This design comes from an exercise in tuning for small area, a short achievable clock period and few clock cycles on the open sky130 flow, not from production work.
RTL that was checked went through simulation tests only; none was proved equivalent to the original.
Some runs may be left out. An edit can pass the tests and still lose a function that they never use.
Only the layout flow was run in runs 2, 3 and 9; the RTL was not checked for function there.

`flow/config.mk`:
```
export PLATFORM = sky130hd
export DESIGN_NAME = calc
export DESIGN_NICKNAME = calc
export VERILOG_FILES = /design/flow/design.v
export SDC_FILE = /design/flow/constraint.sdc
export NUM_CORES = 4
export LEC_CHECK = 0
export CAP_MARGIN = 20
export CORE_MARGIN = 2
export CORE_UTILIZATION = 40
export PLACE_DENSITY = 0.6
export SLEW_MARGIN = 20
```
`flow/constraint.sdc`:
```
create_clock -name core_clock -period 55.0 [get_ports {clk}]
set_input_delay 11.0000 -clock core_clock [delete_from_list [all_inputs] [get_ports {clk}]]
set_output_delay 11.0000 -clock core_clock [all_outputs]
set_load 0.01 [all_outputs]
```
`flow/design.v`:
```
module half_addr(
    input a,
    input b,
    output sum,
    output carry  
);
assign sum = a ^ b;
assign carry = a & b;
endmodule
module full_addr(
    input a,
    input b,
    input cin,  
    output sum,
    output carry  
);
assign sum = a ^ b ^ cin;
assign carry = (a & b) | (cin & (a ^ b));
endmodule
module i4_addr(
    input  [3:0] a,           
    input  [3:0] b,           
    input        cin,         
    input        valid_in,    
    output [3:0] sum,         
    output       group_g,     
    output       group_p,     
    output       ready_out    
);
wire [3:0] g, p;
assign g = a & b;           
assign p = a | b;           
wire c1, c2, c3;
assign c1 = g[0] | (p[0] & cin);
assign c2 = g[1] | (p[1] & g[0]) | (p[1] & p[0] & cin);
assign c3 = g[2] | (p[2] & g[1]) | (p[2] & p[1] & g[0]) | (p[2] & p[1] & p[0] & cin);
assign group_g = g[3] | (p[3] & g[2]) | (p[3] & p[2] & g[1]) | (p[3] & p[2] & p[1] & g[0]);
assign group_p = p[3] & p[2] & p[1] & p[0];
assign sum[0] = a[0] ^ b[0] ^ cin;
assign sum[1] = a[1] ^ b[1] ^ c1;
assign sum[2] = a[2] ^ b[2] ^ c2;
assign sum[3] = a[3] ^ b[3] ^ c3;
reg ready_out_reg;
always @(*) begin
    if (valid_in) begin
        ready_out_reg = 1'b1;
    end else begin
        ready_out_reg = 1'b0;
    end
end
assign ready_out = ready_out_reg;
endmodule
module i8_addr(
    input  [7:0] a,           
    input  [7:0] b,           
    input        cin,         
    input        valid_in,    
    output [7:0] sum,         
    output       group_g,     
    output       group_p,     
    output       ready_out    
);
wire [3:0] a_low  = a[3:0];
wire [3:0] a_high = a[7:4];
wire [3:0] b_low  = b[3:0];
wire [3:0] b_high = b[7:4];
wire c4;                
wire g_low, p_low;      
wire g_high, p_high;    
wire ready_low, ready_high;
i4_addr cla_low(
    .a(a_low), .b(b_low), .cin(cin), .valid_in(valid_in),
    .sum(sum[3:0]), .group_g(g_low), .group_p(p_low), .ready_out(ready_low)
);
i4_addr cla_high(
    .a(a_high), .b(b_high), .cin(c4), .valid_in(valid_in),
    .sum(sum[7:4]), .group_g(g_high), .group_p(p_high), .ready_out(ready_high)
);
assign c4 = g_low | (p_low & cin);
assign group_g = g_high | (p_high & g_low);
assign group_p = p_high & p_low;
assign ready_out = ready_low & ready_high;
endmodule
module i16_add(
    input  [15:0] a,          
    input  [15:0] b,          
    input        valid_in,    
    output [15:0] sum,        
    output       carry_out,   
    output       ready_out    
);
wire [7:0] a_low  = a[7:0];   
wire [7:0] a_high = a[15:8];  
wire [7:0] b_low  = b[7:0];
wire [7:0] b_high = b[15:8];
wire c0, c8;                
wire g_low, p_low;          
wire g_high, p_high;        
wire ready_low, ready_high; 
assign c0 = 1'b0;           
i8_addr cla_low_8bit(
    .a(a_low), .b(b_low), .cin(c0), .valid_in(valid_in),
    .sum(sum[7:0]), .group_g(g_low), .group_p(p_low), .ready_out(ready_low)
);
i8_addr cla_high_8bit(
    .a(a_high), .b(b_high), .cin(c8), .valid_in(valid_in),
    .sum(sum[15:8]), .group_g(g_high), .group_p(p_high), .ready_out(ready_high)
);
assign c8 = g_low | (p_low & c0);                   
assign carry_out = g_high | (p_high & g_low) | (p_high & p_low & c0);  
assign ready_out = ready_low & ready_high;
endmodule
module i16_sub(
    input  [15:0] a,          
    input  [15:0] b,          
    input        valid_in,    
    output [15:0] diff,       
    output       borrow_out,  
    output       ready_out    
);
wire [15:0] b_neg = ~b;  
wire [7:0] a_low  = a[7:0];
wire [7:0] a_high = a[15:8];
wire [7:0] b_low  = b_neg[7:0];
wire [7:0] b_high = b_neg[15:8];
wire c0, c8;               
wire g_low, p_low;         
wire g_high, p_high;       
wire ready_low, ready_high;
wire carry_result;
assign c0 = 1'b1;           
i8_addr cla_low_8bit(
    .a(a_low), .b(b_low), .cin(c0), .valid_in(valid_in),
    .sum(diff[7:0]), .group_g(g_low), .group_p(p_low), .ready_out(ready_low)
);
i8_addr cla_high_8bit(
    .a(a_high), .b(b_high), .cin(c8), .valid_in(valid_in),
    .sum(diff[15:8]), .group_g(g_high), .group_p(p_high), .ready_out(ready_high)
);
assign c8 = g_low | (p_low & c0);
assign carry_result = g_high | (p_high & g_low) | (p_high & p_low & c0);
assign borrow_out = ~carry_result;
assign ready_out = ready_low & ready_high;
endmodule
module i16_mul(
    input signed [15:0] a,    
    input signed [15:0] b,    
    input        valid_in,
    output signed [15:0] prod,  
    output       ready_out
);
wire sign_a = a[15];
wire sign_b = b[15];
wire sign_res = sign_a ^ sign_b;
wire [15:0] abs_a = sign_a ? (~a + 1'b1) : a;
wire [15:0] abs_b = sign_b ? (~b + 1'b1) : b;
reg [15:0] abs_prod;
integer i;
always @(*) begin
    abs_prod = 16'd0;
    for(i = 0; i < 16; i = i + 1) begin
        if(abs_b[i]) begin
            abs_prod = abs_prod + (abs_a << i);
        end
    end
end
assign prod = sign_res ? (~abs_prod + 1'b1) : abs_prod;
assign ready_out = valid_in;
endmodule
module i16_div(
    input signed [15:0] a,    
    input signed [15:0] b,    
    input        valid_in,
    output signed [15:0] quot,  
    output       ready_out
);
wire sign_a = a[15];
wire sign_b = b[15];
wire sign_res = sign_a ^ sign_b;
wire [15:0] abs_a = sign_a ? (~a + 1'b1) : a;
wire [15:0] abs_b = sign_b ? (~b + 1'b1) : b;
reg [15:0] abs_quot;
reg [31:0] temp_r;  
integer i;
always @(*) begin
    temp_r = 32'd0;
    if (abs_b == 0) begin
        abs_quot = 16'hFFFF;  
    end else begin
        abs_quot = 16'd0;
        temp_r = 32'd0;
        for(i = 15; i >= 0; i = i - 1) begin
            temp_r = temp_r << 1;
            temp_r[0] = abs_a[i];  
            if(temp_r >= {16'd0, abs_b}) begin
                temp_r = temp_r - {16'd0, abs_b};
                abs_quot[i] = 1'b1;
            end
        end
    end
end
assign quot = sign_res ? (~abs_quot + 1'b1) : abs_quot;
assign ready_out = valid_in;
endmodule
module calc(
    input clk,  
    input rst_n,  
    input [7:0] num,
    input [2:0] op,
    input start,
    output reg [15:0] result,
    output reg [15:0] display_val,  
    output [2:0] led_op,  
    output reg stop
);
reg [15:0] local_result;
reg local_stop;
localparam ADD = 3'd6;
localparam SUB = 3'd5;
localparam MUL = 3'd4;
localparam DIV = 3'd1;
localparam ENT = 3'd2;
localparam CLR = 3'd3;
reg [15:0] a, b;
reg [2:0] local_op;
assign led_op = local_op;  
wire [15:0] res_add, res_sub, res_mul, res_div;
i16_add u_add(.a(a), .b(b), .valid_in(1'b1), .sum(res_add), .carry_out(), .ready_out());
i16_sub u_sub(.a(a), .b(b), .valid_in(1'b1), .diff(res_sub), .borrow_out(), .ready_out());
i16_mul u_mul(.a(a), .b(b), .valid_in(1'b1), .prod(res_mul), .ready_out());
i16_div u_div(.a(a), .b(b), .valid_in(1'b1), .quot(res_div), .ready_out());
localparam S_INPUT_A = 2'b00;
localparam S_INPUT_B = 2'b01;
reg [2:0] state;
always @(posedge clk) begin
	if (~rst_n) begin
    	local_stop <= 0;
        a <= 0;
        b <= 0;
        local_result <= 0;
        display_val <= 0;
        local_op <= 0;
        state <= S_INPUT_A;
    end else begin
        if (~start&local_stop) begin
        local_stop <= 0;
        end else if (start&~local_stop) begin
            case (state)
            S_INPUT_A: begin
                if (op == CLR) begin
                    a <= 0; b <= 0; display_val <= 0; local_result <= 0; local_op <= 0;
                end else if (op == ADD || op == SUB || op == MUL || op == DIV) begin
                    local_op <= op;
                    b <= 0;
                    state <= S_INPUT_B;
                end else if (op == 0) begin
                    a <= a * 16'd10 + {8'd0, num};
                    display_val <= a * 16'd10 + {8'd0, num};
                end
            end
            S_INPUT_B: begin
                if (op == CLR) begin
                    a <= 0; b <= 0; display_val <= 0; local_result <= 0; local_op <= 0;
                    state <= S_INPUT_A;
                end else if (op == ENT) begin
                    case (local_op)
                    ADD: begin local_result <= res_add; display_val <= res_add; end
                    SUB: begin local_result <= res_sub; display_val <= res_sub; end
                    DIV: begin local_result <= res_div; display_val <= res_div; end
                    MUL: begin local_result <= res_mul; display_val <= res_mul; end
                    endcase
                    a <= 0;
                    local_op <= 0;  
                    state <= S_INPUT_A;
                end else if (op == 0) begin
                    b <= b * 16'd10 + {8'd0, num};
                    display_val <= b * 16'd10 + {8'd0, num};
                end
            end
            endcase
            local_stop <= 1;
        end
    end
end
always @(posedge clk) begin
    result <= local_result;
    stop <= local_stop;
end
endmodule
```
`flow/run.sh`:
```
#!/bin/bash
# synth_recipe.tcl (not shown) runs the flow's synth.tcl, then flattens the netlist and writes it again
# the make line also repeats each setting of config.mk as NAME=value (left out here)
make -C /OpenROAD-flow-scripts/flow DESIGN_CONFIG=/design/flow/config.mk WORK_HOME=/design/flow/orfs CLKGATE_MAP_FILE= SYNTH_SCRIPT=/design/flow/synth_recipe.tcl finish
```
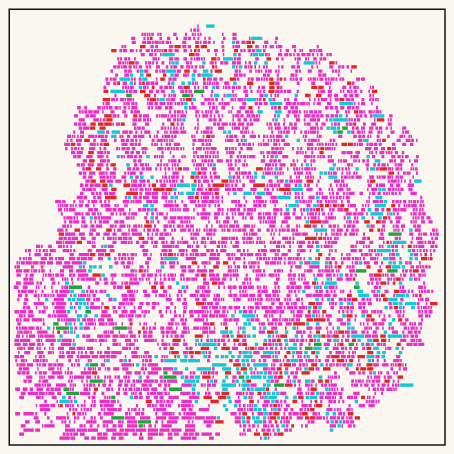
Run 1: cell sizes after repair
(1.5 px per um)
cyan -> _3 and _4 cells  # cells 423, share 8.7%, most used buf_4
red -> _2 cells  # cells 298, share 6.2%, most used mux2_2
magenta -> _0 and _1 cells  # cells 4,091, share 84%, most used ha_1
green -> _6 and larger  # cells 30, share 0.62%, most used clkbuf_16
Final Cell Area: 38,100 um^2
Layout area overhead: 16.7%

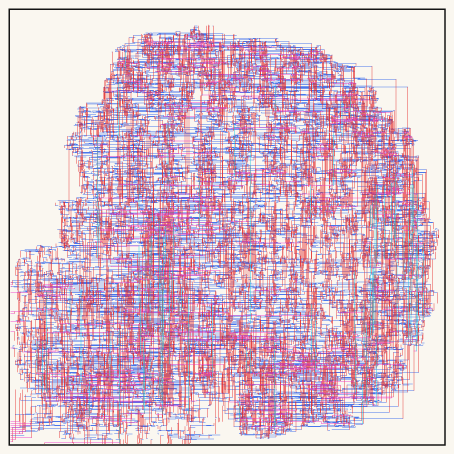
Run 1: wiring by layer
(1.5 px per um)
cyan -> metal 4  # wire length 3,330 um
blue -> metal 1  # wire length 56.2 mm
red -> metal 2  # wire length 52.8 mm
magenta -> metal 3  # wire length 7,220 um
DR vias: 35,200
Routed Wire Length: 119 mm
drt wl/cell: 20.2 um
Tot GR Track Use: 0.271

==> qor.txt, run 1 <==
Synth Flop Type = dfxtp_1
I/O pins = 50
DRT Pass-1 Iters = 6
Hold Path End = result[12]$_DFF_P_
Iter 0 DRT Violations = 3,076
Number of diodes = 0
Post-synth EDFFs = 0
RR Startpoint = b[1]$_SDFFE_PN0P_
Antenna-violating nets left = 0
Die span in x = 290 um
Kind of critical path = reg -> reg
Maximum fanout along the worst path = 27
Minimum clock period = 52,220 ps
Max Cap Violations = 0
DRC = 0
Root buffer selected by CTS = clkbuf_16
Hold WS = 341 ps
Critical Path Max Stage Delay = 650 ps
Setup bufs post-CTS = 7
Die area = 83,800 um^2
Bufs on Longest Clock Path = 2
Status = no timing/DRC/antenna violations
Seq/Total Area, Yosys = 0.0528
Initial antenna violation count = 0
Total grt overflow = 0
Final worst path period share = 0.949
Crit. End Element = register
TritonCTS Buffers = 9
Reg-to-reg endpoint = display_val[4]$_SDFFE_PN0P_
Crit path top cell by count = a21o_1
Synth Instances = 4,579
Reg2reg setup slack = 2780 ps
# setup viols final = 0
Post-CTS Resized = 6
CTS tree = built
Slew @ Worst Pin = 1190 ps
Core area = 80,700 um^2
Sinks on the clock net = 86
Min-delay worst type = reg -> reg
DP HPWL = 95.3 mm
FP Rows = 104
Slew Limit Fails = 0
Vert. Die Dim = 290 um
Worst skew pair latency = 360 ps
Syn nets = 5,115
CP Data Required Time = 55,310 ps
Capture point of the worst path = display_val[4]$_SDFFE_PN0P_
Layout cells sized above 1 = 0.155
Largest net degree at the start of global routing = 64
Synth warnings = 4
Port bufs = 49
Synth async-reset ratio = 0
H-tree depth = 3
Initial core utilization = 0.404
Worst endpoint data arrival time = 52,530 ps
Setup crit start kind = register
Clock-pin slew on the worst setup and hold paths = 70 ps
Syn Area/Cell = 7.12 um^2
Final Net Count = 5,373
Slowest cell on crit path = or4b_4
Rel. slew slack = 0.205
Post-Route Skew = 11.9 ps
Worst Hold Path Cells = 0
Hold Vio Cnt, Final = 0
First-pass GRT wire length = 183 mm
GPL Wtd Cong = 0.992
Worst r2r path cells = 303
Number of synthesized register bits = 86
Crit. Startpoint = b[1]$_SDFFE_PN0P_
Hold_buf cts = 0
Vias in the first global route = 32,200
F_max = 0.0191 GHz
Hold path start = local_result[12]$_SDFFE_PN0P_
Mapped Area = 32,600 um^2
DR vias/cell = 5.97
Distinct cell type count after synthesis = 126
Testbench counts for the RTL of run 1, summed over its fixed seeds: cycles 45,608.
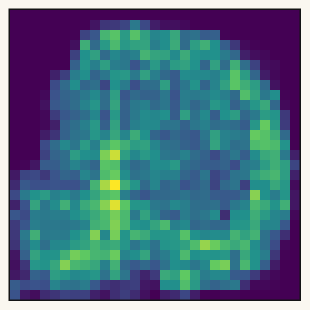
Run 1: signal metal coverage by tile
(1 px per um) 29 x 29 tiles, from dark purple (low) to yellow (high), scaled to the fullest tile. Values are wire area over tile area, all layers added.
nearly empty tiles = 19%
fullest tile = 0.68
emptiest ninth of the die = north-west
tiles over half the peak = 25%
mean over tiles = 0.23

-- run 1: layout by cell type (no fill, tap or decap), types with 52 or more instances in the layout --
| master | count |
|---|---|
| nor2b_1 | 70 |
| a21oi_1 | 392 |
| o21ai_0 | 236 |
| xor2_1 | 125 |
| nand2_1 | 365 |
| inv_1 | 279 |
| nand3_1 | 124 |
| buf_4 | 322 |
| nor3_1 | 84 |
| ha_1 | 475 |
| a21o_1 | 156 |
| o21bai_1 | 86 |
| nand2b_1 | 109 |
| nor2_1 | 388 |
| and2_1 | 52 |
| nand4_1 | 65 |
| dfxtp_1 | 85 |
| o21ai_1 | 64 |
| mux2_2 | 55 |
| xnor2_1 | 281 |
-- run 1: critical path: cells and delay by family, from the launching register on --
kind,cells,cell delay (ps)
muxes,8,2190
DFF,1,320
and+or+nand+nor,103,17010
AOI/OAI and AO/OA,158,25200
adders and majority gates,17,4850
buffers and inverters,16,2260
xor gates and xnor gates,1,190
-- run 1: area by class of cell --
| class | instances | area (um^2) |
|---|---|---|
| Clock inverter | 7 | 73.8 |
| Sequential cell | 86 | 1730 |
| Multi-Input combinational cell | 4068 | 30500 |
| Tap cell | 1060 | 1330 |
| Inverter | 286 | 1070 |
| Timing Repair Buffer | 386 | 3120 |
| Clock buffer | 9 | 225 |
| Fill cell | 8156 | 42600 |
-- run 1: through the flow --
| stage | cells | instance area (um^2) | TNS (ps) | setup WS (ps) | utilization |
|---|---|---|---|---|---|
| 3_5_place_dp | 5777 | 35900 | -12890 | -1110 | 0.445 |
| 2_1_floorplan | 4579 | 33000 | 0 | 0.771 | - |
| 4_1_cts | 5800 | 36300 | 0 | 13.8 | 0.450 |
| 6_report | 5902 | 38100 | 0 | 2780 | 0.472 |
| 3_3_place_gp | 5777 | 35900 | -760 | -146 | 0.445 |
| 5_1_grt | 5902 | 38100 | -4370 | -439 | 0.472 |
-- run 1: cells in the mapped netlist (16+ instances only) --
| library cell | instances | area [um^2] |
|---|---|---|
| xor2_1 | 125 | 1090 |
| nor2b_1 | 73 | 457 |
| buf_2 | 20 | 100 |
| o41ai_1 | 16 | 140 |
| and3_1 | 45 | 282 |
| o21ai_0 | 293 | 1470 |
| fa_1 | 38 | 761 |
| nor2_1 | 408 | 1530 |
| nand2_1 | 371 | 1390 |
| or3_1 | 22 | 138 |
| o31ai_1 | 39 | 293 |
| nand4_1 | 65 | 407 |
| a21oi_1 | 431 | 2160 |
| o21bai_1 | 87 | 653 |
| dfxtp_1 | 86 | 1720 |
| mux2i_1 | 50 | 500 |
| o21a_1 | 37 | 278 |
| a21boi_0 | 28 | 210 |
| nor3_1 | 93 | 465 |
| and2_1 | 54 | 338 |
| o21ai_1 | 25 | 125 |
| nand3_1 | 130 | 651 |
| and4_1 | 17 | 149 |
| nand2b_1 | 109 | 682 |
| mux2_2 | 57 | 642 |
| a22oi_1 | 20 | 150 |
| nor4_1 | 37 | 231 |
| a211o_1 | 17 | 149 |
| a211oi_1 | 41 | 308 |
| xnor2_1 | 291 | 2550 |
| clkbuf_1 | 94 | 353 |
| buf_1 | 18 | 67.6 |
| or4_1 | 18 | 135 |
| o211ai_1 | 17 | 128 |
| a21o_1 | 157 | 1180 |
| a31oi_1 | 45 | 282 |
| ha_1 | 484 | 6060 |
| inv_1 | 283 | 1060 |
| or2_2 | 23 | 144 |
-- run 1: metal layers --
metal,global-route usage,up-vias,wire [um]
met3,0.0217,163,7220
met1,0.389,16600,56200
li1,-,17200,-
met2,0.435,1223,52800
met5,0,-,0
met4,0.0713,0,3330
-- run 1: sequential cells by signal, summed over array words and instances (netlist names) --
signal	cells
local_stop	1
local_op	3
result	16
state	1
a	16
display_val	16
stop	1
local_result	16
b	16
-- run 1: cells by family after synthesis --
family / count (synthesis) / synth area share
compound gates: 1454 / 0.292
mux: 108 / 0.0355
simple gates: 1566 / 0.248
fa+ha+maj: 522 / 0.209
buf+inv: 426 / 0.0511
xor+xnor: 417 / 0.112
flops: 86 / 0.0528
Run 1, I/O nets highlighted:
(1 px per um)
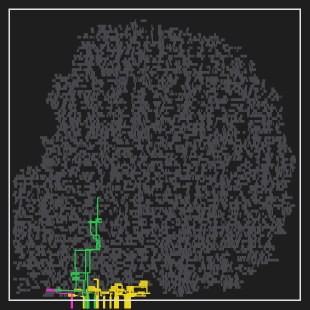

## Run 2: what changed since run 1
==> flow/design.v (replaced) <==
module calc(
    input clk,
    input rst_n,
    input [7:0] num,
    input [2:0] op,
    input start,
    output [15:0] result,
    output [15:0] display_val,
    output [2:0] led_op,
    output stop
);
localparam ADD = 3'd6;
localparam SUB = 3'd5;
localparam MUL = 3'd4;
localparam DIV = 3'd1;
localparam ENT = 3'd2;
localparam CLR = 3'd3;
reg [15:0] a, b, r;
reg [2:0]  o;           
reg        stp;         
reg        busy;        
reg        show_b, show_r;
reg [3:0]  cnt;         
reg        fin;         
reg        sg;          
wire ph = |o;
assign result = r;
assign display_val = show_b ? b : (show_r ? r : a);
assign led_op = o;
assign stop = stp;
wire is_mul = (o == MUL);
wire is_div = (o == DIV);
wire is_sub = (o == SUB);
reg [16:0] x, y;
reg        cin;
always @(*) begin
    x = 17'd0; y = 17'd0; cin = 1'b0;
    if (is_div) begin
        if (busy & ~fin) begin
            x = {r, a[15]};
            y = {~r[15], b ^ {16{~r[15] ^ b[15]}}};
            cin = ~r[15] ^ b[15];
        end else begin
            x = {1'b0, a ^ {16{busy ? sg : a[15]}}};
            cin = busy ? sg : a[15];
        end
    end else if (is_mul) begin
        x = busy ? {1'b0, r} : 17'd0;
        y = a[0] ? {1'b0, b} : 17'd0;
    end else begin
        x = {1'b0, a};
        y = {1'b0, b ^ {16{is_sub}}};
        cin = is_sub;
    end
end
wire [16:0] s;
rca #(17) u_add(.x(x), .y(y), .ci(cin), .s(s));
wire [15:0] cur = ph ? b : a;
wire [15:0] dg;
wire [15:0] t0 = {cur[12:0], 3'd0};
wire [15:0] t1 = {cur[14:0], 1'b0};
wire [15:0] t2 = {8'd0, num};
wire [15:0] cs_s = t0 ^ t1 ^ t2;
wire [15:0] cs_c = (t0 & t1) | (t0 & t2) | (t1 & t2);
rca #(16) u_dig(.x(cs_s), .y({cs_c[14:0], 1'b0}), .ci(1'b0), .s(dg));
wire req = start & ~stp & ~busy;
wire mul_last = (a[15:1] == 15'd0);
always @(posedge clk) begin
    if (~rst_n) begin
        a <= 0; b <= 0; r <= 0; o <= 0;
        stp <= 0; busy <= 0; show_b <= 0; show_r <= 0;
        cnt <= 0; fin <= 0; sg <= 0;
    end else if (busy) begin
        if (is_mul) begin
            r <= s[15:0];
            a <= {1'b0, a[15:1]};
            b <= {b[14:0], 1'b0};
            if (mul_last) begin
                busy <= 0; stp <= 1; o <= 0;
            end
        end else if (~fin) begin
            r <= s[15:0];
            a <= {a[14:0], ~s[16]};
            cnt <= cnt + 4'd1;
            if (cnt == 4'd15) fin <= 1;
        end else begin
            r <= s[15:0];
            a <= 0;
            busy <= 0; stp <= 1; o <= 0;
        end
    end else if (stp) begin
        if (~start) stp <= 0;
    end else if (start) begin
        stp <= 1;
        case (op)
        3'd0: begin
            if (ph) begin b <= dg; show_b <= 1; show_r <= 0; end
            else    begin a <= dg; show_b <= 0; show_r <= 0; end
        end
        ADD, SUB, MUL, DIV: begin
            if (~ph) begin o <= op; b <= 0; end
        end
        CLR: begin
            a <= 0; b <= 0; r <= 0; o <= 0; show_b <= 0; show_r <= 1;
        end
        ENT: begin
            if (ph) begin
                show_b <= 0; show_r <= 1;
                if (is_mul) begin
                    r <= s[15:0];
                    a <= {1'b0, a[15:1]};
                    b <= {b[14:0], 1'b0};
                    if (mul_last) o <= 0;
                    else begin busy <= 1; stp <= 0; end
                end else if (is_div) begin
                    a <= s[15:0];
                    r <= 0;
                    sg <= a[15] ^ b[15];
                    cnt <= 0; fin <= 0;
                    busy <= 1; stp <= 0;
                end else begin
                    r <= s[15:0];
                    a <= 0;
                    o <= 0;
                end
            end
        end
        default: ;
        endcase
    end
end
endmodule
module rca #(parameter W = 16) (
    input  [W-1:0] x,
    input  [W-1:0] y,
    input          ci,
    output [W-1:0] s
);
wire [W:0] c;
assign c[0] = ci;
genvar i;
generate
    for (i = 0; i < W; i = i + 1) begin : g
        assign s[i] = x[i] ^ y[i] ^ c[i];
        assign c[i+1] = (x[i] & y[i]) | (c[i] & (x[i] ^ y[i]));
    end
endgenerate
endmodule
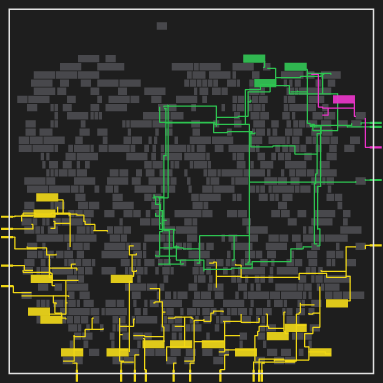
Run 2: I/O nets highlighted
(3 px per um)
green -> led_op  # direction output, end cells 3, wire 769 um
magenta -> stop  # direction output, end cells 1, wire 46.7 um
yellow -> result  # direction output, end cells 16, wire 794 um
I/O pins: 50
port bufs: 49

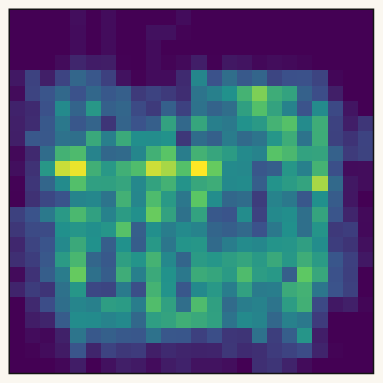
Run 2: signal metal coverage by tile
(3 px per um) 24 x 24 tiles, from dark purple (low) to yellow (high), scaled to the fullest tile. Values are wire area over tile area, all layers added.
tiles over half the peak = 23%
nearly empty tiles = 19%
fullest tile = 0.79
densest ninth of the die = centre
emptiest ninth of the die = north-west
mean over tiles = 0.23
drt wl/cell: 23.1 um
Tot GR Track Use: 0.281
DR vias: 5,623

==> run 2 against run 1 <==
Effect of this change: still clean; first-iteration DRC count down 73%; worst hold slack improved by 150 ps; area after synthesis is 83% lower; clock skew decreased by 4.6 ps; non-clock buffer count fell by 321; clock-buffer cell count is 3 higher; global-route usage up 0.93 points; cell area down 83%; sequential share of layout area rose by 15 points; worst setup slack gained 36000 ps; flip-flop and latch count shrank 25; critical endpoint is now a[15]$_SDFFE_PN0P_.
==> qor.txt, run 2 <==
Status = no timing/DRC/antenna violations (unchanged)
Synth Instances = 674 (was 4,579)
CP Data Required Time = 55,250 ps (was 55,310 ps)
Vert. Die Dim = 121 um (was 290 um)
Rel. slew slack = 0.270 (was 0.205)
Mapped Area = 5470 um^2 (was 32,600 um^2)
Largest net degree at the start of global routing = 49 (was 64)
Fill cells = 1,307 (was 8,156)
Number of diodes = 0 (unchanged)
Top cells by area, synth = dfxtp_1 (22%), fa_1 (12%), nand2_1 (6.4%) (was ha_1 (19%), xnor2_1 (7.8%), a21oi_1 (6.6%))
Slew Limit Fails = 0 (unchanged)
Clock-pin slew on the worst setup and hold paths = 50 ps (was 70 ps)
Post-CTS Resized = 0 (was 6)
Synth area leader = dfxtp_1 (was ha_1)
DP HPWL = 13.5 mm (was 95.3 mm)
Syn nets = 732 (was 5,115)
Most common cell after layout, fill and taps aside = nand2_1 (was ha_1)
Synth Flop Type = dfxtp_1 (unchanged)
Synth warnings = 1 (was 4)
Iter 0 DRT Violations = 827 (was 3,076)
Total grt overflow = 0 (unchanged)
Minimum clock period = 16,690 ps (was 52,220 ps)
Seq/Total Area, Yosys = 0.223 (was 0.0528)
FP Rows = 42 (was 104)
Final worst path period share = 0.303 (was 0.949)
Bufs on Longest Clock Path = 2 (unchanged)
CTS tree = built (unchanged)
Crit. End Element = register (unchanged)
Commonest cells after routing, fill and taps aside = nand2_1 (93), dfxtp_1 (59), clkdlybuf4s50_1 (49), o21ai_0 (36), nor2_1 (35) (was ha_1 (475), a21oi_1 (392), nor2_1 (388), nand2_1 (365), buf_4 (322))
Initial antenna violation count = 0 (unchanged)
Setup_tns = 0 ps (unchanged)
Worst skew pair latency = 340 ps (was 360 ps)
Final Net Count = 734 (was 5,373)
Layout cells sized above 1 = 0.0736 (was 0.155)
F_max = 0.0599 GHz (was 0.0191 GHz)
Crit path max-delay family = adder cells (was compound AO/OA/AOI/OAI gates)
Worst r2r path cells = 24 (was 303)
Biggest regs = a (16), b (16), r (16)
Die area = 14,600 um^2 (was 83,800 um^2)
Distinct cell type count after synthesis = 66 (was 126)
Worst Hold Path Cells = 1 (was 0)
Slowest cell on crit path = fa_1 (was or4b_4)
Initial core utilization = 0.411 (was 0.404)
Vias in the first global route = 5,515 (was 32,200)
Crit path top cell by count = fa_1 (was a21o_1)
# setup viols final = 0 (unchanged)
Worst endpoint data arrival time = 16,940 ps (was 52,530 ps)
First-pass GRT wire length = 31.6 mm (was 183 mm)
Syn Area/Cell = 8.11 um^2 (was 7.12 um^2)
Levels on crit path = 19 (was 303)
Setup bufs post-CTS = 0 (was 7)
Min-delay worst type = reg -> reg (unchanged)
Post-synth EDFFs = 0 (unchanged)
Slew @ Worst Pin = 1090 ps (was 1190 ps)
CP bufs+invs = 2 (was 16)
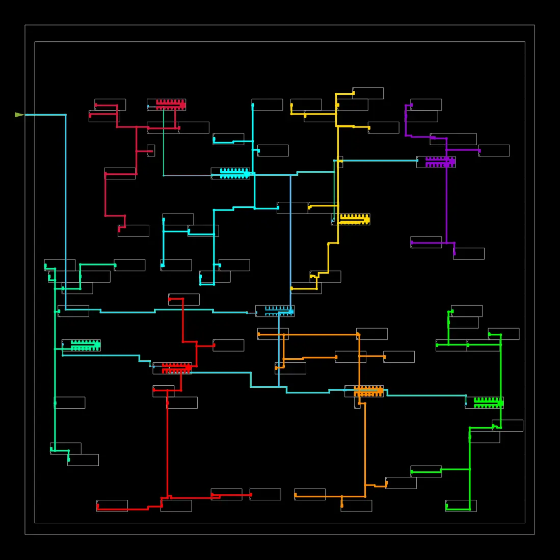
Run 2: CTS result over the die
flip-flop and latch count: 61
H-tree depth: 3
root buffer selected by CTS: clkbuf_16
sinks on the clock net: 61
TritonCTS Buffers: 9

==> run 2: cell types whose count changed after synthesis, sizes merged, moves of 65 or more <==
cell,change
nand3,-125
o21bai,-87
nor2b,-65
ha,-473
xnor2,-268
o21ai,-283
a21oi,-414
xor2,-124
a21o,-155
nand2b,-106
nor2,-380
nor3,-83
inv,-258
nand2,-280
==> run 2: final timing paths <==
check	to	startpoint	slack [ps]
max	a[15]$_SDFFE_PN0P_	num[3]	38310
min	cnt[0]$_SDFFE_PN0P_	cnt[0]$_SDFFE_PN0P_	490
max reg2reg	a[0]$_SDFFE_PN0P_	busy$_SDFF_PN0_	44880
min reg2reg	cnt[0]$_SDFFE_PN0P_	cnt[0]$_SDFFE_PN0P_	490
==> run 2: layer usage <==
layer	track usage	routed length (um)	vias to the layer above
li1	-	-	2496
met1	0.376	8310	2715
met2	0.431	8800	343
met3	0.0550	1680	69
met4	0.140	932	0
met5	0	0	-
==> run 2: logic make-up after synthesis <==
logic type	count (synthesis)	synth area share
AND/OR/NAND/NOR	206	0.181
flip-flops	61	0.223
adder cells (fa/ha/maj)	44	0.146
multiplexers	31	0.0577
XOR/XNOR	25	0.0400
AO/OA/AOI/OAI	205	0.278
buffers and inverters	102	0.0737
==> run 2: area by class of cell <==
type / count / area, um^2 / area share
clock buffers: 12 / 246 / 0.0390
flip-flops and latches: 61 / 1220 / 0.194
clock inverters: 2 / 35.0 / 0.00555
repair buffers: 65 / 611 / 0.0967
multi-input cells: 511 / 3880 / 0.614
well taps: 176 / 220 / 0.0349
inverters: 28 / 105 / 0.0166
==> run 2: through the flow <==
| stage | util | instances | hold slack, ps | setup WS [ps] | instance area [um^2] |
|---|---|---|---|---|---|
| final | 0.475 | 855 | 492 | 38310 | 6320 |
| after CTS | 0.475 | 855 | 504 | 38290 | 6320 |
| after global routing | 0.475 | 855 | 528 | 38050 | 6320 |
| after global placement | 0.454 | 841 | 467 | 38030 | 6030 |
| after detailed placement | 0.454 | 841 | 491 | 37960 | 6030 |
| after floorplan | - | 674 | 447 | 38770 | 5470 |
Run 2, cell sizes after repair:
(4 px per um)
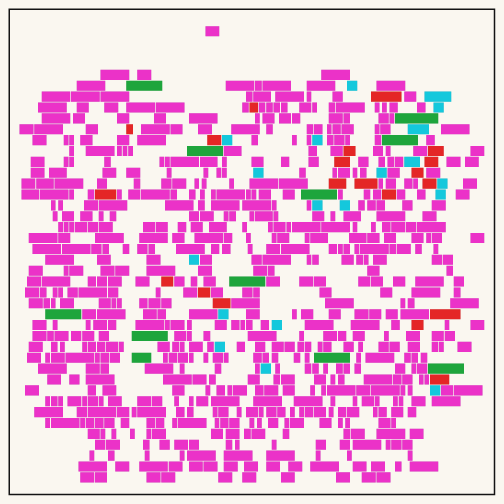

--- run 3 (changed files replaced; the others as in run 2) ---
==> flow/design.v <==
module calc(
    input clk,
    input rst_n,
    input [7:0] num,
    input [2:0] op,
    input start,
    output [15:0] result,
    output [15:0] display_val,
    output [2:0] led_op,
    output stop
);
localparam ADD = 3'd6;
localparam SUB = 3'd5;
localparam MUL = 3'd4;
localparam DIV = 3'd1;
localparam ENT = 3'd2;
localparam CLR = 3'd3;
reg [15:0] a, b, r;
reg [2:0]  o;           
reg        stp;         
reg        busy;        
reg        show_b, show_r;
reg [3:0]  cnt;         
reg        algn;        
reg        fix;         
reg        sg;          
reg        bneg;        
wire ph = |o;
assign result = r;
assign display_val = show_b ? b : (show_r ? r : a);
assign led_op = o;
assign stop = stp;
wire is_add = (o == ADD);
wire is_sub = (o == SUB);
wire is_mul = (o == MUL);
wire is_div = (o == DIV);
wire div_run = busy & is_div & ~fix;
wire sel_a = (~busy & (is_add | is_sub | is_div)) | div_run;
wire inv_a = ~busy & is_div & a[15];
wire sel_r = busy & (is_mul | fix);
wire y_en  = is_add | is_sub | (is_mul & a[0]) | div_run;
wire y_inv = (~busy & is_sub) | (div_run & ~bneg);
wire ci    = y_inv | inv_a | (busy & fix);
wire [15:0] x = sel_a ? (a ^ {16{inv_a}}) : (sel_r ? r : 16'd0);
wire [15:0] y = (b & {16{y_en}}) ^ {16{y_inv}};
wire [15:0] s;
wire        co;
rca #(16) u_add(.x(x), .y(y), .ci(ci), .s(s), .co(co));
wire [15:0] cur = ph ? b : a;
wire [15:0] c10;
rca #(13) u_x10(.x(cur[12:0]), .y(cur[14:2]), .ci(1'b0), .s(c10[15:3]), .co());
assign c10[2:0] = {cur[1:0], 1'b0};
wire [7:0] hi1 = c10[15:8] + 8'd1;
wire [7:0] lo;
wire       c8;
cla8 u_lo(.x(c10[7:0]), .y(num), .s(lo), .co(c8));
wire [15:0] dg = {c8 ? hi1 : c10[15:8], lo};
wire [15:0] pm;         
assign pm[15] = a[15];
genvar gi;
generate
    for (gi = 14; gi >= 0; gi = gi - 1) begin : g_pm
        assign pm[gi] = pm[gi+1] | a[gi];
    end
endgenerate
wire fits = y[15] & (y[14] | ~bneg) & ~|(~y[14:0] & ~pm[15:1]) & ~&cnt;
wire req    = start & ~stp & ~busy;
wire q_dig  = req & (op == 3'd0);
wire q_clr  = req & (op == CLR);
wire q_ent  = req & (op == ENT) & ph;
wire q_opk  = req & (op == ADD || op == SUB || op == MUL || op == DIV) & ~ph;
wire mul_last = ~|a[15:1];
wire b_mul   = busy & is_mul;
wire b_fix   = busy & is_div & fix;
wire b_shift = div_run & algn & fits;
wire b_step  = div_run & ~(algn & fits);
wire last    = b_step & (cnt == 4'd0);
wire done    = (b_mul & mul_last) | b_fix | (last & ~sg);
wire e_mul = q_ent & is_mul;
wire e_div = q_ent & is_div;
wire e_as  = q_ent & (is_add | is_sub);
wire a_dg  = q_dig & ~ph;
wire a_s   = e_div | (b_step & co & ~last);
wire a_sh  = e_mul | b_mul;
wire a_clr = q_clr | e_as | last;
wire a_hld = ~(a_dg | a_s | a_sh | a_clr);
wire b_dg  = q_dig & ph;
wire b_shl = e_mul | b_mul | b_shift;
wire b_shr = b_step;
wire b_clr = q_clr | q_opk;
wire b_hld = ~(b_dg | b_shl | b_shr | b_clr);
wire r_s   = e_as | e_mul | b_mul | b_fix;
wire r_sh  = b_step;
wire r_ini = e_div;
wire r_clr = q_clr;
wire r_hld = ~(r_s | r_sh | r_ini | r_clr);
wire sgn = a[15] ^ b[15];
always @(posedge clk) begin
    if (~rst_n) begin
        a <= 0; b <= 0; r <= 0;
    end else begin
        a <= ({16{a_dg}} & dg) | ({16{a_s}} & s) |
             ({16{a_sh}} & {1'b0, a[15:1]}) | ({16{a_hld}} & a);
        b <= ({16{b_dg}} & dg) | ({16{b_shl}} & {b[14:0], 1'b0}) |
             ({16{b_shr}} & {bneg, b[15:1]}) | ({16{b_hld}} & b);
        r <= ({16{r_s}} & s) | ({16{r_sh}} & {r[14:0], co ^ sg}) |
             {16{r_ini & sgn}} | ({16{r_hld}} & r);
    end
end
always @(posedge clk) begin
    if (~rst_n) begin
        o <= 0; stp <= 0; busy <= 0; show_b <= 0; show_r <= 0;
        cnt <= 0; algn <= 0; fix <= 0; sg <= 0; bneg <= 0;
    end else begin
        if (stp & ~start) stp <= 0;
        if (req | done) stp <= 1;
        if ((e_mul & ~mul_last) | e_div) begin busy <= 1; stp <= 0; end
        if (done) busy <= 0;
        if (q_opk) o <= op;
        if (q_clr | e_as | (e_mul & mul_last) | done) o <= 0;
        if (q_dig) begin show_b <= ph; show_r <= 0; end
        if (q_clr | q_ent) begin show_b <= 0; show_r <= 1; end
        if (e_div) begin
            sg <= sgn; bneg <= b[15];
            cnt <= 0; algn <= 1; fix <= 0;
        end
        if (b_shift) cnt <= cnt + 4'd1;
        if (b_step) begin
            algn <= 0;
            cnt <= cnt - 4'd1;
            if (cnt == 4'd0 && sg) fix <= 1;
        end
        if (b_fix) fix <= 0;
    end
end
endmodule
module rca #(parameter W = 16) (
    input  [W-1:0] x,
    input  [W-1:0] y,
    input          ci,
    output [W-1:0] s,
    output         co
);
wire [W:0] c;
assign c[0] = ci;
assign co = c[W];
genvar i;
generate
    for (i = 0; i < W; i = i + 1) begin : g
        assign s[i] = x[i] ^ y[i] ^ c[i];
        assign c[i+1] = (x[i] & y[i]) | (c[i] & (x[i] ^ y[i]));
    end
endgenerate
endmodule
module cla8 (
    input  [7:0] x,
    input  [7:0] y,
    output [7:0] s,
    output       co
);
wire [7:0] g0 = x & y;
wire [7:0] p0 = x ^ y;
wire [7:0] g1, p1, g2, p2, g3;
assign g1[0] = g0[0];                 assign p1[0] = p0[0];
genvar i;
generate
    for (i = 1; i < 8; i = i + 1) begin : l1
        assign g1[i] = g0[i] | (p0[i] & g0[i-1]);
        assign p1[i] = p0[i] & p0[i-1];
    end
    for (i = 0; i < 2; i = i + 1) begin : l2a
        assign g2[i] = g1[i]; assign p2[i] = p1[i];
    end
    for (i = 2; i < 8; i = i + 1) begin : l2
        assign g2[i] = g1[i] | (p1[i] & g1[i-2]);
        assign p2[i] = p1[i] & p1[i-2];
    end
    for (i = 0; i < 4; i = i + 1) begin : l3a
        assign g3[i] = g2[i];
    end
    for (i = 4; i < 8; i = i + 1) begin : l3
        assign g3[i] = g2[i] | (p2[i] & g2[i-4]);
    end
endgenerate
assign s = p0 ^ {g3[6:0], 1'b0};
assign co = g3[7];
endmodule
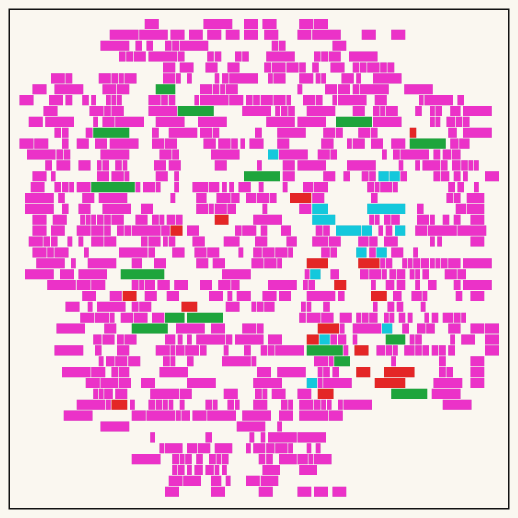
Run 3: cell sizes after repair
(4 px per um)
cyan -> _3 and _4 cells  # cells 15, share 2.0%, most used buf_4
green -> _6 and larger  # cells 15, share 2.0%, most used clkbuf_16
magenta -> _0 and _1 cells  # cells 691, share 94%, most used nand2_1
red -> _2 cells  # cells 18, share 2.4%
Layout area overhead: 15.1%
Final Cell Area: 6690 um^2
count of plain and timing-repair buffers: 61
final worst setup slack: 41,480 ps

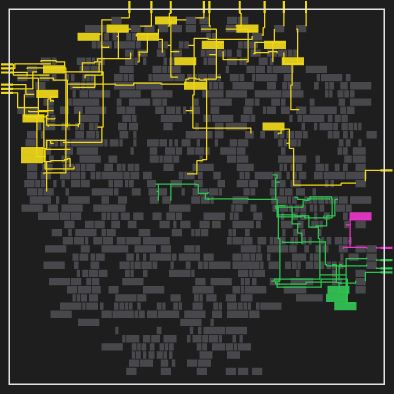
Run 3: I/O nets highlighted
(3 px per um)
magenta -> stop  # direction output, end cells 1, wire 28.5 um
yellow -> result  # direction output, end cells 16, wire 953 um
green -> led_op  # direction output, end cells 3, wire 421 um

==> run 3 against run 2 <==
Effect of this change: clock-buffer cell count unchanged; worst hold slack improved by 34 ps; area after synthesis increased by 6.2%; sequential share of layout area decreased by 0.48 points; critical path type unchanged; first-iteration DRC count decreased by 13%; utilization down 0.96 points; die area grew 6.0%; critical path depth down 10; flip-flop and latch count grew 2.
==> qor.txt, run 3 <==
DRC = 0 (unchanged)
F_max = 0.0740 GHz (was 0.0599 GHz)
Final Net Count = 789 (was 734)
Distinct cell type count after synthesis = 74 (was 66)
Total grt overflow = 0 (unchanged)
Clock-pin slew on the worst setup and hold paths = 60 ps (was 50 ps)
Mapped Area = 5810 um^2 (was 5470 um^2)
Most frequent cells after synthesis = nand2_1 (82), o21ai_0 (65), dfxtp_1 (63) (was nand2_1 (93), clkbuf_1 (66), dfxtp_1 (61))
Max Cap Violations = 0 (unchanged)
H-tree depth = 3 (unchanged)
Largest net degree at the start of global routing = 46 (was 49)
Most numerous cell in the Yosys netlist = nand2_1 (unchanged)
Port bufs = 49 (unchanged)
Commonest cells after routing, fill and taps aside = nand2_1 (82), o21ai_0 (65), dfxtp_1 (61), a21oi_1 (52), clkdlybuf4s50_1 (49) (was nand2_1 (93), dfxtp_1 (59), clkdlybuf4s50_1 (49), o21ai_0 (36), nor2_1 (35))
Core area = 14,400 um^2 (was 13,300 um^2)
Register Area = 1260 um^2 (was 1220 um^2)
Fill cells = 1,426 (was 1,307)
Initial antenna violation count = 0 (unchanged)
Antenna-violating nets left = 0 (unchanged)
CTS tree = built (unchanged)
Min-delay worst type = reg -> reg (unchanged)
DR vias = 5,981 (was 5,623)
Tot GR Track Use = 0.267 (was 0.281)
Synth async-reset ratio = 0 (unchanged)
CP Data Required Time = 55,200 ps (was 55,250 ps)
Slew Limit Fails = 0 (unchanged)
Hold WS = 526 ps (was 492 ps)
Initial core utilization = 0.404 (was 0.411)
Area occupied by multi-input gates = 4170 um^2 (was 3880 um^2)
Hold_buf cts = 0 (unchanged)
Layout cells sized above 1 = 0.0650 (was 0.0736)
Final worst path period share = 0.246 (was 0.303)
Number of diodes = 0 (unchanged)
Slew @ Worst Pin = 1180 ps (was 1090 ps)
Slowest cell on crit path = a21boi_2 (was fa_1)
Syn nets = 781 (was 732)
Post-CTS Resized = 0 (unchanged)
Die area = 15,500 um^2 (was 14,600 um^2)
Seq/Total Area, Yosys = 0.217 (was 0.223)
# setup viols final = 0 (unchanged)
Number of synthesized register bits = 63 (was 61)
Root buffer selected by CTS = clkbuf_16 (unchanged)
Minimum clock period = 13,520 ps (was 16,690 ps)
Final Util = 0.466 (was 0.475)
Biggest regs = a (16), b (16), r (16) (unchanged)
Final non-filler cell total = 923 (was 855)
Setup bufs post-CTS = 0 (unchanged)
Status = no timing/DRC/antenna violations (unchanged)
Synth Flop Type = dfxtp_1 (unchanged)
Most common cell after layout, fill and taps aside = nand2_1 (unchanged)
Post-synth EDFFs = 0 (unchanged)
Routed Wire Length = 20.8 mm (was 19.7 mm)
Setup_tns = 0 ps (unchanged)
Worst endpoint data arrival time = 13,720 ps (was 16,940 ps)
CP bufs+invs = 2 (unchanged)
DR vias/cell = 6.48 (was 6.58)
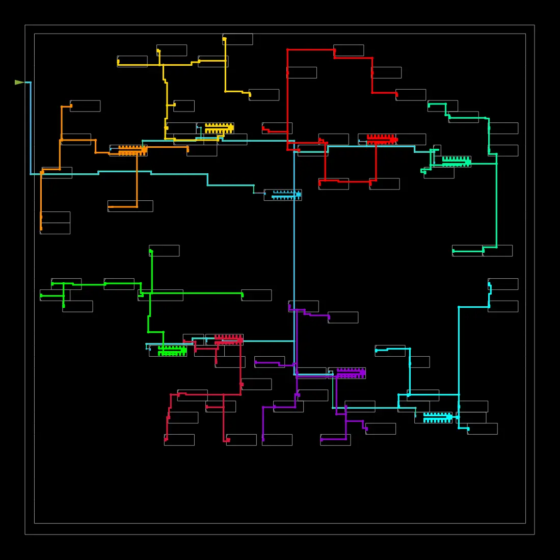
Run 3: CTS result over the die
flip-flop and latch count: 63
sinks on the clock net: 63

## run 3: cell count changes after synthesis, moves of 13 or more
cell / previous run / this run
a21oi_1: 20 / 52
xor2_1: 1 / 22
a22oi_1: 21 / 7
o31ai_1: 13 / 0
a221oi_1: 0 / 16
a31oi_1: 17 / 3
nand3_1: 10 / 38
clkbuf_1: 66 / 44
o21ai_0: 36 / 65
## run 3: worst min-delay path: stages (launching register included)
cell     delay [ps]
dfxtp_1         350
nand3_1          80
a21oi_1          60
## run 3: kinds of logic (layout without fill, tap and decap cells)
group	after synthesis	after routing	share of synthesized area
AOI/OAI and AO/OA	239	239	0.291
and+or+nand+nor	219	219	0.184
buffers and inverters	92	104	0.0670
DFF	63	63	0.217
xor gates and xnor gates	43	43	0.0648
adders and majority gates	40	40	0.122
muxes	31	31	0.0540
## run 3: path summary, 6_finish.rpt
check,to,slack (ps),from,cells past startpoint
max,b[6]$_SDFF_PN0_,41480,start,9
min,r[3]$_SDFF_PN0_,530,r[3]$_SDFF_PN0_,2
max reg2reg,a[5]$_SDFF_PN0_,43100,o[2]$_SDFFE_PP0P_,24
min reg2reg,r[3]$_SDFF_PN0_,530,r[3]$_SDFF_PN0_,2
## run 3: routing by layer
metal | vias up | GRT usage | part of all wire
li1 | 2708 | - | -
met1 | 2910 | 0.353 | 0.43
met2 | 311 | 0.431 | 0.47
met3 | 52 | 0.0524 | 0.074
met4 | 0 | 0.101 | 0.029
met5 | - | 0 | 0
## run 3: layout make-up
type / count / area share
clock inverters: 3 / 0.00973
inverters: 28 / 0.0157
well taps: 184 / 0.0344
repair buffers: 61 / 0.0874
multi-input cells: 572 / 0.624
flip-flops and latches: 63 / 0.189
clock buffers: 12 / 0.0398
Run 3, wiring by layer:
(4 px per um)
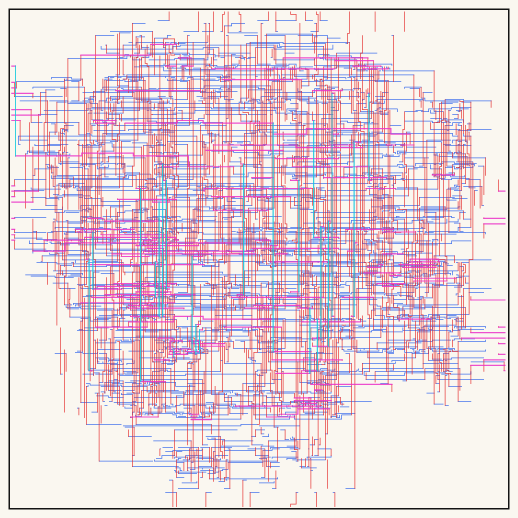

## Run 4: what changed since run 3
--- a/flow/design.v
+++ b/flow/design.v
@@ -35,18 +35,18 @@
 wire is_mul = (o == MUL);
 wire is_div = (o == DIV);
 wire div_run = busy & is_div & ~fix;
-wire sel_a = (~busy & (is_add | is_sub | is_div)) | div_run;
-wire inv_a = ~busy & is_div & a[15];
+wire sel_a = (~busy & (is_add | is_sub)) | div_run;
+wire inv_a = ~busy & is_sub;
 wire sel_r = busy & (is_mul | fix);
-wire y_en  = is_add | is_sub | (is_mul & a[0]) | div_run;
-wire y_inv = (~busy & is_sub) | (div_run & ~bneg);
+wire y_en  = is_add | is_sub | (is_mul & a[0]) | is_div & ~fix;
+wire y_inv = (~busy & is_div & b[15]) | (div_run & ~bneg);
 wire ci    = y_inv | inv_a | (busy & fix);
 wire [15:0] x = sel_a ? (a ^ {16{inv_a}}) : (sel_r ? r : 16'd0);
 wire [15:0] y = (b & {16{y_en}}) ^ {16{y_inv}};
 wire [15:0] s;
 wire        co;
 rca #(16) u_add(.x(x), .y(y), .ci(ci), .s(s), .co(co));
-wire [15:0] cur = ph ? b : a;
+wire [15:0] cur = a;
 wire [15:0] c10;
 rca #(13) u_x10(.x(cur[12:0]), .y(cur[14:2]), .ci(1'b0), .s(c10[15:3]), .co());
 assign c10[2:0] = {cur[1:0], 1'b0};
@@ -79,16 +79,15 @@
 wire e_mul = q_ent & is_mul;
 wire e_div = q_ent & is_div;
 wire e_as  = q_ent & (is_add | is_sub);
-wire a_dg  = q_dig & ~ph;
+wire a_dg  = q_dig;
 wire a_s   = e_div | (b_step & co & ~last);
 wire a_sh  = e_mul | b_mul;
-wire a_clr = q_clr | e_as | last;
+wire a_clr = q_clr | q_opk | e_as | last;
 wire a_hld = ~(a_dg | a_s | a_sh | a_clr);
-wire b_dg  = q_dig & ph;
+wire b_a   = q_opk | e_div;
 wire b_shl = e_mul | b_mul | b_shift;
 wire b_shr = b_step;
-wire b_clr = q_clr | q_opk;
-wire b_hld = ~(b_dg | b_shl | b_shr | b_clr);
+wire b_hld = ~(b_a | b_shl | b_shr);
 wire r_s   = e_as | e_mul | b_mul | b_fix;
 wire r_sh  = b_step;
 wire r_ini = e_div;
@@ -97,15 +96,17 @@
 wire sgn = a[15] ^ b[15];
 always @(posedge clk) begin
     if (~rst_n) begin
-        a <= 0; b <= 0; r <= 0;
+        a <= 0; r <= 0;
     end else begin
         a <= ({16{a_dg}} & dg) | ({16{a_s}} & s) |
              ({16{a_sh}} & {1'b0, a[15:1]}) | ({16{a_hld}} & a);
-        b <= ({16{b_dg}} & dg) | ({16{b_shl}} & {b[14:0], 1'b0}) |
-             ({16{b_shr}} & {bneg, b[15:1]}) | ({16{b_hld}} & b);
         r <= ({16{r_s}} & s) | ({16{r_sh}} & {r[14:0], co ^ sg}) |
              {16{r_ini & sgn}} | ({16{r_hld}} & r);
     end
+end
+always @(posedge clk) begin
+    b <= ({16{b_a}} & a) | ({16{b_shl}} & {b[14:0], 1'b0}) |
+         ({16{b_shr}} & {bneg, b[15:1]}) | ({16{b_hld}} & b);
 end
 always @(posedge clk) begin
     if (~rst_n) begin
@@ -118,10 +119,11 @@
         if (done) busy <= 0;
         if (q_opk) o <= op;
         if (q_clr | e_as | (e_mul & mul_last) | done) o <= 0;
-        if (q_dig) begin show_b <= ph; show_r <= 0; end
+        if (q_dig) begin show_b <= 0; show_r <= 0; end
+        if (q_opk & ~show_r) show_b <= 1;
         if (q_clr | q_ent) begin show_b <= 0; show_r <= 1; end
         if (e_div) begin
-            sg <= sgn; bneg <= b[15];
+            sg <= sgn; bneg <= a[15];
             cnt <= 0; algn <= 1; fix <= 0;
         end
         if (b_shift) cnt <= cnt + 4'd1;
--- a/flow/config.mk
+++ b/flow/config.mk
@@ -7,6 +7,6 @@
 export LEC_CHECK = 0
 export CAP_MARGIN = 20
 export CORE_MARGIN = 2
-export CORE_UTILIZATION = 40
-export PLACE_DENSITY = 0.6
+export CORE_UTILIZATION = 70
+export PLACE_DENSITY = 0.8
 export SLEW_MARGIN = 20
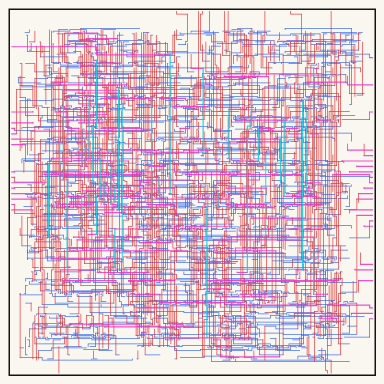
Run 4: wiring by layer
(4 px per um)
cyan -> metal 4  # wire length 654 um
blue -> metal 1  # wire length 6,400 um
magenta -> metal 3  # wire length 1,730 um
red -> metal 2  # wire length 7,250 um
Tot GR Track Use: 0.389
drt wl/cell: 21.4 um
DR vias: 5,399
Routed Wire Length: 16.0 mm

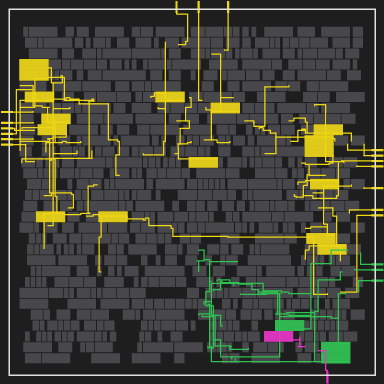
Run 4: I/O nets highlighted
(4 px per um)
magenta -> stop  # direction output, end cells 1, wire 14.0 um
yellow -> result  # direction output, end cells 16, wire 928 um
green -> led_op  # direction output, end cells 3, wire 370 um

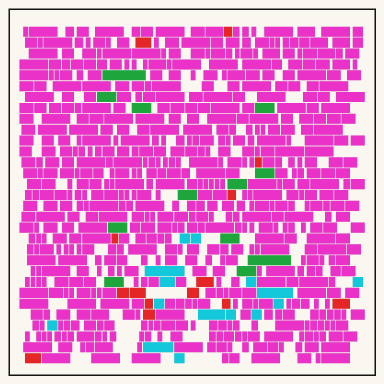
Run 4: cell sizes after repair
(4 px per um)
green -> _6 and larger  # cells 12, share 1.8%, most used clkbuf_8
cyan -> _3 and _4 cells  # cells 15, share 2.3%, most used buf_4
red -> _2 cells  # cells 14, share 2.2%
magenta -> _0 and _1 cells  # cells 608, share 94%, most used nand2_1
Layout area overhead: 13.0%
count of plain and timing-repair buffers: 59
Final Cell Area: 6000 um^2

==> run 4 against run 3 <==
Effect of this change: critical path depth fell by 1; fmax fell by 2.6%; sequential share of layout area rose by 2.1 points; clock-buffer cell count fell by 1.
==> qor.txt, run 4 <==
Commonest cells after routing, fill and taps aside = nand2_1 (90), dfxtp_1 (63), clkdlybuf4s50_1 (49), xnor2_1 (42), o21ai_0 (42) (was nand2_1 (82), o21ai_0 (65), dfxtp_1 (61), a21oi_1 (52), clkdlybuf4s50_1 (49))
Area fraction of the dominant cell type after synthesis = 0.237 (was 0.217)
Synth warnings = 1 (unchanged)
Synth area leader = dfxtp_1 (unchanged)
Reg2reg setup slack = 43,860 ps (was 43,100 ps)
Root buffer selected by CTS = clkbuf_8 (was clkbuf_16)
Min-delay worst type = reg -> reg (unchanged)
Slew Limit Fails = 0 (unchanged)
Met2 Routed Length = 7.25 mm (was 9.81 mm)
Total grt overflow = 0 (unchanged)
Sinks on the clock net = 63 (unchanged)
CTS tree = built (unchanged)
Status = no timing/DRC/antenna violations (unchanged)
Synth Flop Type = dfxtp_1 (unchanged)
Vias in the first global route = 4,995 (was 5,783)
Setup crit start kind = primary input (unchanged)
Port bufs = 49 (unchanged)
Die span in x = 91.1 um (was 125 um)
First-pass GRT wire length = 26.0 mm (was 32.8 mm)
Bufs on Longest Clock Path = 2 (unchanged)
Final Net Count = 699 (was 789)
Biggest regs = a (16), b (16), r (16) (unchanged)
Synth async-reset ratio = 0 (unchanged)
WL met3 = 1.73 mm (was 1.53 mm)
Distinct cell type count after synthesis = 69 (was 74)
Most frequent cells after synthesis = nand2_1 (90), dfxtp_1 (63), o21ai_0 (42), xnor2_1 (42), clkbuf_1 (38) (was nand2_1 (82), o21ai_0 (65), dfxtp_1 (63))
Antenna-violating nets left = 0 (unchanged)
FP Rows = 31 (was 44)
Syn Area/Cell = 8.42 um^2 (was 7.99 um^2)
Slowest cell on crit path = a2111oi_0 (was a21boi_2)
Slew @ Worst Pin = 1160 ps (was 1180 ps)
Number of diodes = 0 (unchanged)
Seq/Total Area, Yosys = 0.237 (was 0.217)
Number of synthesized register bits = 63 (unchanged)
Post-Route Skew = 11.5 ps (was 7.85 ps)
Max layer used = met4 (unchanged)
H-tree depth = 3 (unchanged)
Vert. Die Dim = 91.1 um (was 125 um)
Crit path max-delay family = simple AND/OR/NAND/NOR gates (was compound AO/OA/AOI/OAI gates)
Iter 0 DRT Violations = 778 (was 722)
Worst r2r path cells = 24 (unchanged)
Post-synth EDFFs = 0 (unchanged)
Crit. End Element = register (unchanged)
Die area = 8300 um^2 (was 15,500 um^2)
Hold Vio Cnt, Final = 0 (unchanged)
CP bufs+invs = 2 (unchanged)
Synth Instances = 631 (was 727)
DRC = 0 (unchanged)
Most common cell after layout, fill and taps aside = nand2_1 (unchanged)
Initial antenna violation count = 0 (unchanged)
Hold WS = 506 ps (was 526 ps)
Hold Path End = b[1]$_DFF_P_ (was r[3]$_SDFF_PN0_)
Clock-pin slew on the worst setup and hold paths = 70 ps (was 60 ps)
DRT Pass-1 Iters = 11 (was 7)
Hold_buf cts = 0 (unchanged)
Top cells by area, synth = dfxtp_1 (24%), fa_1 (11%), xnor2_1 (6.9%) (was dfxtp_1 (22%), fa_1 (9.6%), o21ai_0 (5.6%))
Worst Hold Path Cells = 2 (unchanged)
Crit. Startpoint = op[0] (was start)
Testbench counts for the RTL of run 4, summed over its fixed seeds: cycles 28,086.
[run 4: cell type report]
class / count / area (um^2)
clock inverter: 4 / 70.1
fill: 477 / 1290
clock buffer: 11 / 141
sequential: 63 / 1260
multi-input combinational: 481 / 3730
inverter: 31 / 116
timing repair buffer: 59 / 566
tap: 99 / 124
[run 4: tightest hold or removal path, cell delays in order (launching register included)]
cell and delay, ps:
dfxtp_1 350, nand2_1 70, nand2_1 40
[run 4: cell families (layout without fill, tap and decap cells)]
group,Yosys count,after routing,synth area share
multiplexers,21,21,0.0400
flip-flops,63,63,0.237
buffers and inverters,87,105,0.0666
AO/OA/AOI/OAI,192,192,0.279
XOR/XNOR,51,51,0.0841
AND/OR/NAND/NOR,177,177,0.160
adder cells (fa/ha/maj),40,40,0.134
[run 4: worst max path at each step]
stage,to,depth (start not counted)
floorplan,a[9]$_SDFF_PN0_,10
global placement,a[0]$_SDFF_PN0_,8
detailed placement,a[10]$_SDFF_PN0_,8
CTS,a[10]$_SDFF_PN0_,8
global route,a[11]$_SDFF_PN0_,8
finish,a[10]$_SDFF_PN0_,8
[run 4: routing by layer]
layer  vias up  global-route usage
li1       2352                   -
met1      2551               0.520
met2       413               0.612
met3        83              0.0855
met4         0               0.162
met5         -                   0
[run 4: through the flow]
| stage | setup WS [ps] | util | instances |
|---|---|---|---|
| global placement | 41110 | 0.794 | 733 |
| detailed placement | 40860 | 0.794 | 733 |
| finish | 41120 | 0.823 | 748 |
| CTS | 41200 | 0.823 | 748 |
| floorplan | 42130 | - | 631 |
| global route | 40870 | 0.823 | 748 |
Run 4, signal metal coverage by tile:
(4 px per um) 18 x 18 tiles, from dark purple (low) to yellow (high), scaled to the fullest tile. Values are wire area over tile area, all layers added.
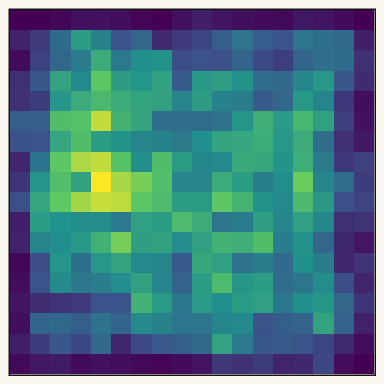

## Run 5: what changed since run 4
==> flow/flow/run.sh (new file) <==
#!/bin/bash
# Layout flow: the standard flow with small port buffers and a clock
# tree of small buffers without dummy loads. Each tool's output is in standard.log.
bash standard.sh \
  "BUFFER_PORTS_ARGS=-buffer_cell sky130_fd_sc_hd__buf_2" \
  "CTS_ARGS=-sink_clustering_enable -repair_clock_nets -dont_use_dummy_load -buf_list sky130_fd_sc_hd__clkbuf_4" \
  finish > standard.log 2>&1
==> flow/standard.sh (new file) <==
#!/bin/bash
# synth_recipe.tcl (not shown) runs the flow's synth.tcl, then flattens the netlist and writes it again
# the make line also repeats each setting of config.mk as NAME=value (left out here)
make -C /OpenROAD-flow-scripts/flow DESIGN_CONFIG=/design/flow/config.mk WORK_HOME=/design/flow/orfs CLKGATE_MAP_FILE= SYNTH_SCRIPT=/design/flow/synth_recipe.tcl "${@:-finish}"
--- a/flow/config.mk
+++ b/flow/config.mk
@@ -9,4 +9,4 @@
 export CORE_MARGIN = 2
 export CORE_UTILIZATION = 70
 export PLACE_DENSITY = 0.8
-export SLEW_MARGIN = 20
+export SLEW_MARGIN = 80
removed: flow/run.sh
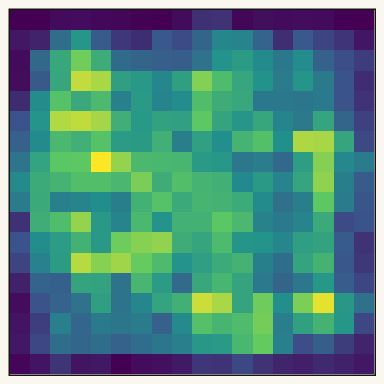
Run 5: signal metal coverage by tile
(4 px per um) 18 x 18 tiles, from dark purple (low) to yellow (high), scaled to the fullest tile. Values are wire area over tile area, all layers added.
mean over tiles = 0.36
tiles over half the peak = 45%
fullest tile = 0.81
nearly empty tiles = 3.1%
emptiest ninth of the die = north-east
Tot GR Track Use: 0.415
Routed Wire Length: 17.0 mm
drt wl/cell: 22.0 um
DR vias: 5,612

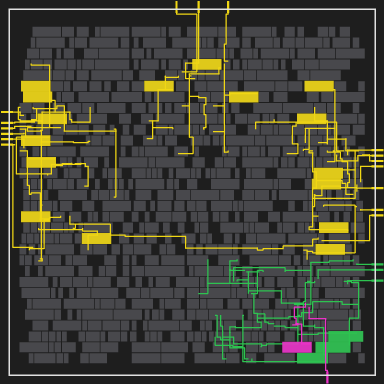
Run 5: I/O nets highlighted
(4 px per um)
magenta -> stop  # direction output, end cells 1, wire 40.4 um
green -> led_op  # direction output, end cells 3, wire 385 um
yellow -> result  # direction output, end cells 16, wire 915 um

==> run 5 against run 4 <==
Effect of this change: still clean on timing, DRC and antenna; die area unchanged; routed wire length up 6.2%; synthesized cell count unchanged; area after synthesis unchanged; worst hold slack better by 23 ps; non-clock buffer count up 33; fmax down 6.5%; clock-buffer cell count down 2; via count up 3.9%; worst setup slack worse by 960 ps; largest cell class unchanged.
==> qor.txt, run 5 <==
Status = no timing/DRC/antenna violations (unchanged)
Layout area overhead = 16.5% (was 13.0%)
Iter 0 DRT Violations = 974 (was 778)
Core area = 7290 um^2 (unchanged)
DP Cell Count = 762 (was 733)
TritonCTS Buffers = 9 (unchanged)
Number of synthesized register bits = 63 (unchanged)
Die span in x = 91.1 um (unchanged)
Slew @ Worst Pin = 344 ps (was 1160 ps)
Bufs on Longest Clock Path = 2 (unchanged)
Syn Area/Cell = 8.42 um^2 (unchanged)
Max Cap Violations = 0 (unchanged)
Initial antenna violation count = 0 (unchanged)
Min-delay worst type = reg -> reg (unchanged)
Crit. End Element = register (unchanged)
Final worst setup slack = 40,160 ps (was 41,120 ps)
Final Util = 0.849 (was 0.823)
Vert. Die Dim = 91.1 um (unchanged)
Mapped Area = 5310 um^2 (unchanged)
Die area = 8300 um^2 (unchanged)
DRT Pass-1 Iters = 10 (was 11)
Final Net Count = 732 (was 699)
Reg-to-reg endpoint = a[11]$_SDFF_PN0_ (was a[5]$_SDFF_PN0_)
Most frequent cells after synthesis = nand2_1 (90), dfxtp_1 (63), o21ai_0 (42), xnor2_1 (42), clkbuf_1 (38) (unchanged)
Hold Vio Cnt, Final = 0 (unchanged)
Placed inst area = 5980 um^2 (was 5790 um^2)
Layout cells sized above 1 = 0.237 (was 0.0632)
Reg2reg setup slack = 44,370 ps (was 43,860 ps)
Initial core utilization = 0.729 (unchanged)
Fill cells = 463 (was 477)
Worst r2r path cells = 26 (was 24)
Post-synth EDFFs = 0 (unchanged)
Most common cell after layout, fill and taps aside = nand2_1 (unchanged)
Placement Setup Slack = 39,800 ps (was 40,860 ps)
Rel. slew slack = 0.770 (was 0.221)
RR Startpoint = o[0]$_SDFFE_PP0P_ (was o[2]$_SDFFE_PP0P_)
Commonest cells after routing, fill and taps aside = nand2_1 (86), buf_2 (56), xnor2_1 (40), dfxtp_1 (37), o2bb2ai_1 (33) (was nand2_1 (90), dfxtp_1 (63), clkdlybuf4s50_1 (49), xnor2_1 (42), o21ai_0 (42))
FP Rows = 31 (unchanged)
Hold_buf cts = 0 (unchanged)
Setup bufs post-CTS = 0 (unchanged)
# setup viols final = 0 (unchanged)
Crit. Startpoint = op[0] (unchanged)
Synth warnings = 1 (unchanged)
GPL Wtd Cong = 0.941 (was 0.983)
Post-Route Skew = 33.7 ps (was 11.5 ps)
Largest net degree at the start of global routing = 38 (was 41)
H-tree depth = 3 (unchanged)
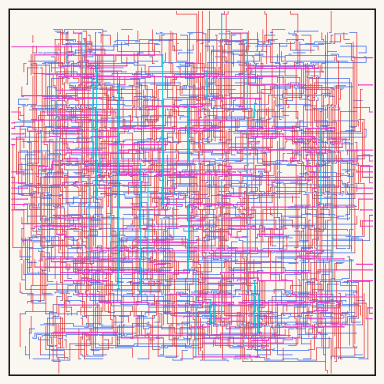
Run 5: wiring by layer
(4 px per um)
blue -> metal 1  # wire length 6,420 um
red -> metal 2  # wire length 7,690 um
cyan -> metal 4  # wire length 732 um
magenta -> metal 3  # wire length 2,180 um

run 5: cell counts after synthesis:
No cell type changed its count.
run 5: worst min path at each step:
stage	to	slack, ps	startpoint	depth (start not counted)
3_3_place_gp	b[1]$_DFF_P_	480	b[0]$_DFF_P_	2
6_report	b[1]$_DFF_P_	530	b[0]$_DFF_P_	2
2_1_floorplan	b[1]$_DFF_P_	450	b[0]$_DFF_P_	2
3_5_place_dp	b[1]$_DFF_P_	490	b[0]$_DFF_P_	2
5_1_grt	r[10]$_SDFF_PN0_	540	r[10]$_SDFF_PN0_	1
4_1_cts	b[1]$_DFF_P_	510	b[0]$_DFF_P_	2
run 5: kinds of logic after synthesis:
logic type,after synthesis,synth area share
compound gates,192,0.279
simple gates,177,0.160
buf+inv,87,0.0666
flops,63,0.237
xor+xnor,51,0.0841
fa+ha+maj,40,0.134
mux,21,0.0400
run 5: layer usage:
| metal | global-route usage | vias to the layer above | routed length (um) |
|---|---|---|---|
| met1 | 0.569 | 2617 | 6420 |
| li1 | - | 2419 | - |
| met4 | 0.197 | 0 | 732 |
| met3 | 0.0598 | 87 | 2180 |
| met2 | 0.648 | 489 | 7690 |
| met5 | 0 | - | 0 |
run 5: cell type report:
cell class / instances / area (um^2) / area share
Inverter: 31 / 116 / 0.0188
Clock buffer: 9 / 67.6 / 0.0109
Multi-Input combinational cell: 481 / 4010 / 0.648
Sequential cell: 63 / 1310 / 0.211
Tap cell: 99 / 124 / 0.0200
Timing Repair Buffer: 92 / 564 / 0.0911
run 5: worst max-delay path, cell delays in order:
cell and delay [ps]:
buf_2 210, nor2_2 90, a2111oi_4 310, clkdlybuf4s50_1 580, clkdlybuf4s50_1 520, clkdlybuf4s50_1 490, clkdlybuf4s50_1 510, clkdlybuf4s50_1 490
inv_1 70, nand2_4 200, nor3b_2 110, buf_4 200, a222oi_1 260, nand2_1 100
Run 5, cell sizes after repair:
(4 px per um)
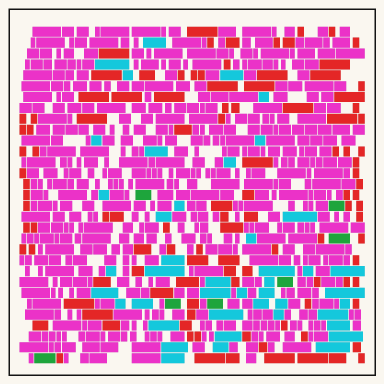

## Run 6: what changed since run 5
--- a/flow/config.mk
+++ b/flow/config.mk
@@ -9,4 +9,4 @@
 export CORE_MARGIN = 2
 export CORE_UTILIZATION = 70
 export PLACE_DENSITY = 0.8
-export SLEW_MARGIN = 80
+export SLEW_MARGIN = 20
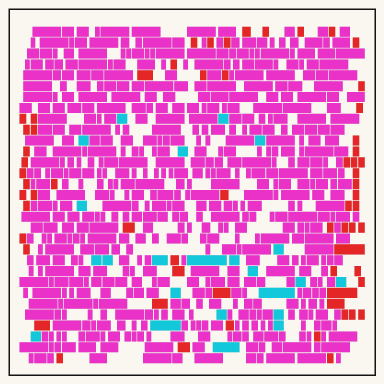
Run 6: cell sizes after repair
(4 px per um)
magenta -> _0 and _1 cells  # cells 556, share 87%, most used nand2_1
cyan -> _3 and _4 cells  # cells 23, share 3.6%
red -> _2 cells  # cells 63, share 9.8%, most used buf_2
Final Cell Area: 5610 um^2
final worst setup slack: 41,610 ps
Layout area overhead: 5.58%
count of plain and timing-repair buffers: 58

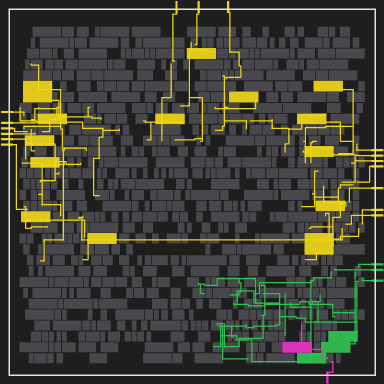
Run 6: I/O nets highlighted
(4 px per um)
green -> led_op  # direction output, end cells 3, wire 348 um
magenta -> stop  # direction output, end cells 1, wire 18.3 um
yellow -> result  # direction output, end cells 16, wire 817 um

==> run 6 against run 5 <==
Effect of this change: fmax increased by 11%; worst hold slack got worse by 19 ps; global-route usage decreased by 3.1 points; register-to-register slack got worse by 520 ps; largest cell class unchanged.
==> qor.txt, run 6 <==
Number of diodes = 0 (unchanged)
DP HPWL = 10.9 mm (was 11.9 mm)
Crit. End Element = register (unchanged)
Total grt overflow = 0 (unchanged)
DRC = 0 (unchanged)
Hold WS = 510 ps (was 529 ps)
Vert. Die Dim = 91.1 um (unchanged)
Die area = 8300 um^2 (unchanged)
Final Net Count = 698 (was 732)
Largest net degree at the start of global routing = 38 (unchanged)
CTS tree = built (unchanged)
FP Rows = 31 (unchanged)
Core area = 7290 um^2 (unchanged)
H-tree depth = 3 (unchanged)
Sinks on the clock net = 63 (unchanged)
Maximum fanout along the worst path = 18 (unchanged)
Synth async-reset ratio = 0 (unchanged)
Port bufs = 49 (unchanged)
Kind of critical path = in -> reg (unchanged)
Crit. Startpoint = op[0] (unchanged)
Slew @ Worst Pin = 1120 ps (was 344 ps)
# setup viols final = 0 (unchanged)
Initial antenna violation count = 0 (unchanged)
Fill cells = 575 (was 463)
Syn nets = 685 (unchanged)
Most frequent cells after synthesis = nand2_1 (90), dfxtp_1 (63), o21ai_0 (42), xnor2_1 (42), clkbuf_1 (38) (unchanged)
Slew Limit Fails = 0 (unchanged)
Synth warnings = 1 (unchanged)
Final non-filler cell total = 741 (was 775)
Vias in the first global route = 5,088 (was 5,456)
Root buffer selected by CTS = clkbuf_4 (unchanged)
Setup bufs post-CTS = 0 (unchanged)
Worst Hold Path Cells = 2 (unchanged)
Max Cap Violations = 0 (unchanged)
Worst r2r path cells = 24 (was 26)
Min-delay worst type = reg -> reg (unchanged)
Mapped Area = 5310 um^2 (unchanged)
Biggest regs = a (16), b (16), r (16) (unchanged)
Post-CTS Resized = 0 (unchanged)
Synth area leader = dfxtp_1 (unchanged)
Status = no timing/DRC/antenna violations (unchanged)
F_max = 0.0747 GHz (was 0.0674 GHz)
Area fraction of the dominant cell type after synthesis = 0.237 (unchanged)
Most numerous cell in the Yosys netlist = nand2_1 (unchanged)
Die span in x = 91.1 um (unchanged)
GPL Wtd Cong = 0.941 (unchanged)
Post-Route Skew = 28.5 ps (was 33.7 ps)
Initial core utilization = 0.729 (unchanged)
Final worst path period share = 0.243 (was 0.270)
Worst endpoint data arrival time = 13,680 ps (was 15,140 ps)
I/O pins = 50 (unchanged)
Area occupied by multi-input gates = 3730 um^2 (was 4010 um^2)
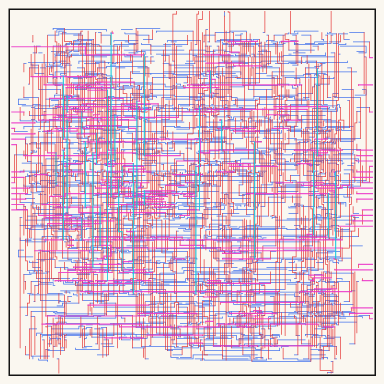
Run 6: wiring by layer
(4 px per um)
red -> metal 2  # wire length 7,160 um
cyan -> metal 4  # wire length 537 um
blue -> metal 1  # wire length 6,200 um
magenta -> metal 3  # wire length 1,690 um
Tot GR Track Use: 0.384
Routed Wire Length: 15.6 mm
DR vias: 5,231
drt wl/cell: 21.0 um

-- run 6: cell counts after synthesis --
Identical to the previous run, type by type.
-- run 6: worst min-delay path by stage --
stage | from | slack (ps) | end
3_3_place_gp | b[0]$_DFF_P_ | 480 | b[1]$_DFF_P_
3_5_place_dp | b[0]$_DFF_P_ | 490 | b[1]$_DFF_P_
2_1_floorplan | b[0]$_DFF_P_ | 450 | b[1]$_DFF_P_
5_1_grt | b[0]$_DFF_P_ | 520 | b[1]$_DFF_P_
4_1_cts | b[0]$_DFF_P_ | 500 | b[1]$_DFF_P_
6_report | b[0]$_DFF_P_ | 510 | b[1]$_DFF_P_
-- run 6: cells by family (layout without fill, tap and decap cells) --
logic type | after synthesis | after routing | synth area share
AO/OA/AOI/OAI | 192 | 192 | 0.279
AND/OR/NAND/NOR | 177 | 177 | 0.160
buffers and inverters | 87 | 98 | 0.0666
flip-flops | 63 | 63 | 0.237
XOR/XNOR | 51 | 51 | 0.0841
adder cells (fa/ha/maj) | 40 | 40 | 0.134
multiplexers | 21 | 21 | 0.0400
-- run 6: critical path: stages --
cell and delay (ps):
buf_2 160, nor2_1 70, a2111oi_0 880, inv_1 170, nand2_1 520, nor3b_1 260
buf_4 250, a222oi_1 270, nand2_1 80
-- run 6: through the flow --
stage	area [um^2]	worst slack, ps
5_1_grt	5610	41470
3_3_place_gp	5530	41560
2_1_floorplan	5310	42130
6_report	5610	41610
3_5_place_dp	5530	41310
4_1_cts	5600	41690
-- run 6: cell type report --
type	count	area share
Multi-Input combinational cell	481	0.664
Tap cell	99	0.0221
Clock buffer	9	0.0120
Timing Repair Buffer	58	0.0558
Sequential cell	63	0.225
Inverter	31	0.0207
-- run 6: layer usage --
metal | vias up | part of all wire | track usage
li1 | 2349 | - | -
met3 | 63 | 0.11 | 0.0639
met4 | 0 | 0.034 | 0.176
met5 | - | 0 | 0
met2 | 384 | 0.46 | 0.601
met1 | 2435 | 0.40 | 0.522
Run 6, signal metal coverage by tile:
(4 px per um) 18 x 18 tiles, from dark purple (low) to yellow (high), scaled to the fullest tile. Values are wire area over tile area, all layers added.
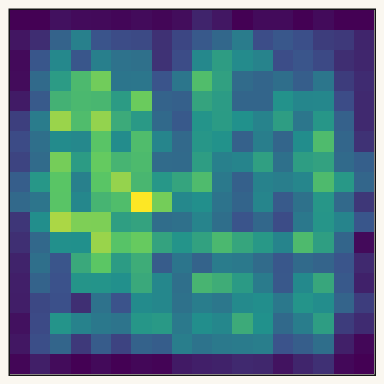

## Run 7: what changed since run 6
==> flow/flow/run.sh (replaced) <==
#!/bin/bash
# Layout flow: the standard flow with small port buffers and a clock
# tree of small buffers without dummy loads. Each tool's output is in standard.log.
bash standard.sh \
  "BUFFER_PORTS_ARGS=-buffer_cell sky130_fd_sc_hd__buf_1" \
  "CTS_ARGS=-sink_clustering_enable -repair_clock_nets -dont_use_dummy_load -buf_list sky130_fd_sc_hd__clkbuf_4" \
  finish > standard.log 2>&1
--- a/flow/config.mk
+++ b/flow/config.mk
@@ -7,6 +7,6 @@
 export LEC_CHECK = 0
 export CAP_MARGIN = 20
 export CORE_MARGIN = 2
-export CORE_UTILIZATION = 70
-export PLACE_DENSITY = 0.8
+export CORE_UTILIZATION = 80
+export PLACE_DENSITY = 0.88
 export SLEW_MARGIN = 20
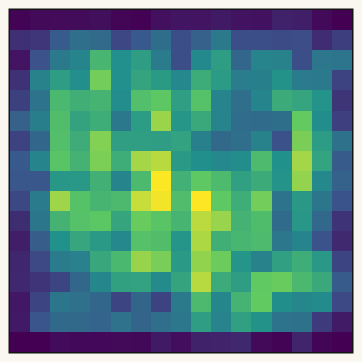
Run 7: signal metal coverage by tile
(4 px per um) 17 x 17 tiles, from dark purple (low) to yellow (high), scaled to the fullest tile. Values are wire area over tile area, all layers added.
nearly empty tiles = 3.1%
tiles over half the peak = 42%
mean over tiles = 0.40
densest ninth of the die = centre
Tot GR Track Use: 0.446
Routed Wire Length: 16.1 mm

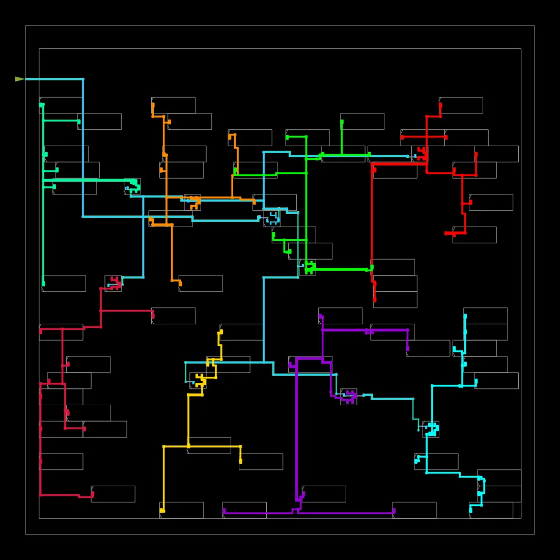
Run 7: CTS result over the die
root buffer selected by CTS: clkbuf_4

==> run 7 against run 6 <==
Effect of this change: cell area is 1.3% lower; register-to-register slack improved by 30 ps; critical path type unchanged; highest routed layer unchanged.
==> qor.txt, run 7 <==
Status = no timing/DRC/antenna violations (unchanged)
Initial antenna violation count = 0 (unchanged)
Minimum clock period = 13,600 ps (was 13,390 ps)
Syn nets = 685 (unchanged)
CP Data Required Time = 55,280 ps (was 55,290 ps)
Max Cap Violations = 0 (unchanged)
Final Util = 0.867 (was 0.769)
Number of synthesized register bits = 63 (unchanged)
F_max = 0.0735 GHz (was 0.0747 GHz)
Vias in the first global route = 5,210 (was 5,088)
Top cells by area, synth = dfxtp_1 (24%), fa_1 (11%), xnor2_1 (6.9%) (unchanged)
Min-delay worst type = reg -> reg (unchanged)
Total grt overflow = 0 (unchanged)
I/O pins = 50 (unchanged)
Layout area overhead = 4.24% (was 5.58%)
Kind of critical path = in -> reg (unchanged)
Antenna-violating nets left = 0 (unchanged)
Final Net Count = 701 (was 698)
Worst skew pair latency = 430 ps (was 420 ps)
DRT Pass-1 Iters = 12 (was 6)
Setup bufs post-CTS = 0 (unchanged)
FP Rows = 29 (was 31)
Worst endpoint data arrival time = 13,880 ps (was 13,680 ps)
Final worst path period share = 0.247 (was 0.243)
Die span in x = 85.5 um (was 91.1 um)
Core area = 6390 um^2 (was 7290 um^2)
Iter 0 DRT Violations = 1,121 (was 657)
Rel. slew slack = 0.217 (was 0.250)
Distinct cell type count after synthesis = 69 (unchanged)
H-tree depth = 3 (unchanged)
RSZ-0062 raised after global routing = no (unchanged)
Clock-pin slew on the worst setup and hold paths = 70 ps (was 90 ps)
Synth async-reset ratio = 0 (unchanged)
Syn Area/Cell = 8.42 um^2 (unchanged)
Slew Limit Fails = 0 (unchanged)
Maximum fanout along the worst path = 18 (unchanged)
Seq/Total Area, Yosys = 0.237 (unchanged)
Biggest regs = a (16), b (16), r (16) (unchanged)
Slew @ Worst Pin = 1170 ps (was 1120 ps)
Synth area leader = dfxtp_1 (unchanged)
Most common cell after layout, fill and taps aside = nand2_1 (unchanged)
DP HPWL = 11.2 mm (was 10.9 mm)
Largest net degree at the start of global routing = 38 (unchanged)
Most frequent cells after synthesis = nand2_1 (90), dfxtp_1 (63), o21ai_0 (42), xnor2_1 (42), clkbuf_1 (38) (unchanged)
Post-Route Skew = 32.1 ps (was 28.5 ps)
Port bufs = 49 (unchanged)
Most numerous cell in the Yosys netlist = nand2_1 (unchanged)
DRC = 0 (unchanged)
Hold_buf cts = 0 (unchanged)
Synth Instances = 631 (unchanged)
DR vias = 5,486 (was 5,231)
Setup_tns = 0 ps (unchanged)
Layout cells sized above 1 = 0.0574 (was 0.134)
CTS tree = built (unchanged)
Mapped Area = 5310 um^2 (unchanged)
Sinks on the clock net = 63 (unchanged)
Post-CTS Resized = 0 (unchanged)
Post-synth EDFFs = 0 (unchanged)
Commonest cells after routing, fill and taps aside = nand2_1 (90), dfxtp_1 (63), buf_1 (49), xnor2_1 (42), o21ai_0 (42) (was nand2_1 (90), dfxtp_1 (61), buf_2 (49), xnor2_1 (42), o21ai_0 (42))
Number of diodes = 0 (unchanged)
Synth warnings = 1 (unchanged)
Setup crit start kind = primary input (unchanged)
Drt wl/cell = 22.3 um (was 21.0 um)
TritonCTS Buffers = 9 (unchanged)
Vert. Die Dim = 85.5 um (was 91.1 um)
First-pass GRT wire length = 25.8 mm (was 25.7 mm)
DR vias/cell = 7.60 (was 7.06)
GPL Wtd Cong = 0.984 (was 0.941)
Bufs on Longest Clock Path = 2 (unchanged)
Die area = 7310 um^2 (was 8300 um^2)
# setup viols final = 0 (unchanged)
Fill cells = 363 (was 575)
Hold Vio Cnt, Final = 0 (unchanged)
Initial core utilization = 0.832 (was 0.729)
Synth Flop Type = dfxtp_1 (unchanged)
Crit. End Element = register (unchanged)
Area fraction of the dominant cell type after synthesis = 0.237 (unchanged)
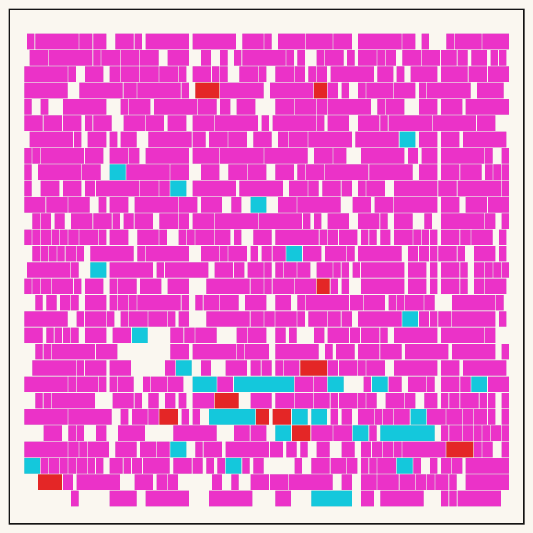
Run 7: cell sizes after repair
(6 px per um)
cyan -> _3 and _4 cells  # cells 26, share 4.0%, most used buf_4
red -> _2 cells  # cells 11, share 1.7%
magenta -> _0 and _1 cells  # cells 608, share 94%, most used nand2_1
final worst setup slack: 41,400 ps
count of plain and timing-repair buffers: 61

-- run 7: changes by cell type in the layout (fill, tap and decap cells not counted) --
cell,delta
buf_4,+3
buf_1,+49
dfxtp_2,-2
nor2_2,-1
nor2_1,+1
buf_2,-49
dfxtp_1,+2
-- run 7: area by class of cell --
| class | instances | area [um^2] | share of cell area |
|---|---|---|---|
| clock buffer | 9 | 67.6 | 0.0122 |
| inverter | 31 | 116 | 0.0210 |
| multi-input combinational | 481 | 3720 | 0.672 |
| sequential | 63 | 1260 | 0.228 |
| tap | 77 | 96.3 | 0.0174 |
| timing repair buffer | 61 | 274 | 0.0495 |
-- run 7: final timing paths --
path | start | end | slack [ps] | cells past startpoint
min | bneg$_SDFFE_PN0P_ | bneg$_SDFFE_PN0P_ | 530 | 2
max reg2reg | o[2]$_SDFFE_PP0P_ | a[6]$_SDFF_PN0_ | 43880 | 24
max | op[0] | b[15]$_DFF_P_ | 41400 | 9
min reg2reg | bneg$_SDFFE_PN0P_ | bneg$_SDFFE_PN0P_ | 530 | 2
-- run 7: critical path, stage by stage --
cell and delay (ps):
buf_1 240, nor2_1 110, a2111oi_0 940, inv_1 190, nand2_1 550, nor3b_1 270, buf_4 250, a222oi_1 240
nand2_1 90
-- run 7: kinds of logic after synthesis --
kind of cell	after synthesis	synth area share
buffers and inverters	87	0.0666
flip-flops	63	0.237
multiplexers	21	0.0400
adder cells (fa/ha/maj)	40	0.134
XOR/XNOR	51	0.0841
AO/OA/AOI/OAI	192	0.279
AND/OR/NAND/NOR	177	0.160
-- run 7: stage by stage --
step           cell area (um^2)  instances  setup slack, ps  hold WS, ps
2_1_floorplan              5310        631            42130          448
3_3_place_gp               5470        713            41470          478
3_5_place_dp               5470        713            41180          509
4_1_cts                    5540        722            41620          525
5_1_grt                    5540        722            41260          545
6_report                   5540        722            41400          531
-- run 7: routing by layer --
metal  wire length [um]  vias up  global-route usage
met2               7110      544               0.699
met4                937        0               0.209
met3               2350      109              0.0914
met5                  0        -                   0
li1                   -     2349                   -
met1               5730     2484               0.597
Run 7, I/O nets highlighted:
(4 px per um)
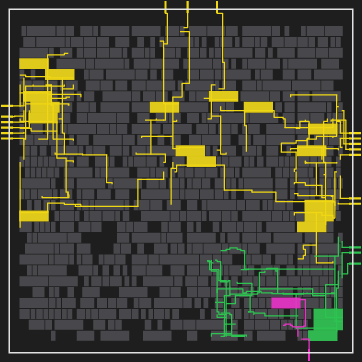

## Run 8: what changed since run 7
==> flow/flow/run.sh (replaced) <==
#!/bin/bash
# Layout flow: the standard flow with small port buffers, a clock tree of
# small buffers without dummy loads, and timing repair that aims for slack
# well above zero. Each tool's output is in standard.log.
bash standard.sh \
  "BUFFER_PORTS_ARGS=-buffer_cell sky130_fd_sc_hd__buf_2" \
  "CTS_ARGS=-sink_clustering_enable -repair_clock_nets -dont_use_dummy_load -buf_list sky130_fd_sc_hd__clkbuf_4" \
  "SETUP_SLACK_MARGIN=42.5" \
  finish > standard.log 2>&1
--- a/flow/config.mk
+++ b/flow/config.mk
@@ -7,6 +7,6 @@
 export LEC_CHECK = 0
 export CAP_MARGIN = 20
 export CORE_MARGIN = 2
-export CORE_UTILIZATION = 80
-export PLACE_DENSITY = 0.88
+export CORE_UTILIZATION = 70
+export PLACE_DENSITY = 0.8
 export SLEW_MARGIN = 20
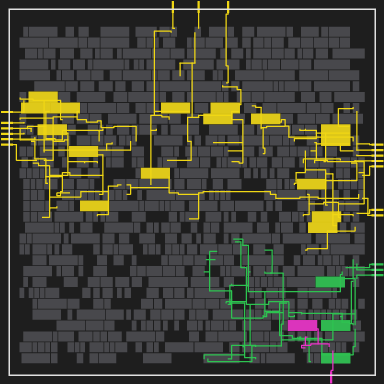
Run 8: I/O nets highlighted
(4 px per um)
green -> led_op  # direction output, end cells 3, wire 395 um
magenta -> stop  # direction output, end cells 1, wire 22.3 um
yellow -> result  # direction output, end cells 16, wire 873 um

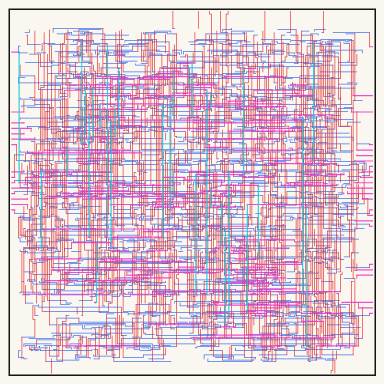
Run 8: wiring by layer
(4 px per um)
red -> metal 2  # wire length 7,530 um
magenta -> metal 3  # wire length 1,690 um
blue -> metal 1  # wire length 6,580 um
cyan -> metal 4  # wire length 706 um
Tot GR Track Use: 0.399
DR vias: 5,364
Routed Wire Length: 16.5 mm
drt wl/cell: 22.0 um

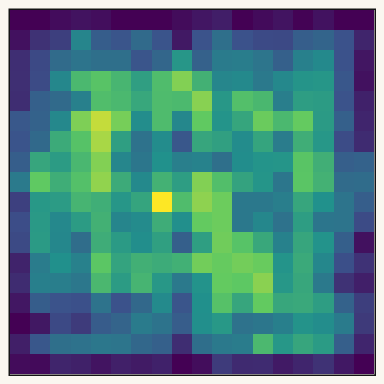
Run 8: signal metal coverage by tile
(4 px per um) 18 x 18 tiles, from dark purple (low) to yellow (high), scaled to the fullest tile. Values are wire area over tile area, all layers added.
tiles over half the peak = 39%
fullest tile = 0.82
nearly empty tiles = 3.7%
mean over tiles = 0.34

==> run 8 against run 7 <==
Effect of this change: die area grew 14%; sequential share of layout area shrank 1.1 points; largest cell class unchanged; cell area grew 7.0%.
==> qor.txt, run 8 <==
Crit-path cells = buf_8 > ha_4 > a21o_1 > a21oi_2 > nor2b_2 > o21ai_2 > a21oi_4 > mux2_4 > a22o_1 > a21oi_1 > o2bb2ai_1 (was buf_1 > nor2_1 > a2111oi_0 > inv_1 > nand2_1 > nor3b_1 > buf_4 > a222oi_1 > nand2_1)
Final Net Count = 708 (was 701)
Levels on crit path = 11 (was 9)
Minimum clock period = 12,520 ps (was 13,600 ps)
Clock-pin slew on the worst setup and hold paths = 80 ps (was 70 ps)
Mapped Area = 5310 um^2 (unchanged)
RSZ-0062 raised after global routing = yes (was no)
Synth Flop Type = dfxtp_1 (unchanged)
Die area = 8300 um^2 (was 7310 um^2)
Vias in the first global route = 5,210 (unchanged)
Synth warnings = 1 (unchanged)
Core area = 7290 um^2 (was 6390 um^2)
DRC = 0 (unchanged)
Slew @ Worst Pin = 1140 ps (was 1170 ps)
DR vias/cell = 7.14 (was 7.60)
Slew Limit Fails = 0 (unchanged)
Synth area leader = dfxtp_1 (unchanged)
Hold_buf cts = 0 (unchanged)
Worst Hold Path Cells = 2 (unchanged)
Number of diodes = 0 (unchanged)
Hold Vio Cnt, Final = 0 (unchanged)
TritonCTS Buffers = 9 (unchanged)
I/O pins = 50 (unchanged)
FP Rows = 31 (was 29)
Layout cells sized above 1 = 0.201 (was 0.0574)
CP Data Required Time = 55,290 ps (was 55,280 ps)
Fill cells = 500 (was 363)
Critical Path Max Stage Delay = 330 ps (was 940 ps)
Bufs on Longest Clock Path = 2 (unchanged)
GPL Wtd Cong = 1.02 (was 0.984)
Setup crit start kind = primary input (unchanged)
RR Startpoint = o[2]$_SDFFE_PP0P_ (unchanged)
Min-delay worst type = reg -> reg (unchanged)
# setup viols final = 0 (unchanged)
Layout area overhead = 11.5% (was 4.24%)
Slowest cell on crit path = mux2_4 (was a2111oi_0)
Post-Route Skew = 36.1 ps (was 32.1 ps)
Syn nets = 685 (unchanged)
Hold Path End = b[1]$_DFF_P_ (was bneg$_SDFFE_PN0P_)
Synth Instances = 631 (unchanged)
Reg2reg setup slack = 43,960 ps (was 43,880 ps)
Kind of critical path = in -> reg (unchanged)
Root buffer selected by CTS = clkbuf_4 (unchanged)
Vert. Die Dim = 91.1 um (was 85.5 um)
Hold WS = 526 ps (was 531 ps)
Synth async-reset ratio = 0 (unchanged)
Hold path start = b[0]$_DFF_P_ (was bneg$_SDFFE_PN0P_)
CP bufs+invs = 1 (was 3)
F_max = 0.0799 GHz (was 0.0735 GHz)
CTS tree = built (unchanged)
Reg-to-reg endpoint = a[1]$_SDFF_PN0_ (was a[6]$_SDFF_PN0_)
Sinks on the clock net = 63 (unchanged)
Largest net degree at the start of global routing = 35 (was 38)
Most common cell after layout, fill and taps aside = nand2_1 (unchanged)
Crit path max-delay family = compound AO/OA/AOI/OAI gates (unchanged)
Register Area = 1280 um^2 (was 1260 um^2)
Die span in x = 91.1 um (was 85.5 um)
Setup_tns = 0 ps (unchanged)
DP HPWL = 11.1 mm (was 11.2 mm)
Most numerous cell in the Yosys netlist = nand2_1 (unchanged)
Seq/Total Area, Yosys = 0.237 (unchanged)
Antenna-violating nets left = 0 (unchanged)
Top cells by area, synth = dfxtp_1 (24%), fa_1 (11%), xnor2_1 (6.9%) (unchanged)
Rel. slew slack = 0.235 (was 0.217)
DRT Pass-1 Iters = 7 (was 12)
Most frequent cells after synthesis = nand2_1 (90), dfxtp_1 (63), o21ai_0 (42), xnor2_1 (42), clkbuf_1 (38) (unchanged)
First-pass GRT wire length = 26.6 mm (was 25.8 mm)
Initial core utilization = 0.729 (was 0.832)
Max Cap Violations = 0 (unchanged)
Total grt overflow = 0 (unchanged)
Post-synth EDFFs = 0 (unchanged)
Worst skew pair latency = 440 ps (was 430 ps)
Area occupied by multi-input gates = 3910 um^2 (was 3720 um^2)
Iter 0 DRT Violations = 895 (was 1,121)
Biggest regs = a (16), b (16), r (16) (unchanged)
Number of synthesized register bits = 63 (unchanged)
Port bufs = 49 (unchanged)
Final worst path period share = 0.228 (was 0.247)
Distinct cell type count after synthesis = 69 (unchanged)
Initial antenna violation count = 0 (unchanged)
Worst r2r path cells = 24 (unchanged)
Status = no timing/DRC/antenna violations (unchanged)
Maximum fanout along the worst path = 8 (was 18)
Area fraction of the dominant cell type after synthesis = 0.237 (unchanged)
Crit. End Element = register (unchanged)
Commonest cells after routing, fill and taps aside = nand2_1 (88), dfxtp_1 (48), buf_2 (48), xnor2_1 (42), o21ai_0 (36) (was nand2_1 (90), dfxtp_1 (63), buf_1 (49), xnor2_1 (42), o21ai_0 (42))
Worst endpoint data arrival time = 12,810 ps (was 13,880 ps)
Syn Area/Cell = 8.42 um^2 (unchanged)
H-tree depth = 3 (unchanged)
[run 8: cell counts after synthesis]
No cell type changed its count.
[run 8: kinds of logic (layout without fill, tap and decap cells)]
family / after synthesis / count (layout) / synth area share
AO/OA/AOI/OAI: 192 / 192 / 0.279
AND/OR/NAND/NOR: 177 / 178 / 0.160
buffers and inverters: 87 / 107 / 0.0666
flip-flops: 63 / 63 / 0.237
XOR/XNOR: 51 / 51 / 0.0841
adder cells (fa/ha/maj): 40 / 40 / 0.134
multiplexers: 21 / 21 / 0.0400
[run 8: stage by stage]
| step | setup slack, ps | instances | util | instance area [um^2] |
|---|---|---|---|---|
| final | 42480 | 751 | 0.812 | 5920 |
| after global routing | 42370 | 751 | 0.812 | 5920 |
| after CTS | 42480 | 746 | 0.792 | 5780 |
| after detailed placement | 41710 | 730 | 0.766 | 5580 |
| after global placement | 41870 | 730 | 0.766 | 5580 |
| after floorplan | 42320 | 631 | - | 5390 |
[run 8: worst max path at each step]
| stage | start | endpoint | slack, ps |
|---|---|---|---|
| 3_3_place_gp | op[2] | b[14]$_DFF_P_ | 41870 |
| 4_1_cts | num[2] | a[9]$_SDFF_PN0_ | 42480 |
| 3_5_place_dp | op[2] | b[14]$_DFF_P_ | 41710 |
| 2_1_floorplan | num[2] | a[9]$_SDFF_PN0_ | 42320 |
| 6_report | num[2] | a[9]$_SDFF_PN0_ | 42480 |
| 5_1_grt | num[2] | a[10]$_SDFF_PN0_ | 42370 |
[run 8: per-layer routing]
| layer | vias up | track usage | routed length (um) |
|---|---|---|---|
| li1 | 2363 | - | - |
| met1 | 2535 | 0.531 | 6580 |
| met2 | 391 | 0.628 | 7530 |
| met3 | 75 | 0.0805 | 1690 |
| met4 | 0 | 0.177 | 705 |
| met5 | - | 0 | 0 |
[run 8: what timing repair did]
item                                    4_1_cts  5_1_grt
endpoints found under the setup margin       64       57
gates cloned                                  0        1
hold endpoints to repair                      0        0
gates resized for setup                      18       31
pin swaps                                    12       10
setup buffers                                 7        4
[run 8: area by class of cell]
type                            instances  share of cell area
Timing Repair Buffer                   67              0.0707
Clock buffer                            9              0.0114
Inverter                               31              0.0196
Sequential cell                        63               0.217
Multi-Input combinational cell        482               0.660
Tap cell                               99              0.0209
[run 8: worst min-delay path: cells and delay by family, from the launching register on]
family,cells,cell delay [ps]
AND/OR/NAND/NOR,2,130
flip-flops,1,360
Run 8, cell sizes after repair:
(4 px per um)
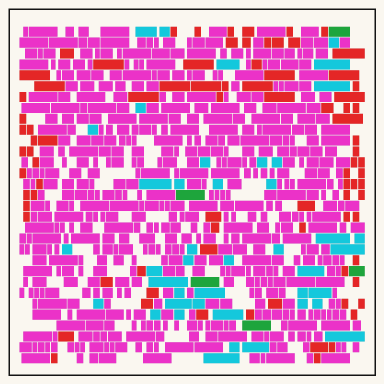

## Run 9: files that changed since run 8, shown whole
==> flow/design.v <==
module calc(
    input clk,
    input rst_n,
    input [7:0] num,
    input [2:0] op,
    input start,
    output [15:0] result,
    output [15:0] display_val,
    output [2:0] led_op,
    output stop
);
localparam ADD = 3'd6;
localparam SUB = 3'd5;
localparam MUL = 3'd4;
localparam DIV = 3'd1;
localparam ENT = 3'd2;
localparam CLR = 3'd3;
reg [15:0] a, b, r;
reg [2:0]  o;           
reg        stp;         
reg        busy;        
reg        fresh;       
reg [3:0]  cnt;         
reg        algn;        
reg        fix;         
reg        sg;          
reg        bneg;        
wire ph = |o;
assign result = r;
assign display_val = a;
assign led_op = o;
assign stop = stp;
wire is_add = (o == ADD);
wire is_sub = (o == SUB);
wire is_mul = (o == MUL);
wire is_div = (o == DIV);
wire [15:0] ae = a & {16{~fresh}};    
wire div_run = busy & is_div & ~fix;
wire b_fix   = busy & is_div & fix;
wire sel_a = (~busy & (is_add | is_sub) & ~fresh) | div_run;
wire inv_a = ~busy & is_sub;
wire sel_r = (busy & is_mul) | b_fix;
wire y_en  = is_add | is_sub | (is_mul & ae[0]) | (is_div & ~b_fix);
wire y_inv = (~busy & is_div & b[15]) | (div_run & ~bneg);
wire ci    = y_inv | inv_a | (b_fix & sg);
wire [15:0] x = sel_a ? (a ^ {16{inv_a}}) : (sel_r ? r : {16{inv_a}});
wire [15:0] y = (b & {16{y_en}}) ^ {16{y_inv}};
wire [15:0] s;
wire        co;
rca #(16) u_add(.x(x), .y(y), .ci(ci), .s(s), .co(co));
wire [15:0] cur = ae;
wire [15:0] c10;
rca #(13) u_x10(.x(cur[12:0]), .y(cur[14:2]), .ci(1'b0), .s(c10[15:3]), .co());
assign c10[2:0] = {cur[1:0], 1'b0};
wire [7:0] hi1 = c10[15:8] + 8'd1;
wire [7:0] lo;
wire       c8;
cla8 u_lo(.x(c10[7:0]), .y(num), .s(lo), .co(c8));
wire [15:0] dg = {c8 ? hi1 : c10[15:8], lo};
wire [15:0] pm;         
assign pm[15] = a[15];
genvar gi;
generate
    for (gi = 14; gi >= 0; gi = gi - 1) begin : g_pm
        assign pm[gi] = pm[gi+1] | a[gi];
    end
endgenerate
wire fits = y[15] & (y[14] | ~bneg) & ~|(~y[14:0] & ~pm[15:1]) & ~&cnt;
wire req    = start & ~stp & ~busy;
wire q_dig  = req & (op == 3'd0);
wire q_clr  = req & (op == CLR);
wire q_ent  = req & (op == ENT) & ph;
wire q_opk  = req & (op == ADD || op == SUB || op == MUL || op == DIV) & ~ph;
wire mul_last = ~|ae[15:1];
wire b_mul   = busy & is_mul;
wire b_shift = div_run & algn & fits;
wire b_step  = div_run & ~(algn & fits);
wire last    = b_step & (cnt == 4'd0);
wire done    = (b_mul & mul_last) | b_fix;
wire e_mul = q_ent & is_mul;
wire e_div = q_ent & is_div;
wire e_as  = q_ent & (is_add | is_sub);
wire a_dg  = q_dig;
wire a_s   = e_div | e_as | ((e_mul | b_mul) & mul_last) | (b_step & co & ~last) | b_fix;
wire a_sh  = (e_mul | b_mul) & ~mul_last;
wire a_hld = ~(a_dg | a_s | a_sh | q_clr | last);
wire b_a   = (q_opk | e_div) & ~fresh;
wire b_shl = e_mul | b_mul | b_shift;
wire b_shr = b_step;
wire b_hld = ~(q_opk | e_div | b_shl | b_shr);
wire r_s   = e_as | e_mul | b_mul | b_fix;
wire r_sh  = b_step;
wire r_ini = e_div;
wire r_hld = ~(r_s | r_sh | r_ini | q_clr);
wire sgn = ae[15] ^ b[15];
always @(posedge clk) begin
    if (~rst_n) begin
        a <= 0; r <= 0;
    end else begin
        a <= ({16{a_dg}} & dg) | ({16{a_s}} & s) |
             ({16{a_sh}} & {1'b0, a[15:1]}) | ({16{a_hld}} & a);
        r <= ({16{r_s}} & s) | ({16{r_sh}} & {r[14:0], co ^ sg}) |
             {16{r_ini & sgn}} | ({16{r_hld}} & r);
    end
end
always @(posedge clk) begin
    b <= ({16{b_a}} & a) | ({16{b_shl}} & {b[14:0], 1'b0}) |
         ({16{b_shr}} & {bneg, b[15:1]}) | ({16{b_hld}} & b);
end
always @(posedge clk) begin
    if (~rst_n) begin
        o <= 0; stp <= 0; busy <= 0; fresh <= 0;
    end else begin
        if (stp & ~start) stp <= 0;
        if (req | done) stp <= 1;
        if ((e_mul & ~mul_last) | e_div) begin busy <= 1; stp <= 0; end
        if (done) busy <= 0;
        if (q_opk) o <= op;
        if (q_clr | e_as | (e_mul & mul_last) | done) o <= 0;
        if (q_dig) fresh <= 0;
        if (q_opk | e_as | (e_mul & mul_last) | done) fresh <= 1;
    end
end
always @(posedge clk) begin
    if (e_div) begin
        sg <= sgn; bneg <= ae[15];
        cnt <= 0; algn <= 1; fix <= 0;
    end else begin
        if (b_shift) cnt <= cnt + 4'd1;
        if (b_step) begin
            algn <= 0;
            cnt <= cnt - 4'd1;
            if (cnt == 4'd0) fix <= 1;
        end
        if (b_fix) fix <= 0;
    end
end
endmodule
module rca #(parameter W = 16) (
    input  [W-1:0] x,
    input  [W-1:0] y,
    input          ci,
    output [W-1:0] s,
    output         co
);
wire [W:0] c;
assign c[0] = ci;
assign co = c[W];
genvar i;
generate
    for (i = 0; i < W; i = i + 1) begin : g
        assign s[i] = x[i] ^ y[i] ^ c[i];
        assign c[i+1] = (x[i] & y[i]) | (c[i] & (x[i] ^ y[i]));
    end
endgenerate
endmodule
module cla8 (
    input  [7:0] x,
    input  [7:0] y,
    output [7:0] s,
    output       co
);
wire [7:0] g0 = x & y;
wire [7:0] p0 = x ^ y;
wire [7:0] g1, p1, g2, p2, g3;
assign g1[0] = g0[0];
assign p1[0] = p0[0];
genvar i;
generate
    for (i = 1; i < 8; i = i + 1) begin : l1
        assign g1[i] = g0[i] | (p0[i] & g0[i-1]);
        assign p1[i] = p0[i] & p0[i-1];
    end
    for (i = 0; i < 2; i = i + 1) begin : l2a
        assign g2[i] = g1[i];
        assign p2[i] = p1[i];
    end
    for (i = 2; i < 8; i = i + 1) begin : l2
        assign g2[i] = g1[i] | (p1[i] & g1[i-2]);
        assign p2[i] = p1[i] & p1[i-2];
    end
    for (i = 0; i < 4; i = i + 1) begin : l3a
        assign g3[i] = g2[i];
    end
    for (i = 4; i < 8; i = i + 1) begin : l3
        assign g3[i] = g2[i] | (p2[i] & g2[i-4]);
    end
endgenerate
assign s = p0 ^ {g3[6:0], 1'b0};
assign co = g3[7];
endmodule
==> flow/flow/run.sh <==
#!/bin/bash
# Layout flow: the standard flow with small port buffers and a clock
# tree of small buffers without dummy loads. Each tool's output is in standard.log.
bash standard.sh \
  "BUFFER_PORTS_ARGS=-buffer_cell sky130_fd_sc_hd__buf_2" \
  "CTS_ARGS=-sink_clustering_enable -repair_clock_nets -dont_use_dummy_load -buf_list sky130_fd_sc_hd__clkbuf_4" \
  finish > standard.log 2>&1
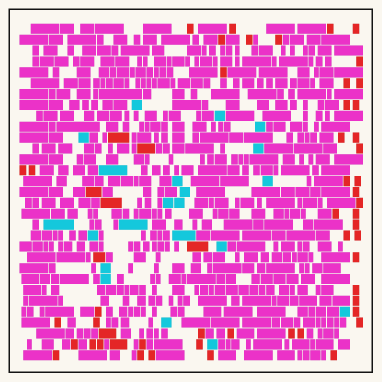
Run 9: cell sizes after repair
(4 px per um)
magenta -> _0 and _1 cells  # cells 565, share 88%, most used nor2_1
red -> _2 cells  # cells 57, share 8.9%, most used buf_2
cyan -> _3 and _4 cells  # cells 21, share 3.3%, most used clkbuf_4
final worst setup slack: 41,270 ps
Final Cell Area: 5520 um^2
count of plain and timing-repair buffers: 57

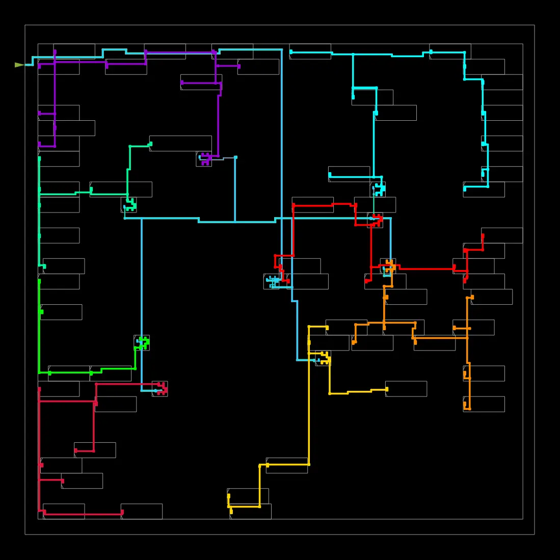
Run 9: CTS result over the die
sinks on the clock net: 62
flip-flop and latch count: 62

==> run 9 against run 8 <==
Effect of this change: fmax fell by 8.8%; clock-buffer cell count stayed put; worst hold slack lost 31 ps; global-route usage fell by 1.5 points; flip-flop and latch count is 1 lower; cell area fell by 6.8%; still clean on timing, DRC and antenna; routed wire length down 7.0%; synthesized cell count is 0.63% lower; area after synthesis shrank 1.7%; highest routed layer unchanged; register-to-register slack better by 120 ps; worst setup slack worse by 1200 ps.
==> qor.txt, run 9 <==
First-pass GRT wire length = 25.1 mm (was 26.6 mm)
Number of diodes = 0 (unchanged)
Max Cap Violations = 0 (unchanged)
Levels on crit path = 9 (was 11)
Area occupied by multi-input gates = 3660 um^2 (was 3910 um^2)
Slowest cell on crit path = and2_0 (was mux2_4)
Slew @ Worst Pin = 1080 ps (was 1140 ps)
DRC = 0 (unchanged)
Maximum fanout along the worst path = 17 (was 8)
Commonest cells after routing, fill and taps aside = nor2_1 (65), dfxtp_1 (60), nand2_1 (51), buf_2 (49), o21ai_0 (48) (was nand2_1 (88), dfxtp_1 (48), buf_2 (48), xnor2_1 (42), o21ai_0 (36))
Vias in the first global route = 4,896 (was 5,210)
Die span in x = 90.4 um (was 91.1 um)
Area fraction of the dominant cell type after synthesis = 0.230 (was 0.237)
Status = no timing/DRC/antenna violations (unchanged)
F_max = 0.0728 GHz (was 0.0799 GHz)
Hold_buf cts = 0 (unchanged)
Synth Flop Type = dfxtp_1 (unchanged)
Core area = 7250 um^2 (was 7290 um^2)
Syn nets = 681 (was 685)
Initial antenna violation count = 0 (unchanged)
Mapped Area = 5220 um^2 (was 5310 um^2)
Worst r2r path cells = 28 (was 24)
Worst endpoint data arrival time = 14,020 ps (was 12,810 ps)
Distinct cell type count after synthesis = 62 (was 69)
# setup viols final = 0 (unchanged)
Layout area overhead = 5.68% (was 11.5%)
DR vias/cell = 7.08 (was 7.14)
Post-synth EDFFs = 2 (was 0)
Slew Limit Fails = 0 (unchanged)
CTS tree = built (unchanged)
Critical Path Max Stage Delay = 810 ps (was 330 ps)
Largest net degree at the start of global routing = 35 (unchanged)
Setup bufs post-CTS = 0 (was 7)
Seq/Total Area, Yosys = 0.241 (was 0.237)
Register Area = 1260 um^2 (was 1280 um^2)
Rel. slew slack = 0.278 (was 0.235)
Final Net Count = 699 (was 708)
Final worst path period share = 0.250 (was 0.228)
H-tree depth = 3 (unchanged)
Kind of critical path = in -> reg (unchanged)
Crit path max-delay family = simple AND/OR/NAND/NOR gates (was compound AO/OA/AOI/OAI gates)
Initial core utilization = 0.720 (was 0.729)
Clock-pin slew on the worst setup and hold paths = 80 ps (about the same)
Antenna-violating nets left = 0 (unchanged)
RSZ-0062 raised after global routing = no (was yes)
Most frequent cells after synthesis = nor2_1 (65), dfxtp_1 (60), nand2_1 (51) (was nand2_1 (90), dfxtp_1 (63), o21ai_0 (42), xnor2_1 (42), clkbuf_1 (38))
Biggest regs = a (16), b (16), r (16) (unchanged)
Placed inst area = 5440 um^2 (was 5580 um^2)
Post-Route Skew = 52.6 ps (was 36.1 ps)
I/O pins = 50 (unchanged)
Tot GR Track Use = 0.384 (was 0.399)
Min-delay worst type = reg -> reg (unchanged)
FP Rows = 31 (unchanged)
Number of synthesized register bits = 62 (was 63)
TritonCTS Buffers = 9 (unchanged)
Port bufs = 49 (unchanged)
Most common cell after layout, fill and taps aside = nor2_1 (was nand2_1)
Placement Setup Slack = 40,790 ps (was 41,710 ps)
Die area = 8170 um^2 (was 8300 um^2)
CP bufs+invs = 1 (unchanged)
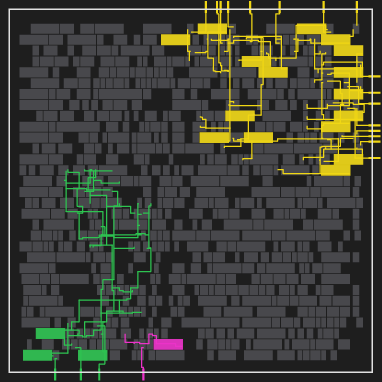
Run 9: I/O nets highlighted
(4 px per um)
yellow -> result  # direction output, end cells 16, wire 613 um
green -> led_op  # direction output, end cells 3, wire 403 um
magenta -> stop  # direction output, end cells 1, wire 29.0 um

[run 9: cell types whose count changed in the layout (fill, tap and decap cells not counted), moves of 13 or more]
cell	change
a221o_1	+31
dfxtp_2	-13
nor2_1	+43
o2bb2ai_1	-33
nand2_1	-37
a21oi_1	+22
a222oi_1	-14
[run 9: cells by family (layout without fill, tap and decap cells)]
logic type,Yosys count,in the layout,share of synthesized area
buf+inv,78,94,0.0661
flops,62,62,0.241
simple gates,184,184,0.163
fa+ha+maj,40,40,0.137
mux,17,17,0.0326
xor+xnor,36,36,0.0604
compound gates,210,210,0.299
[run 9: through the flow]
stage | hold slack [ps] | utilization
final | 495 | 0.761
after global routing | 513 | 0.761
after CTS | 505 | 0.759
after detailed placement | 489 | 0.750
after global placement | 472 | 0.749
after floorplan | 426 | -
[run 9: layout make-up]
| cell class | count | area share |
|---|---|---|
| Sequential cell | 62 | 0.228 |
| Multi-Input combinational cell | 487 | 0.663 |
| Clock buffer | 9 | 0.0122 |
| Tap cell | 99 | 0.0224 |
| Timing Repair Buffer | 57 | 0.0553 |
| Inverter | 28 | 0.0190 |
[run 9: path summary, 6_finish.rpt]
check	from	end	slack, ps
min	algn$_SDFFE_PP1P_	algn$_SDFFE_PP1P_	500
max reg2reg	busy$_SDFFE_PP0P_	a[11]$_SDFF_PN0_	44080
min reg2reg	algn$_SDFFE_PP1P_	algn$_SDFFE_PP1P_	500
max	start	a[11]$_SDFF_PN0_	41270
[run 9: routing by layer]
metal  up-vias  global-route usage  wire length [um]
met4         0               0.136               627
met5         -                   0                 0
met2       373               0.621              7100
met3        72              0.0952              1820
met1      2451               0.502              5800
li1       2360                   -                 -
Run 9, wiring by layer:
(4 px per um)
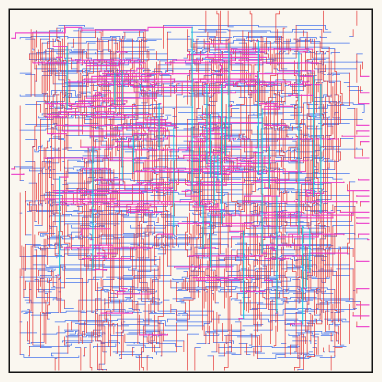

## Run 10: what changed since run 9
--- a/flow/design.v
+++ b/flow/design.v
@@ -49,9 +49,7 @@
 wire        co;
 rca #(16) u_add(.x(x), .y(y), .ci(ci), .s(s), .co(co));
 wire [15:0] cur = ae;
-wire [15:0] c10;
-rca #(13) u_x10(.x(cur[12:0]), .y(cur[14:2]), .ci(1'b0), .s(c10[15:3]), .co());
-assign c10[2:0] = {cur[1:0], 1'b0};
+wire [15:0] c10 = {cur[12:0], 3'd0} + {cur[14:0], 1'b0};
 wire [7:0] hi1 = c10[15:8] + 8'd1;
 wire [7:0] lo;
 wire       c8;
==> flow/flow/run.sh (replaced) <==
#!/bin/bash
# Layout flow: the standard flow with small port buffers and a clock
# tree of small buffers without dummy loads. Each tool's output is in standard.log.
bash standard.sh \
  "BUFFER_PORTS_ARGS=-buffer_cell sky130_fd_sc_hd__buf_2" \
  "CTS_ARGS=-sink_clustering_enable -repair_clock_nets -dont_use_dummy_load -buf_list sky130_fd_sc_hd__clkbuf_8" \
  finish > standard.log 2>&1
--- a/flow/config.mk
+++ b/flow/config.mk
@@ -5,6 +5,7 @@
 export SDC_FILE = /design/flow/constraint.sdc
 export NUM_CORES = 4
 export LEC_CHECK = 0
+export ABC_AREA = 1
 export CAP_MARGIN = 20
 export CORE_MARGIN = 2
 export CORE_UTILIZATION = 70
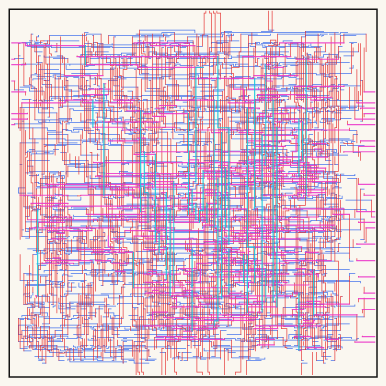
Run 10: wiring by layer
(4 px per um)
magenta -> metal 3  # wire length 2,180 um
blue -> metal 1  # wire length 6,330 um
cyan -> metal 4  # wire length 853 um
red -> metal 2  # wire length 7,460 um
DR vias: 6,144
Routed Wire Length: 16.8 mm
drt wl/cell: 17.8 um
Tot GR Track Use: 0.407

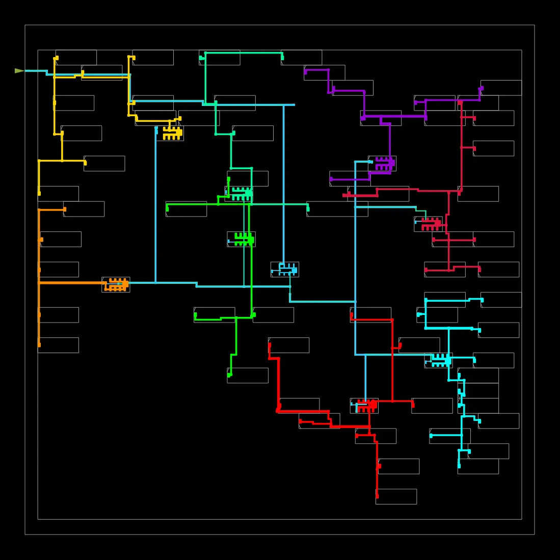
Run 10: CTS result over the die
root buffer selected by CTS: clkbuf_8

==> run 10 against run 9 <==
Effect of this change: global-route usage rose by 2.3 points; via count rose by 17%; highest routed layer unchanged.
==> qor.txt, run 10 <==
Vert. Die Dim = 91.5 um (was 90.4 um)
Status = no timing/DRC/antenna violations (unchanged)
Initial antenna violation count = 0 (unchanged)
Port bufs = 49 (unchanged)
RR Startpoint = o[0]$_SDFFE_PP0P_ (was busy$_SDFFE_PP0P_)
Routing usage on met3 = 0.113 (was 0.0952)
Die area = 8380 um^2 (was 8170 um^2)
Crit. End Element = register (unchanged)
XOR/XNOR Fraction of Synth Area = 0.0583 (was 0.0604)
Setup crit start kind = primary input (unchanged)
Core area = 7330 um^2 (was 7250 um^2)
Most frequent cells after synthesis = nand2_1 (193), nor2_1 (86), inv_1 (80) (was nor2_1 (65), dfxtp_1 (60), nand2_1 (51))
Placement Setup Slack = 41,490 ps (was 40,790 ps)
H-tree depth = 3 (unchanged)
CTS tree = built (unchanged)
Mux cell area share after synthesis = 0 (was 0.0326)
Final worst path period share = 0.239 (was 0.250)
Post-synth EDFFs = 2 (unchanged)
TritonCTS Buffers = 9 (unchanged)
Most common cell after layout, fill and taps aside = nand2_1 (was nor2_1)
Synth Instances = 811 (was 627)
Setup_tns = 0 ps (unchanged)
Mapped Area = 5360 um^2 (was 5220 um^2)
Syn nets = 866 (was 681)
F_max = 0.0761 GHz (was 0.0728 GHz)
Area fraction of the dominant cell type after synthesis = 0.224 (was 0.230)
Post-Synth Simple-Gate Area = 0.322 (was 0.163)
Final worst setup slack = 41,850 ps (was 41,270 ps)
Largest net degree at the start of global routing = 34 (was 35)
I/O pins = 50 (unchanged)
Number of diodes = 0 (unchanged)
Vias in the first global route = 5,662 (was 4,896)
Total grt overflow = 0 (unchanged)
Max Cap Violations = 0 (unchanged)
GPL Wtd Cong = 1.03 (was 0.963)
Bufs on Longest Clock Path = 2 (unchanged)
Final Net Count = 901 (was 699)
Layout area overhead = 6.97% (was 5.68%)
Seq/Total Area, Yosys = 0.235 (was 0.241)
Met2 GRT Util = 0.635 (was 0.621)
RSZ-0062 raised after global routing = no (unchanged)
Minimum clock period = 13,150 ps (was 13,730 ps)
Largest family of logic cells by synthesized area = simple AND/OR/NAND/NOR gates (was compound AO/OA/AOI/OAI gates)
FP Rows = 31 (unchanged)
Clock-pin slew on the worst setup and hold paths = 70 ps (was 80 ps)
Testbench counts for the RTL of run 10, summed over its fixed seeds: cycles 28,309.
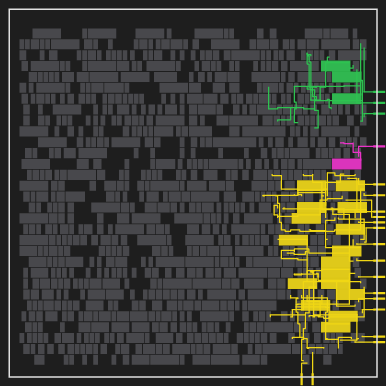
Run 10: I/O nets highlighted
(4 px per um)
magenta -> stop  # direction output, end cells 1, wire 16.2 um
green -> led_op  # direction output, end cells 3, wire 187 um
yellow -> result  # direction output, end cells 16, wire 637 um

==> run 10: layer usage <==
layer / wire, um / up-vias
met3: 2180 / 95
met1: 6330 / 2755
li1: - / 2791
met5: 0 / -
met4: 853 / 0
met2: 7460 / 503
==> run 10: stage by stage <==
step | instance area (um^2) | hold slack [ps] | instances
after global routing | 5740 | 530 | 943
after floorplan | 5360 | 451 | 811
after CTS | 5730 | 492 | 943
after detailed placement | 5610 | 480 | 934
after global placement | 5610 | 474 | 934
final | 5740 | 490 | 943
==> run 10: path summary, 6_finish.rpt <==
| path | to | slack (ps) | depth (start not counted) |
|---|---|---|---|
| hold reg to reg | algn$_SDFFE_PP1P_ | 490 | 2 |
| hold / removal | algn$_SDFFE_PP1P_ | 490 | 2 |
| setup / recovery | r[1]$_SDFF_PN0_ | 41850 | 10 |
| setup reg to reg | a[1]$_SDFF_PN0_ | 43610 | 30 |
==> run 10: critical path, cell delays in order <==
cell and delay, ps:
buf_2 110, nor2_1 100, inv_1 70, nor3b_1 250, inv_1 130, nor2_2 330
inv_1 190, nor2_1 870, a21oi_1 100, a31oi_1 250
==> run 10: final cells by class <==
cell class                      count  area (um^2)
Multi-Input combinational cell    635         3630
Fill cell                         581         1590
Sequential cell                    62         1260
Inverter                           85          319
Timing Repair Buffer               53          275
Clock buffer                        9          124
Tap cell                           99          124
==> run 10: cell families after synthesis <==
family          Yosys count
xor+xnor                 34
simple gates            395
buf+inv                 114
compound gates          165
fa+ha+maj                41
flops                    62

## Gallery

CTS result over the die.
(a)
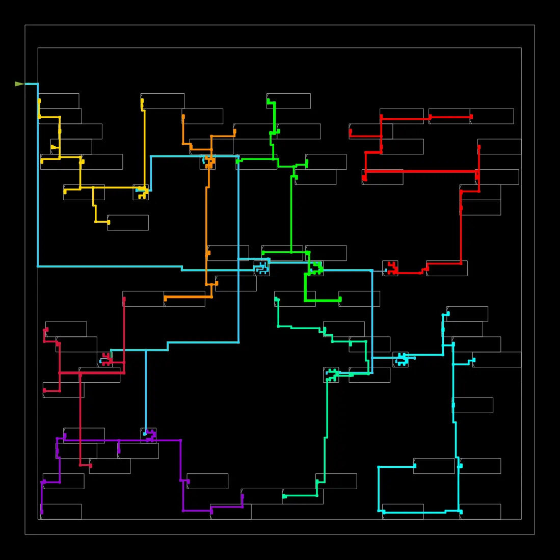
(b)
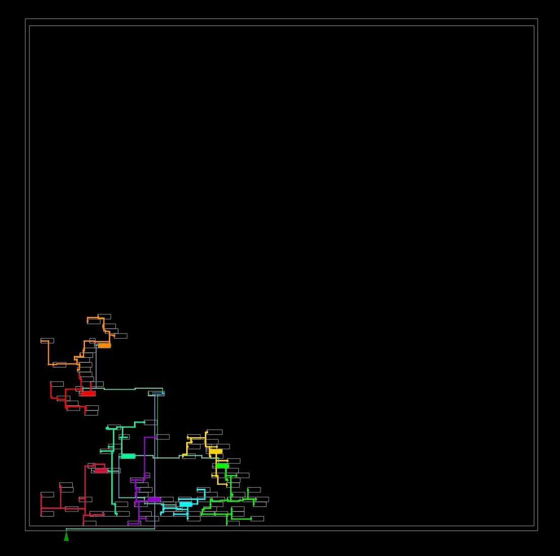
(c)
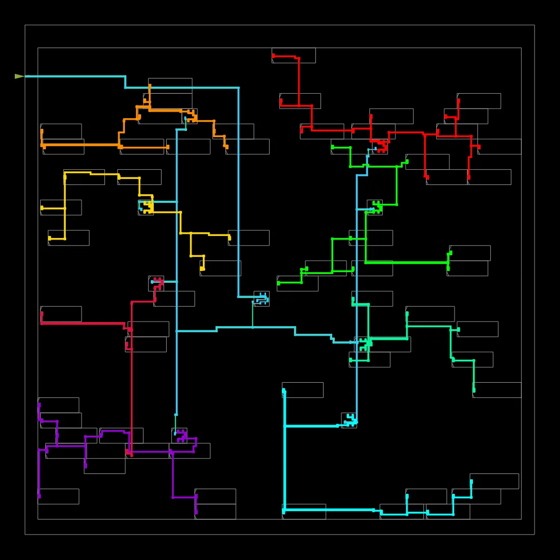
(d)
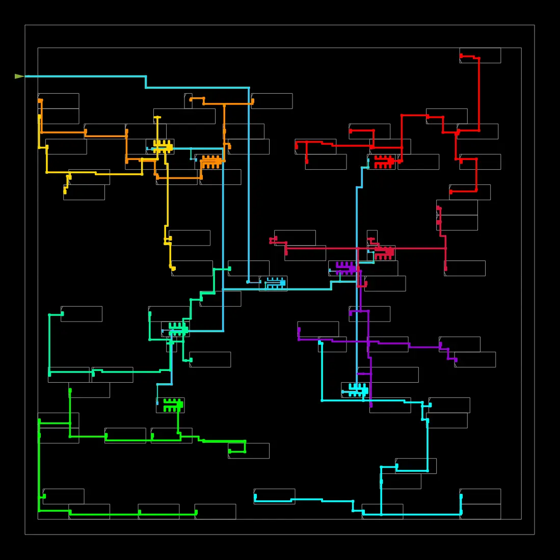
- (c) = run 5
- (b) = run 1
- (a) = run 8
- (d) = run 4
The one with the most sequential cells is (b).


==> gallery <==
Signal metal coverage by tile.
image #1
(4 px per um) 18 x 18 tiles, from dark purple (low) to yellow (high), scaled to the fullest tile. Values are wire area over tile area, all layers added.
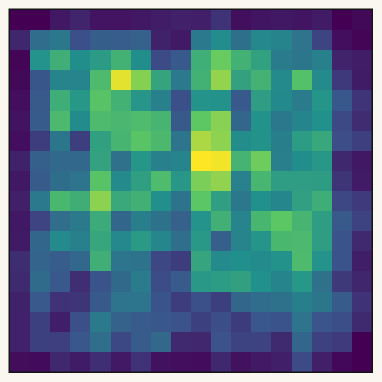
image #2
(4 px per um) 18 x 18 tiles, from dark purple (low) to yellow (high), scaled to the fullest tile. Values are wire area over tile area, all layers added.
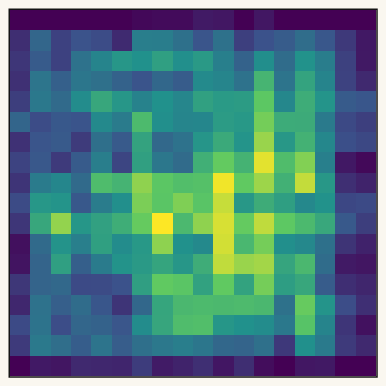
image #3
(3 px per um) 25 x 25 tiles, from dark purple (low) to yellow (high), scaled to the fullest tile. Values are wire area over tile area, all layers added.
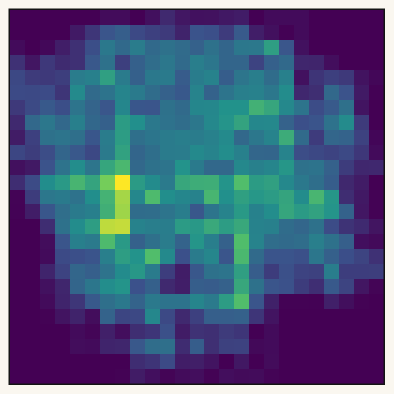
- image #3 = run 3
- image #1 = run 9
- image #2 = run 10

separate check: timing with driven ports:
The results above use ideal ports. As a check the final layouts listed here were re-extracted and re-timed, cells and wires unchanged.
Step 1 assumes that a clkbuf_16 drives the clock port and a buf_2 every other input.
Step 2 times the ports against the registers' clock, not the clock port: input delays grow and output delays shrink by t, the midpoint of the rising clock arrivals with the driver on.
Slacks: ideal / step 1 / step 2; pairs: ideal / step 1.
| run | shift t [ns] | setup slack, ns | worst setup path after step 2 | pins driven straight from the clock port |
|---|---|---|---|---|
| run 1 | 0.403 | 2.779 / 2.779 / 2.779 | register to register | 1 |
| run 2 | 0.382 | 38.308 / 38.329 / 37.948 | input to register | 1 |
| run 3 | 0.378 | 41.484 / 41.492 / 41.114 | input to register | 1 |
| run 4 | 0.379 | 41.123 / 41.125 / 40.746 | input to register | 1 |
| run 5 | 0.439 | 40.162 / 40.166 / 39.727 | input to register | 1 |
| run 6 | 0.438 | 41.612 / 41.618 / 41.180 | input to register | 1 |
| run 7 | 0.441 | 41.396 / 41.403 / 40.962 | input to register | 1 |
| run 8 | 0.447 | 42.481 / 42.469 / 42.022 | input to register | 1 |
| run 9 | 0.433 | 41.269 / 41.281 / 40.847 | input to register | 1 |
| run 10 | 0.378 | 41.851 / 41.862 / 41.484 | input to register | 1 |
After both steps every run listed still meets setup and hold. The setup slack of run 8, which loses most, moves by -0.012 ns with the drivers and by -0.459 ns with both steps.
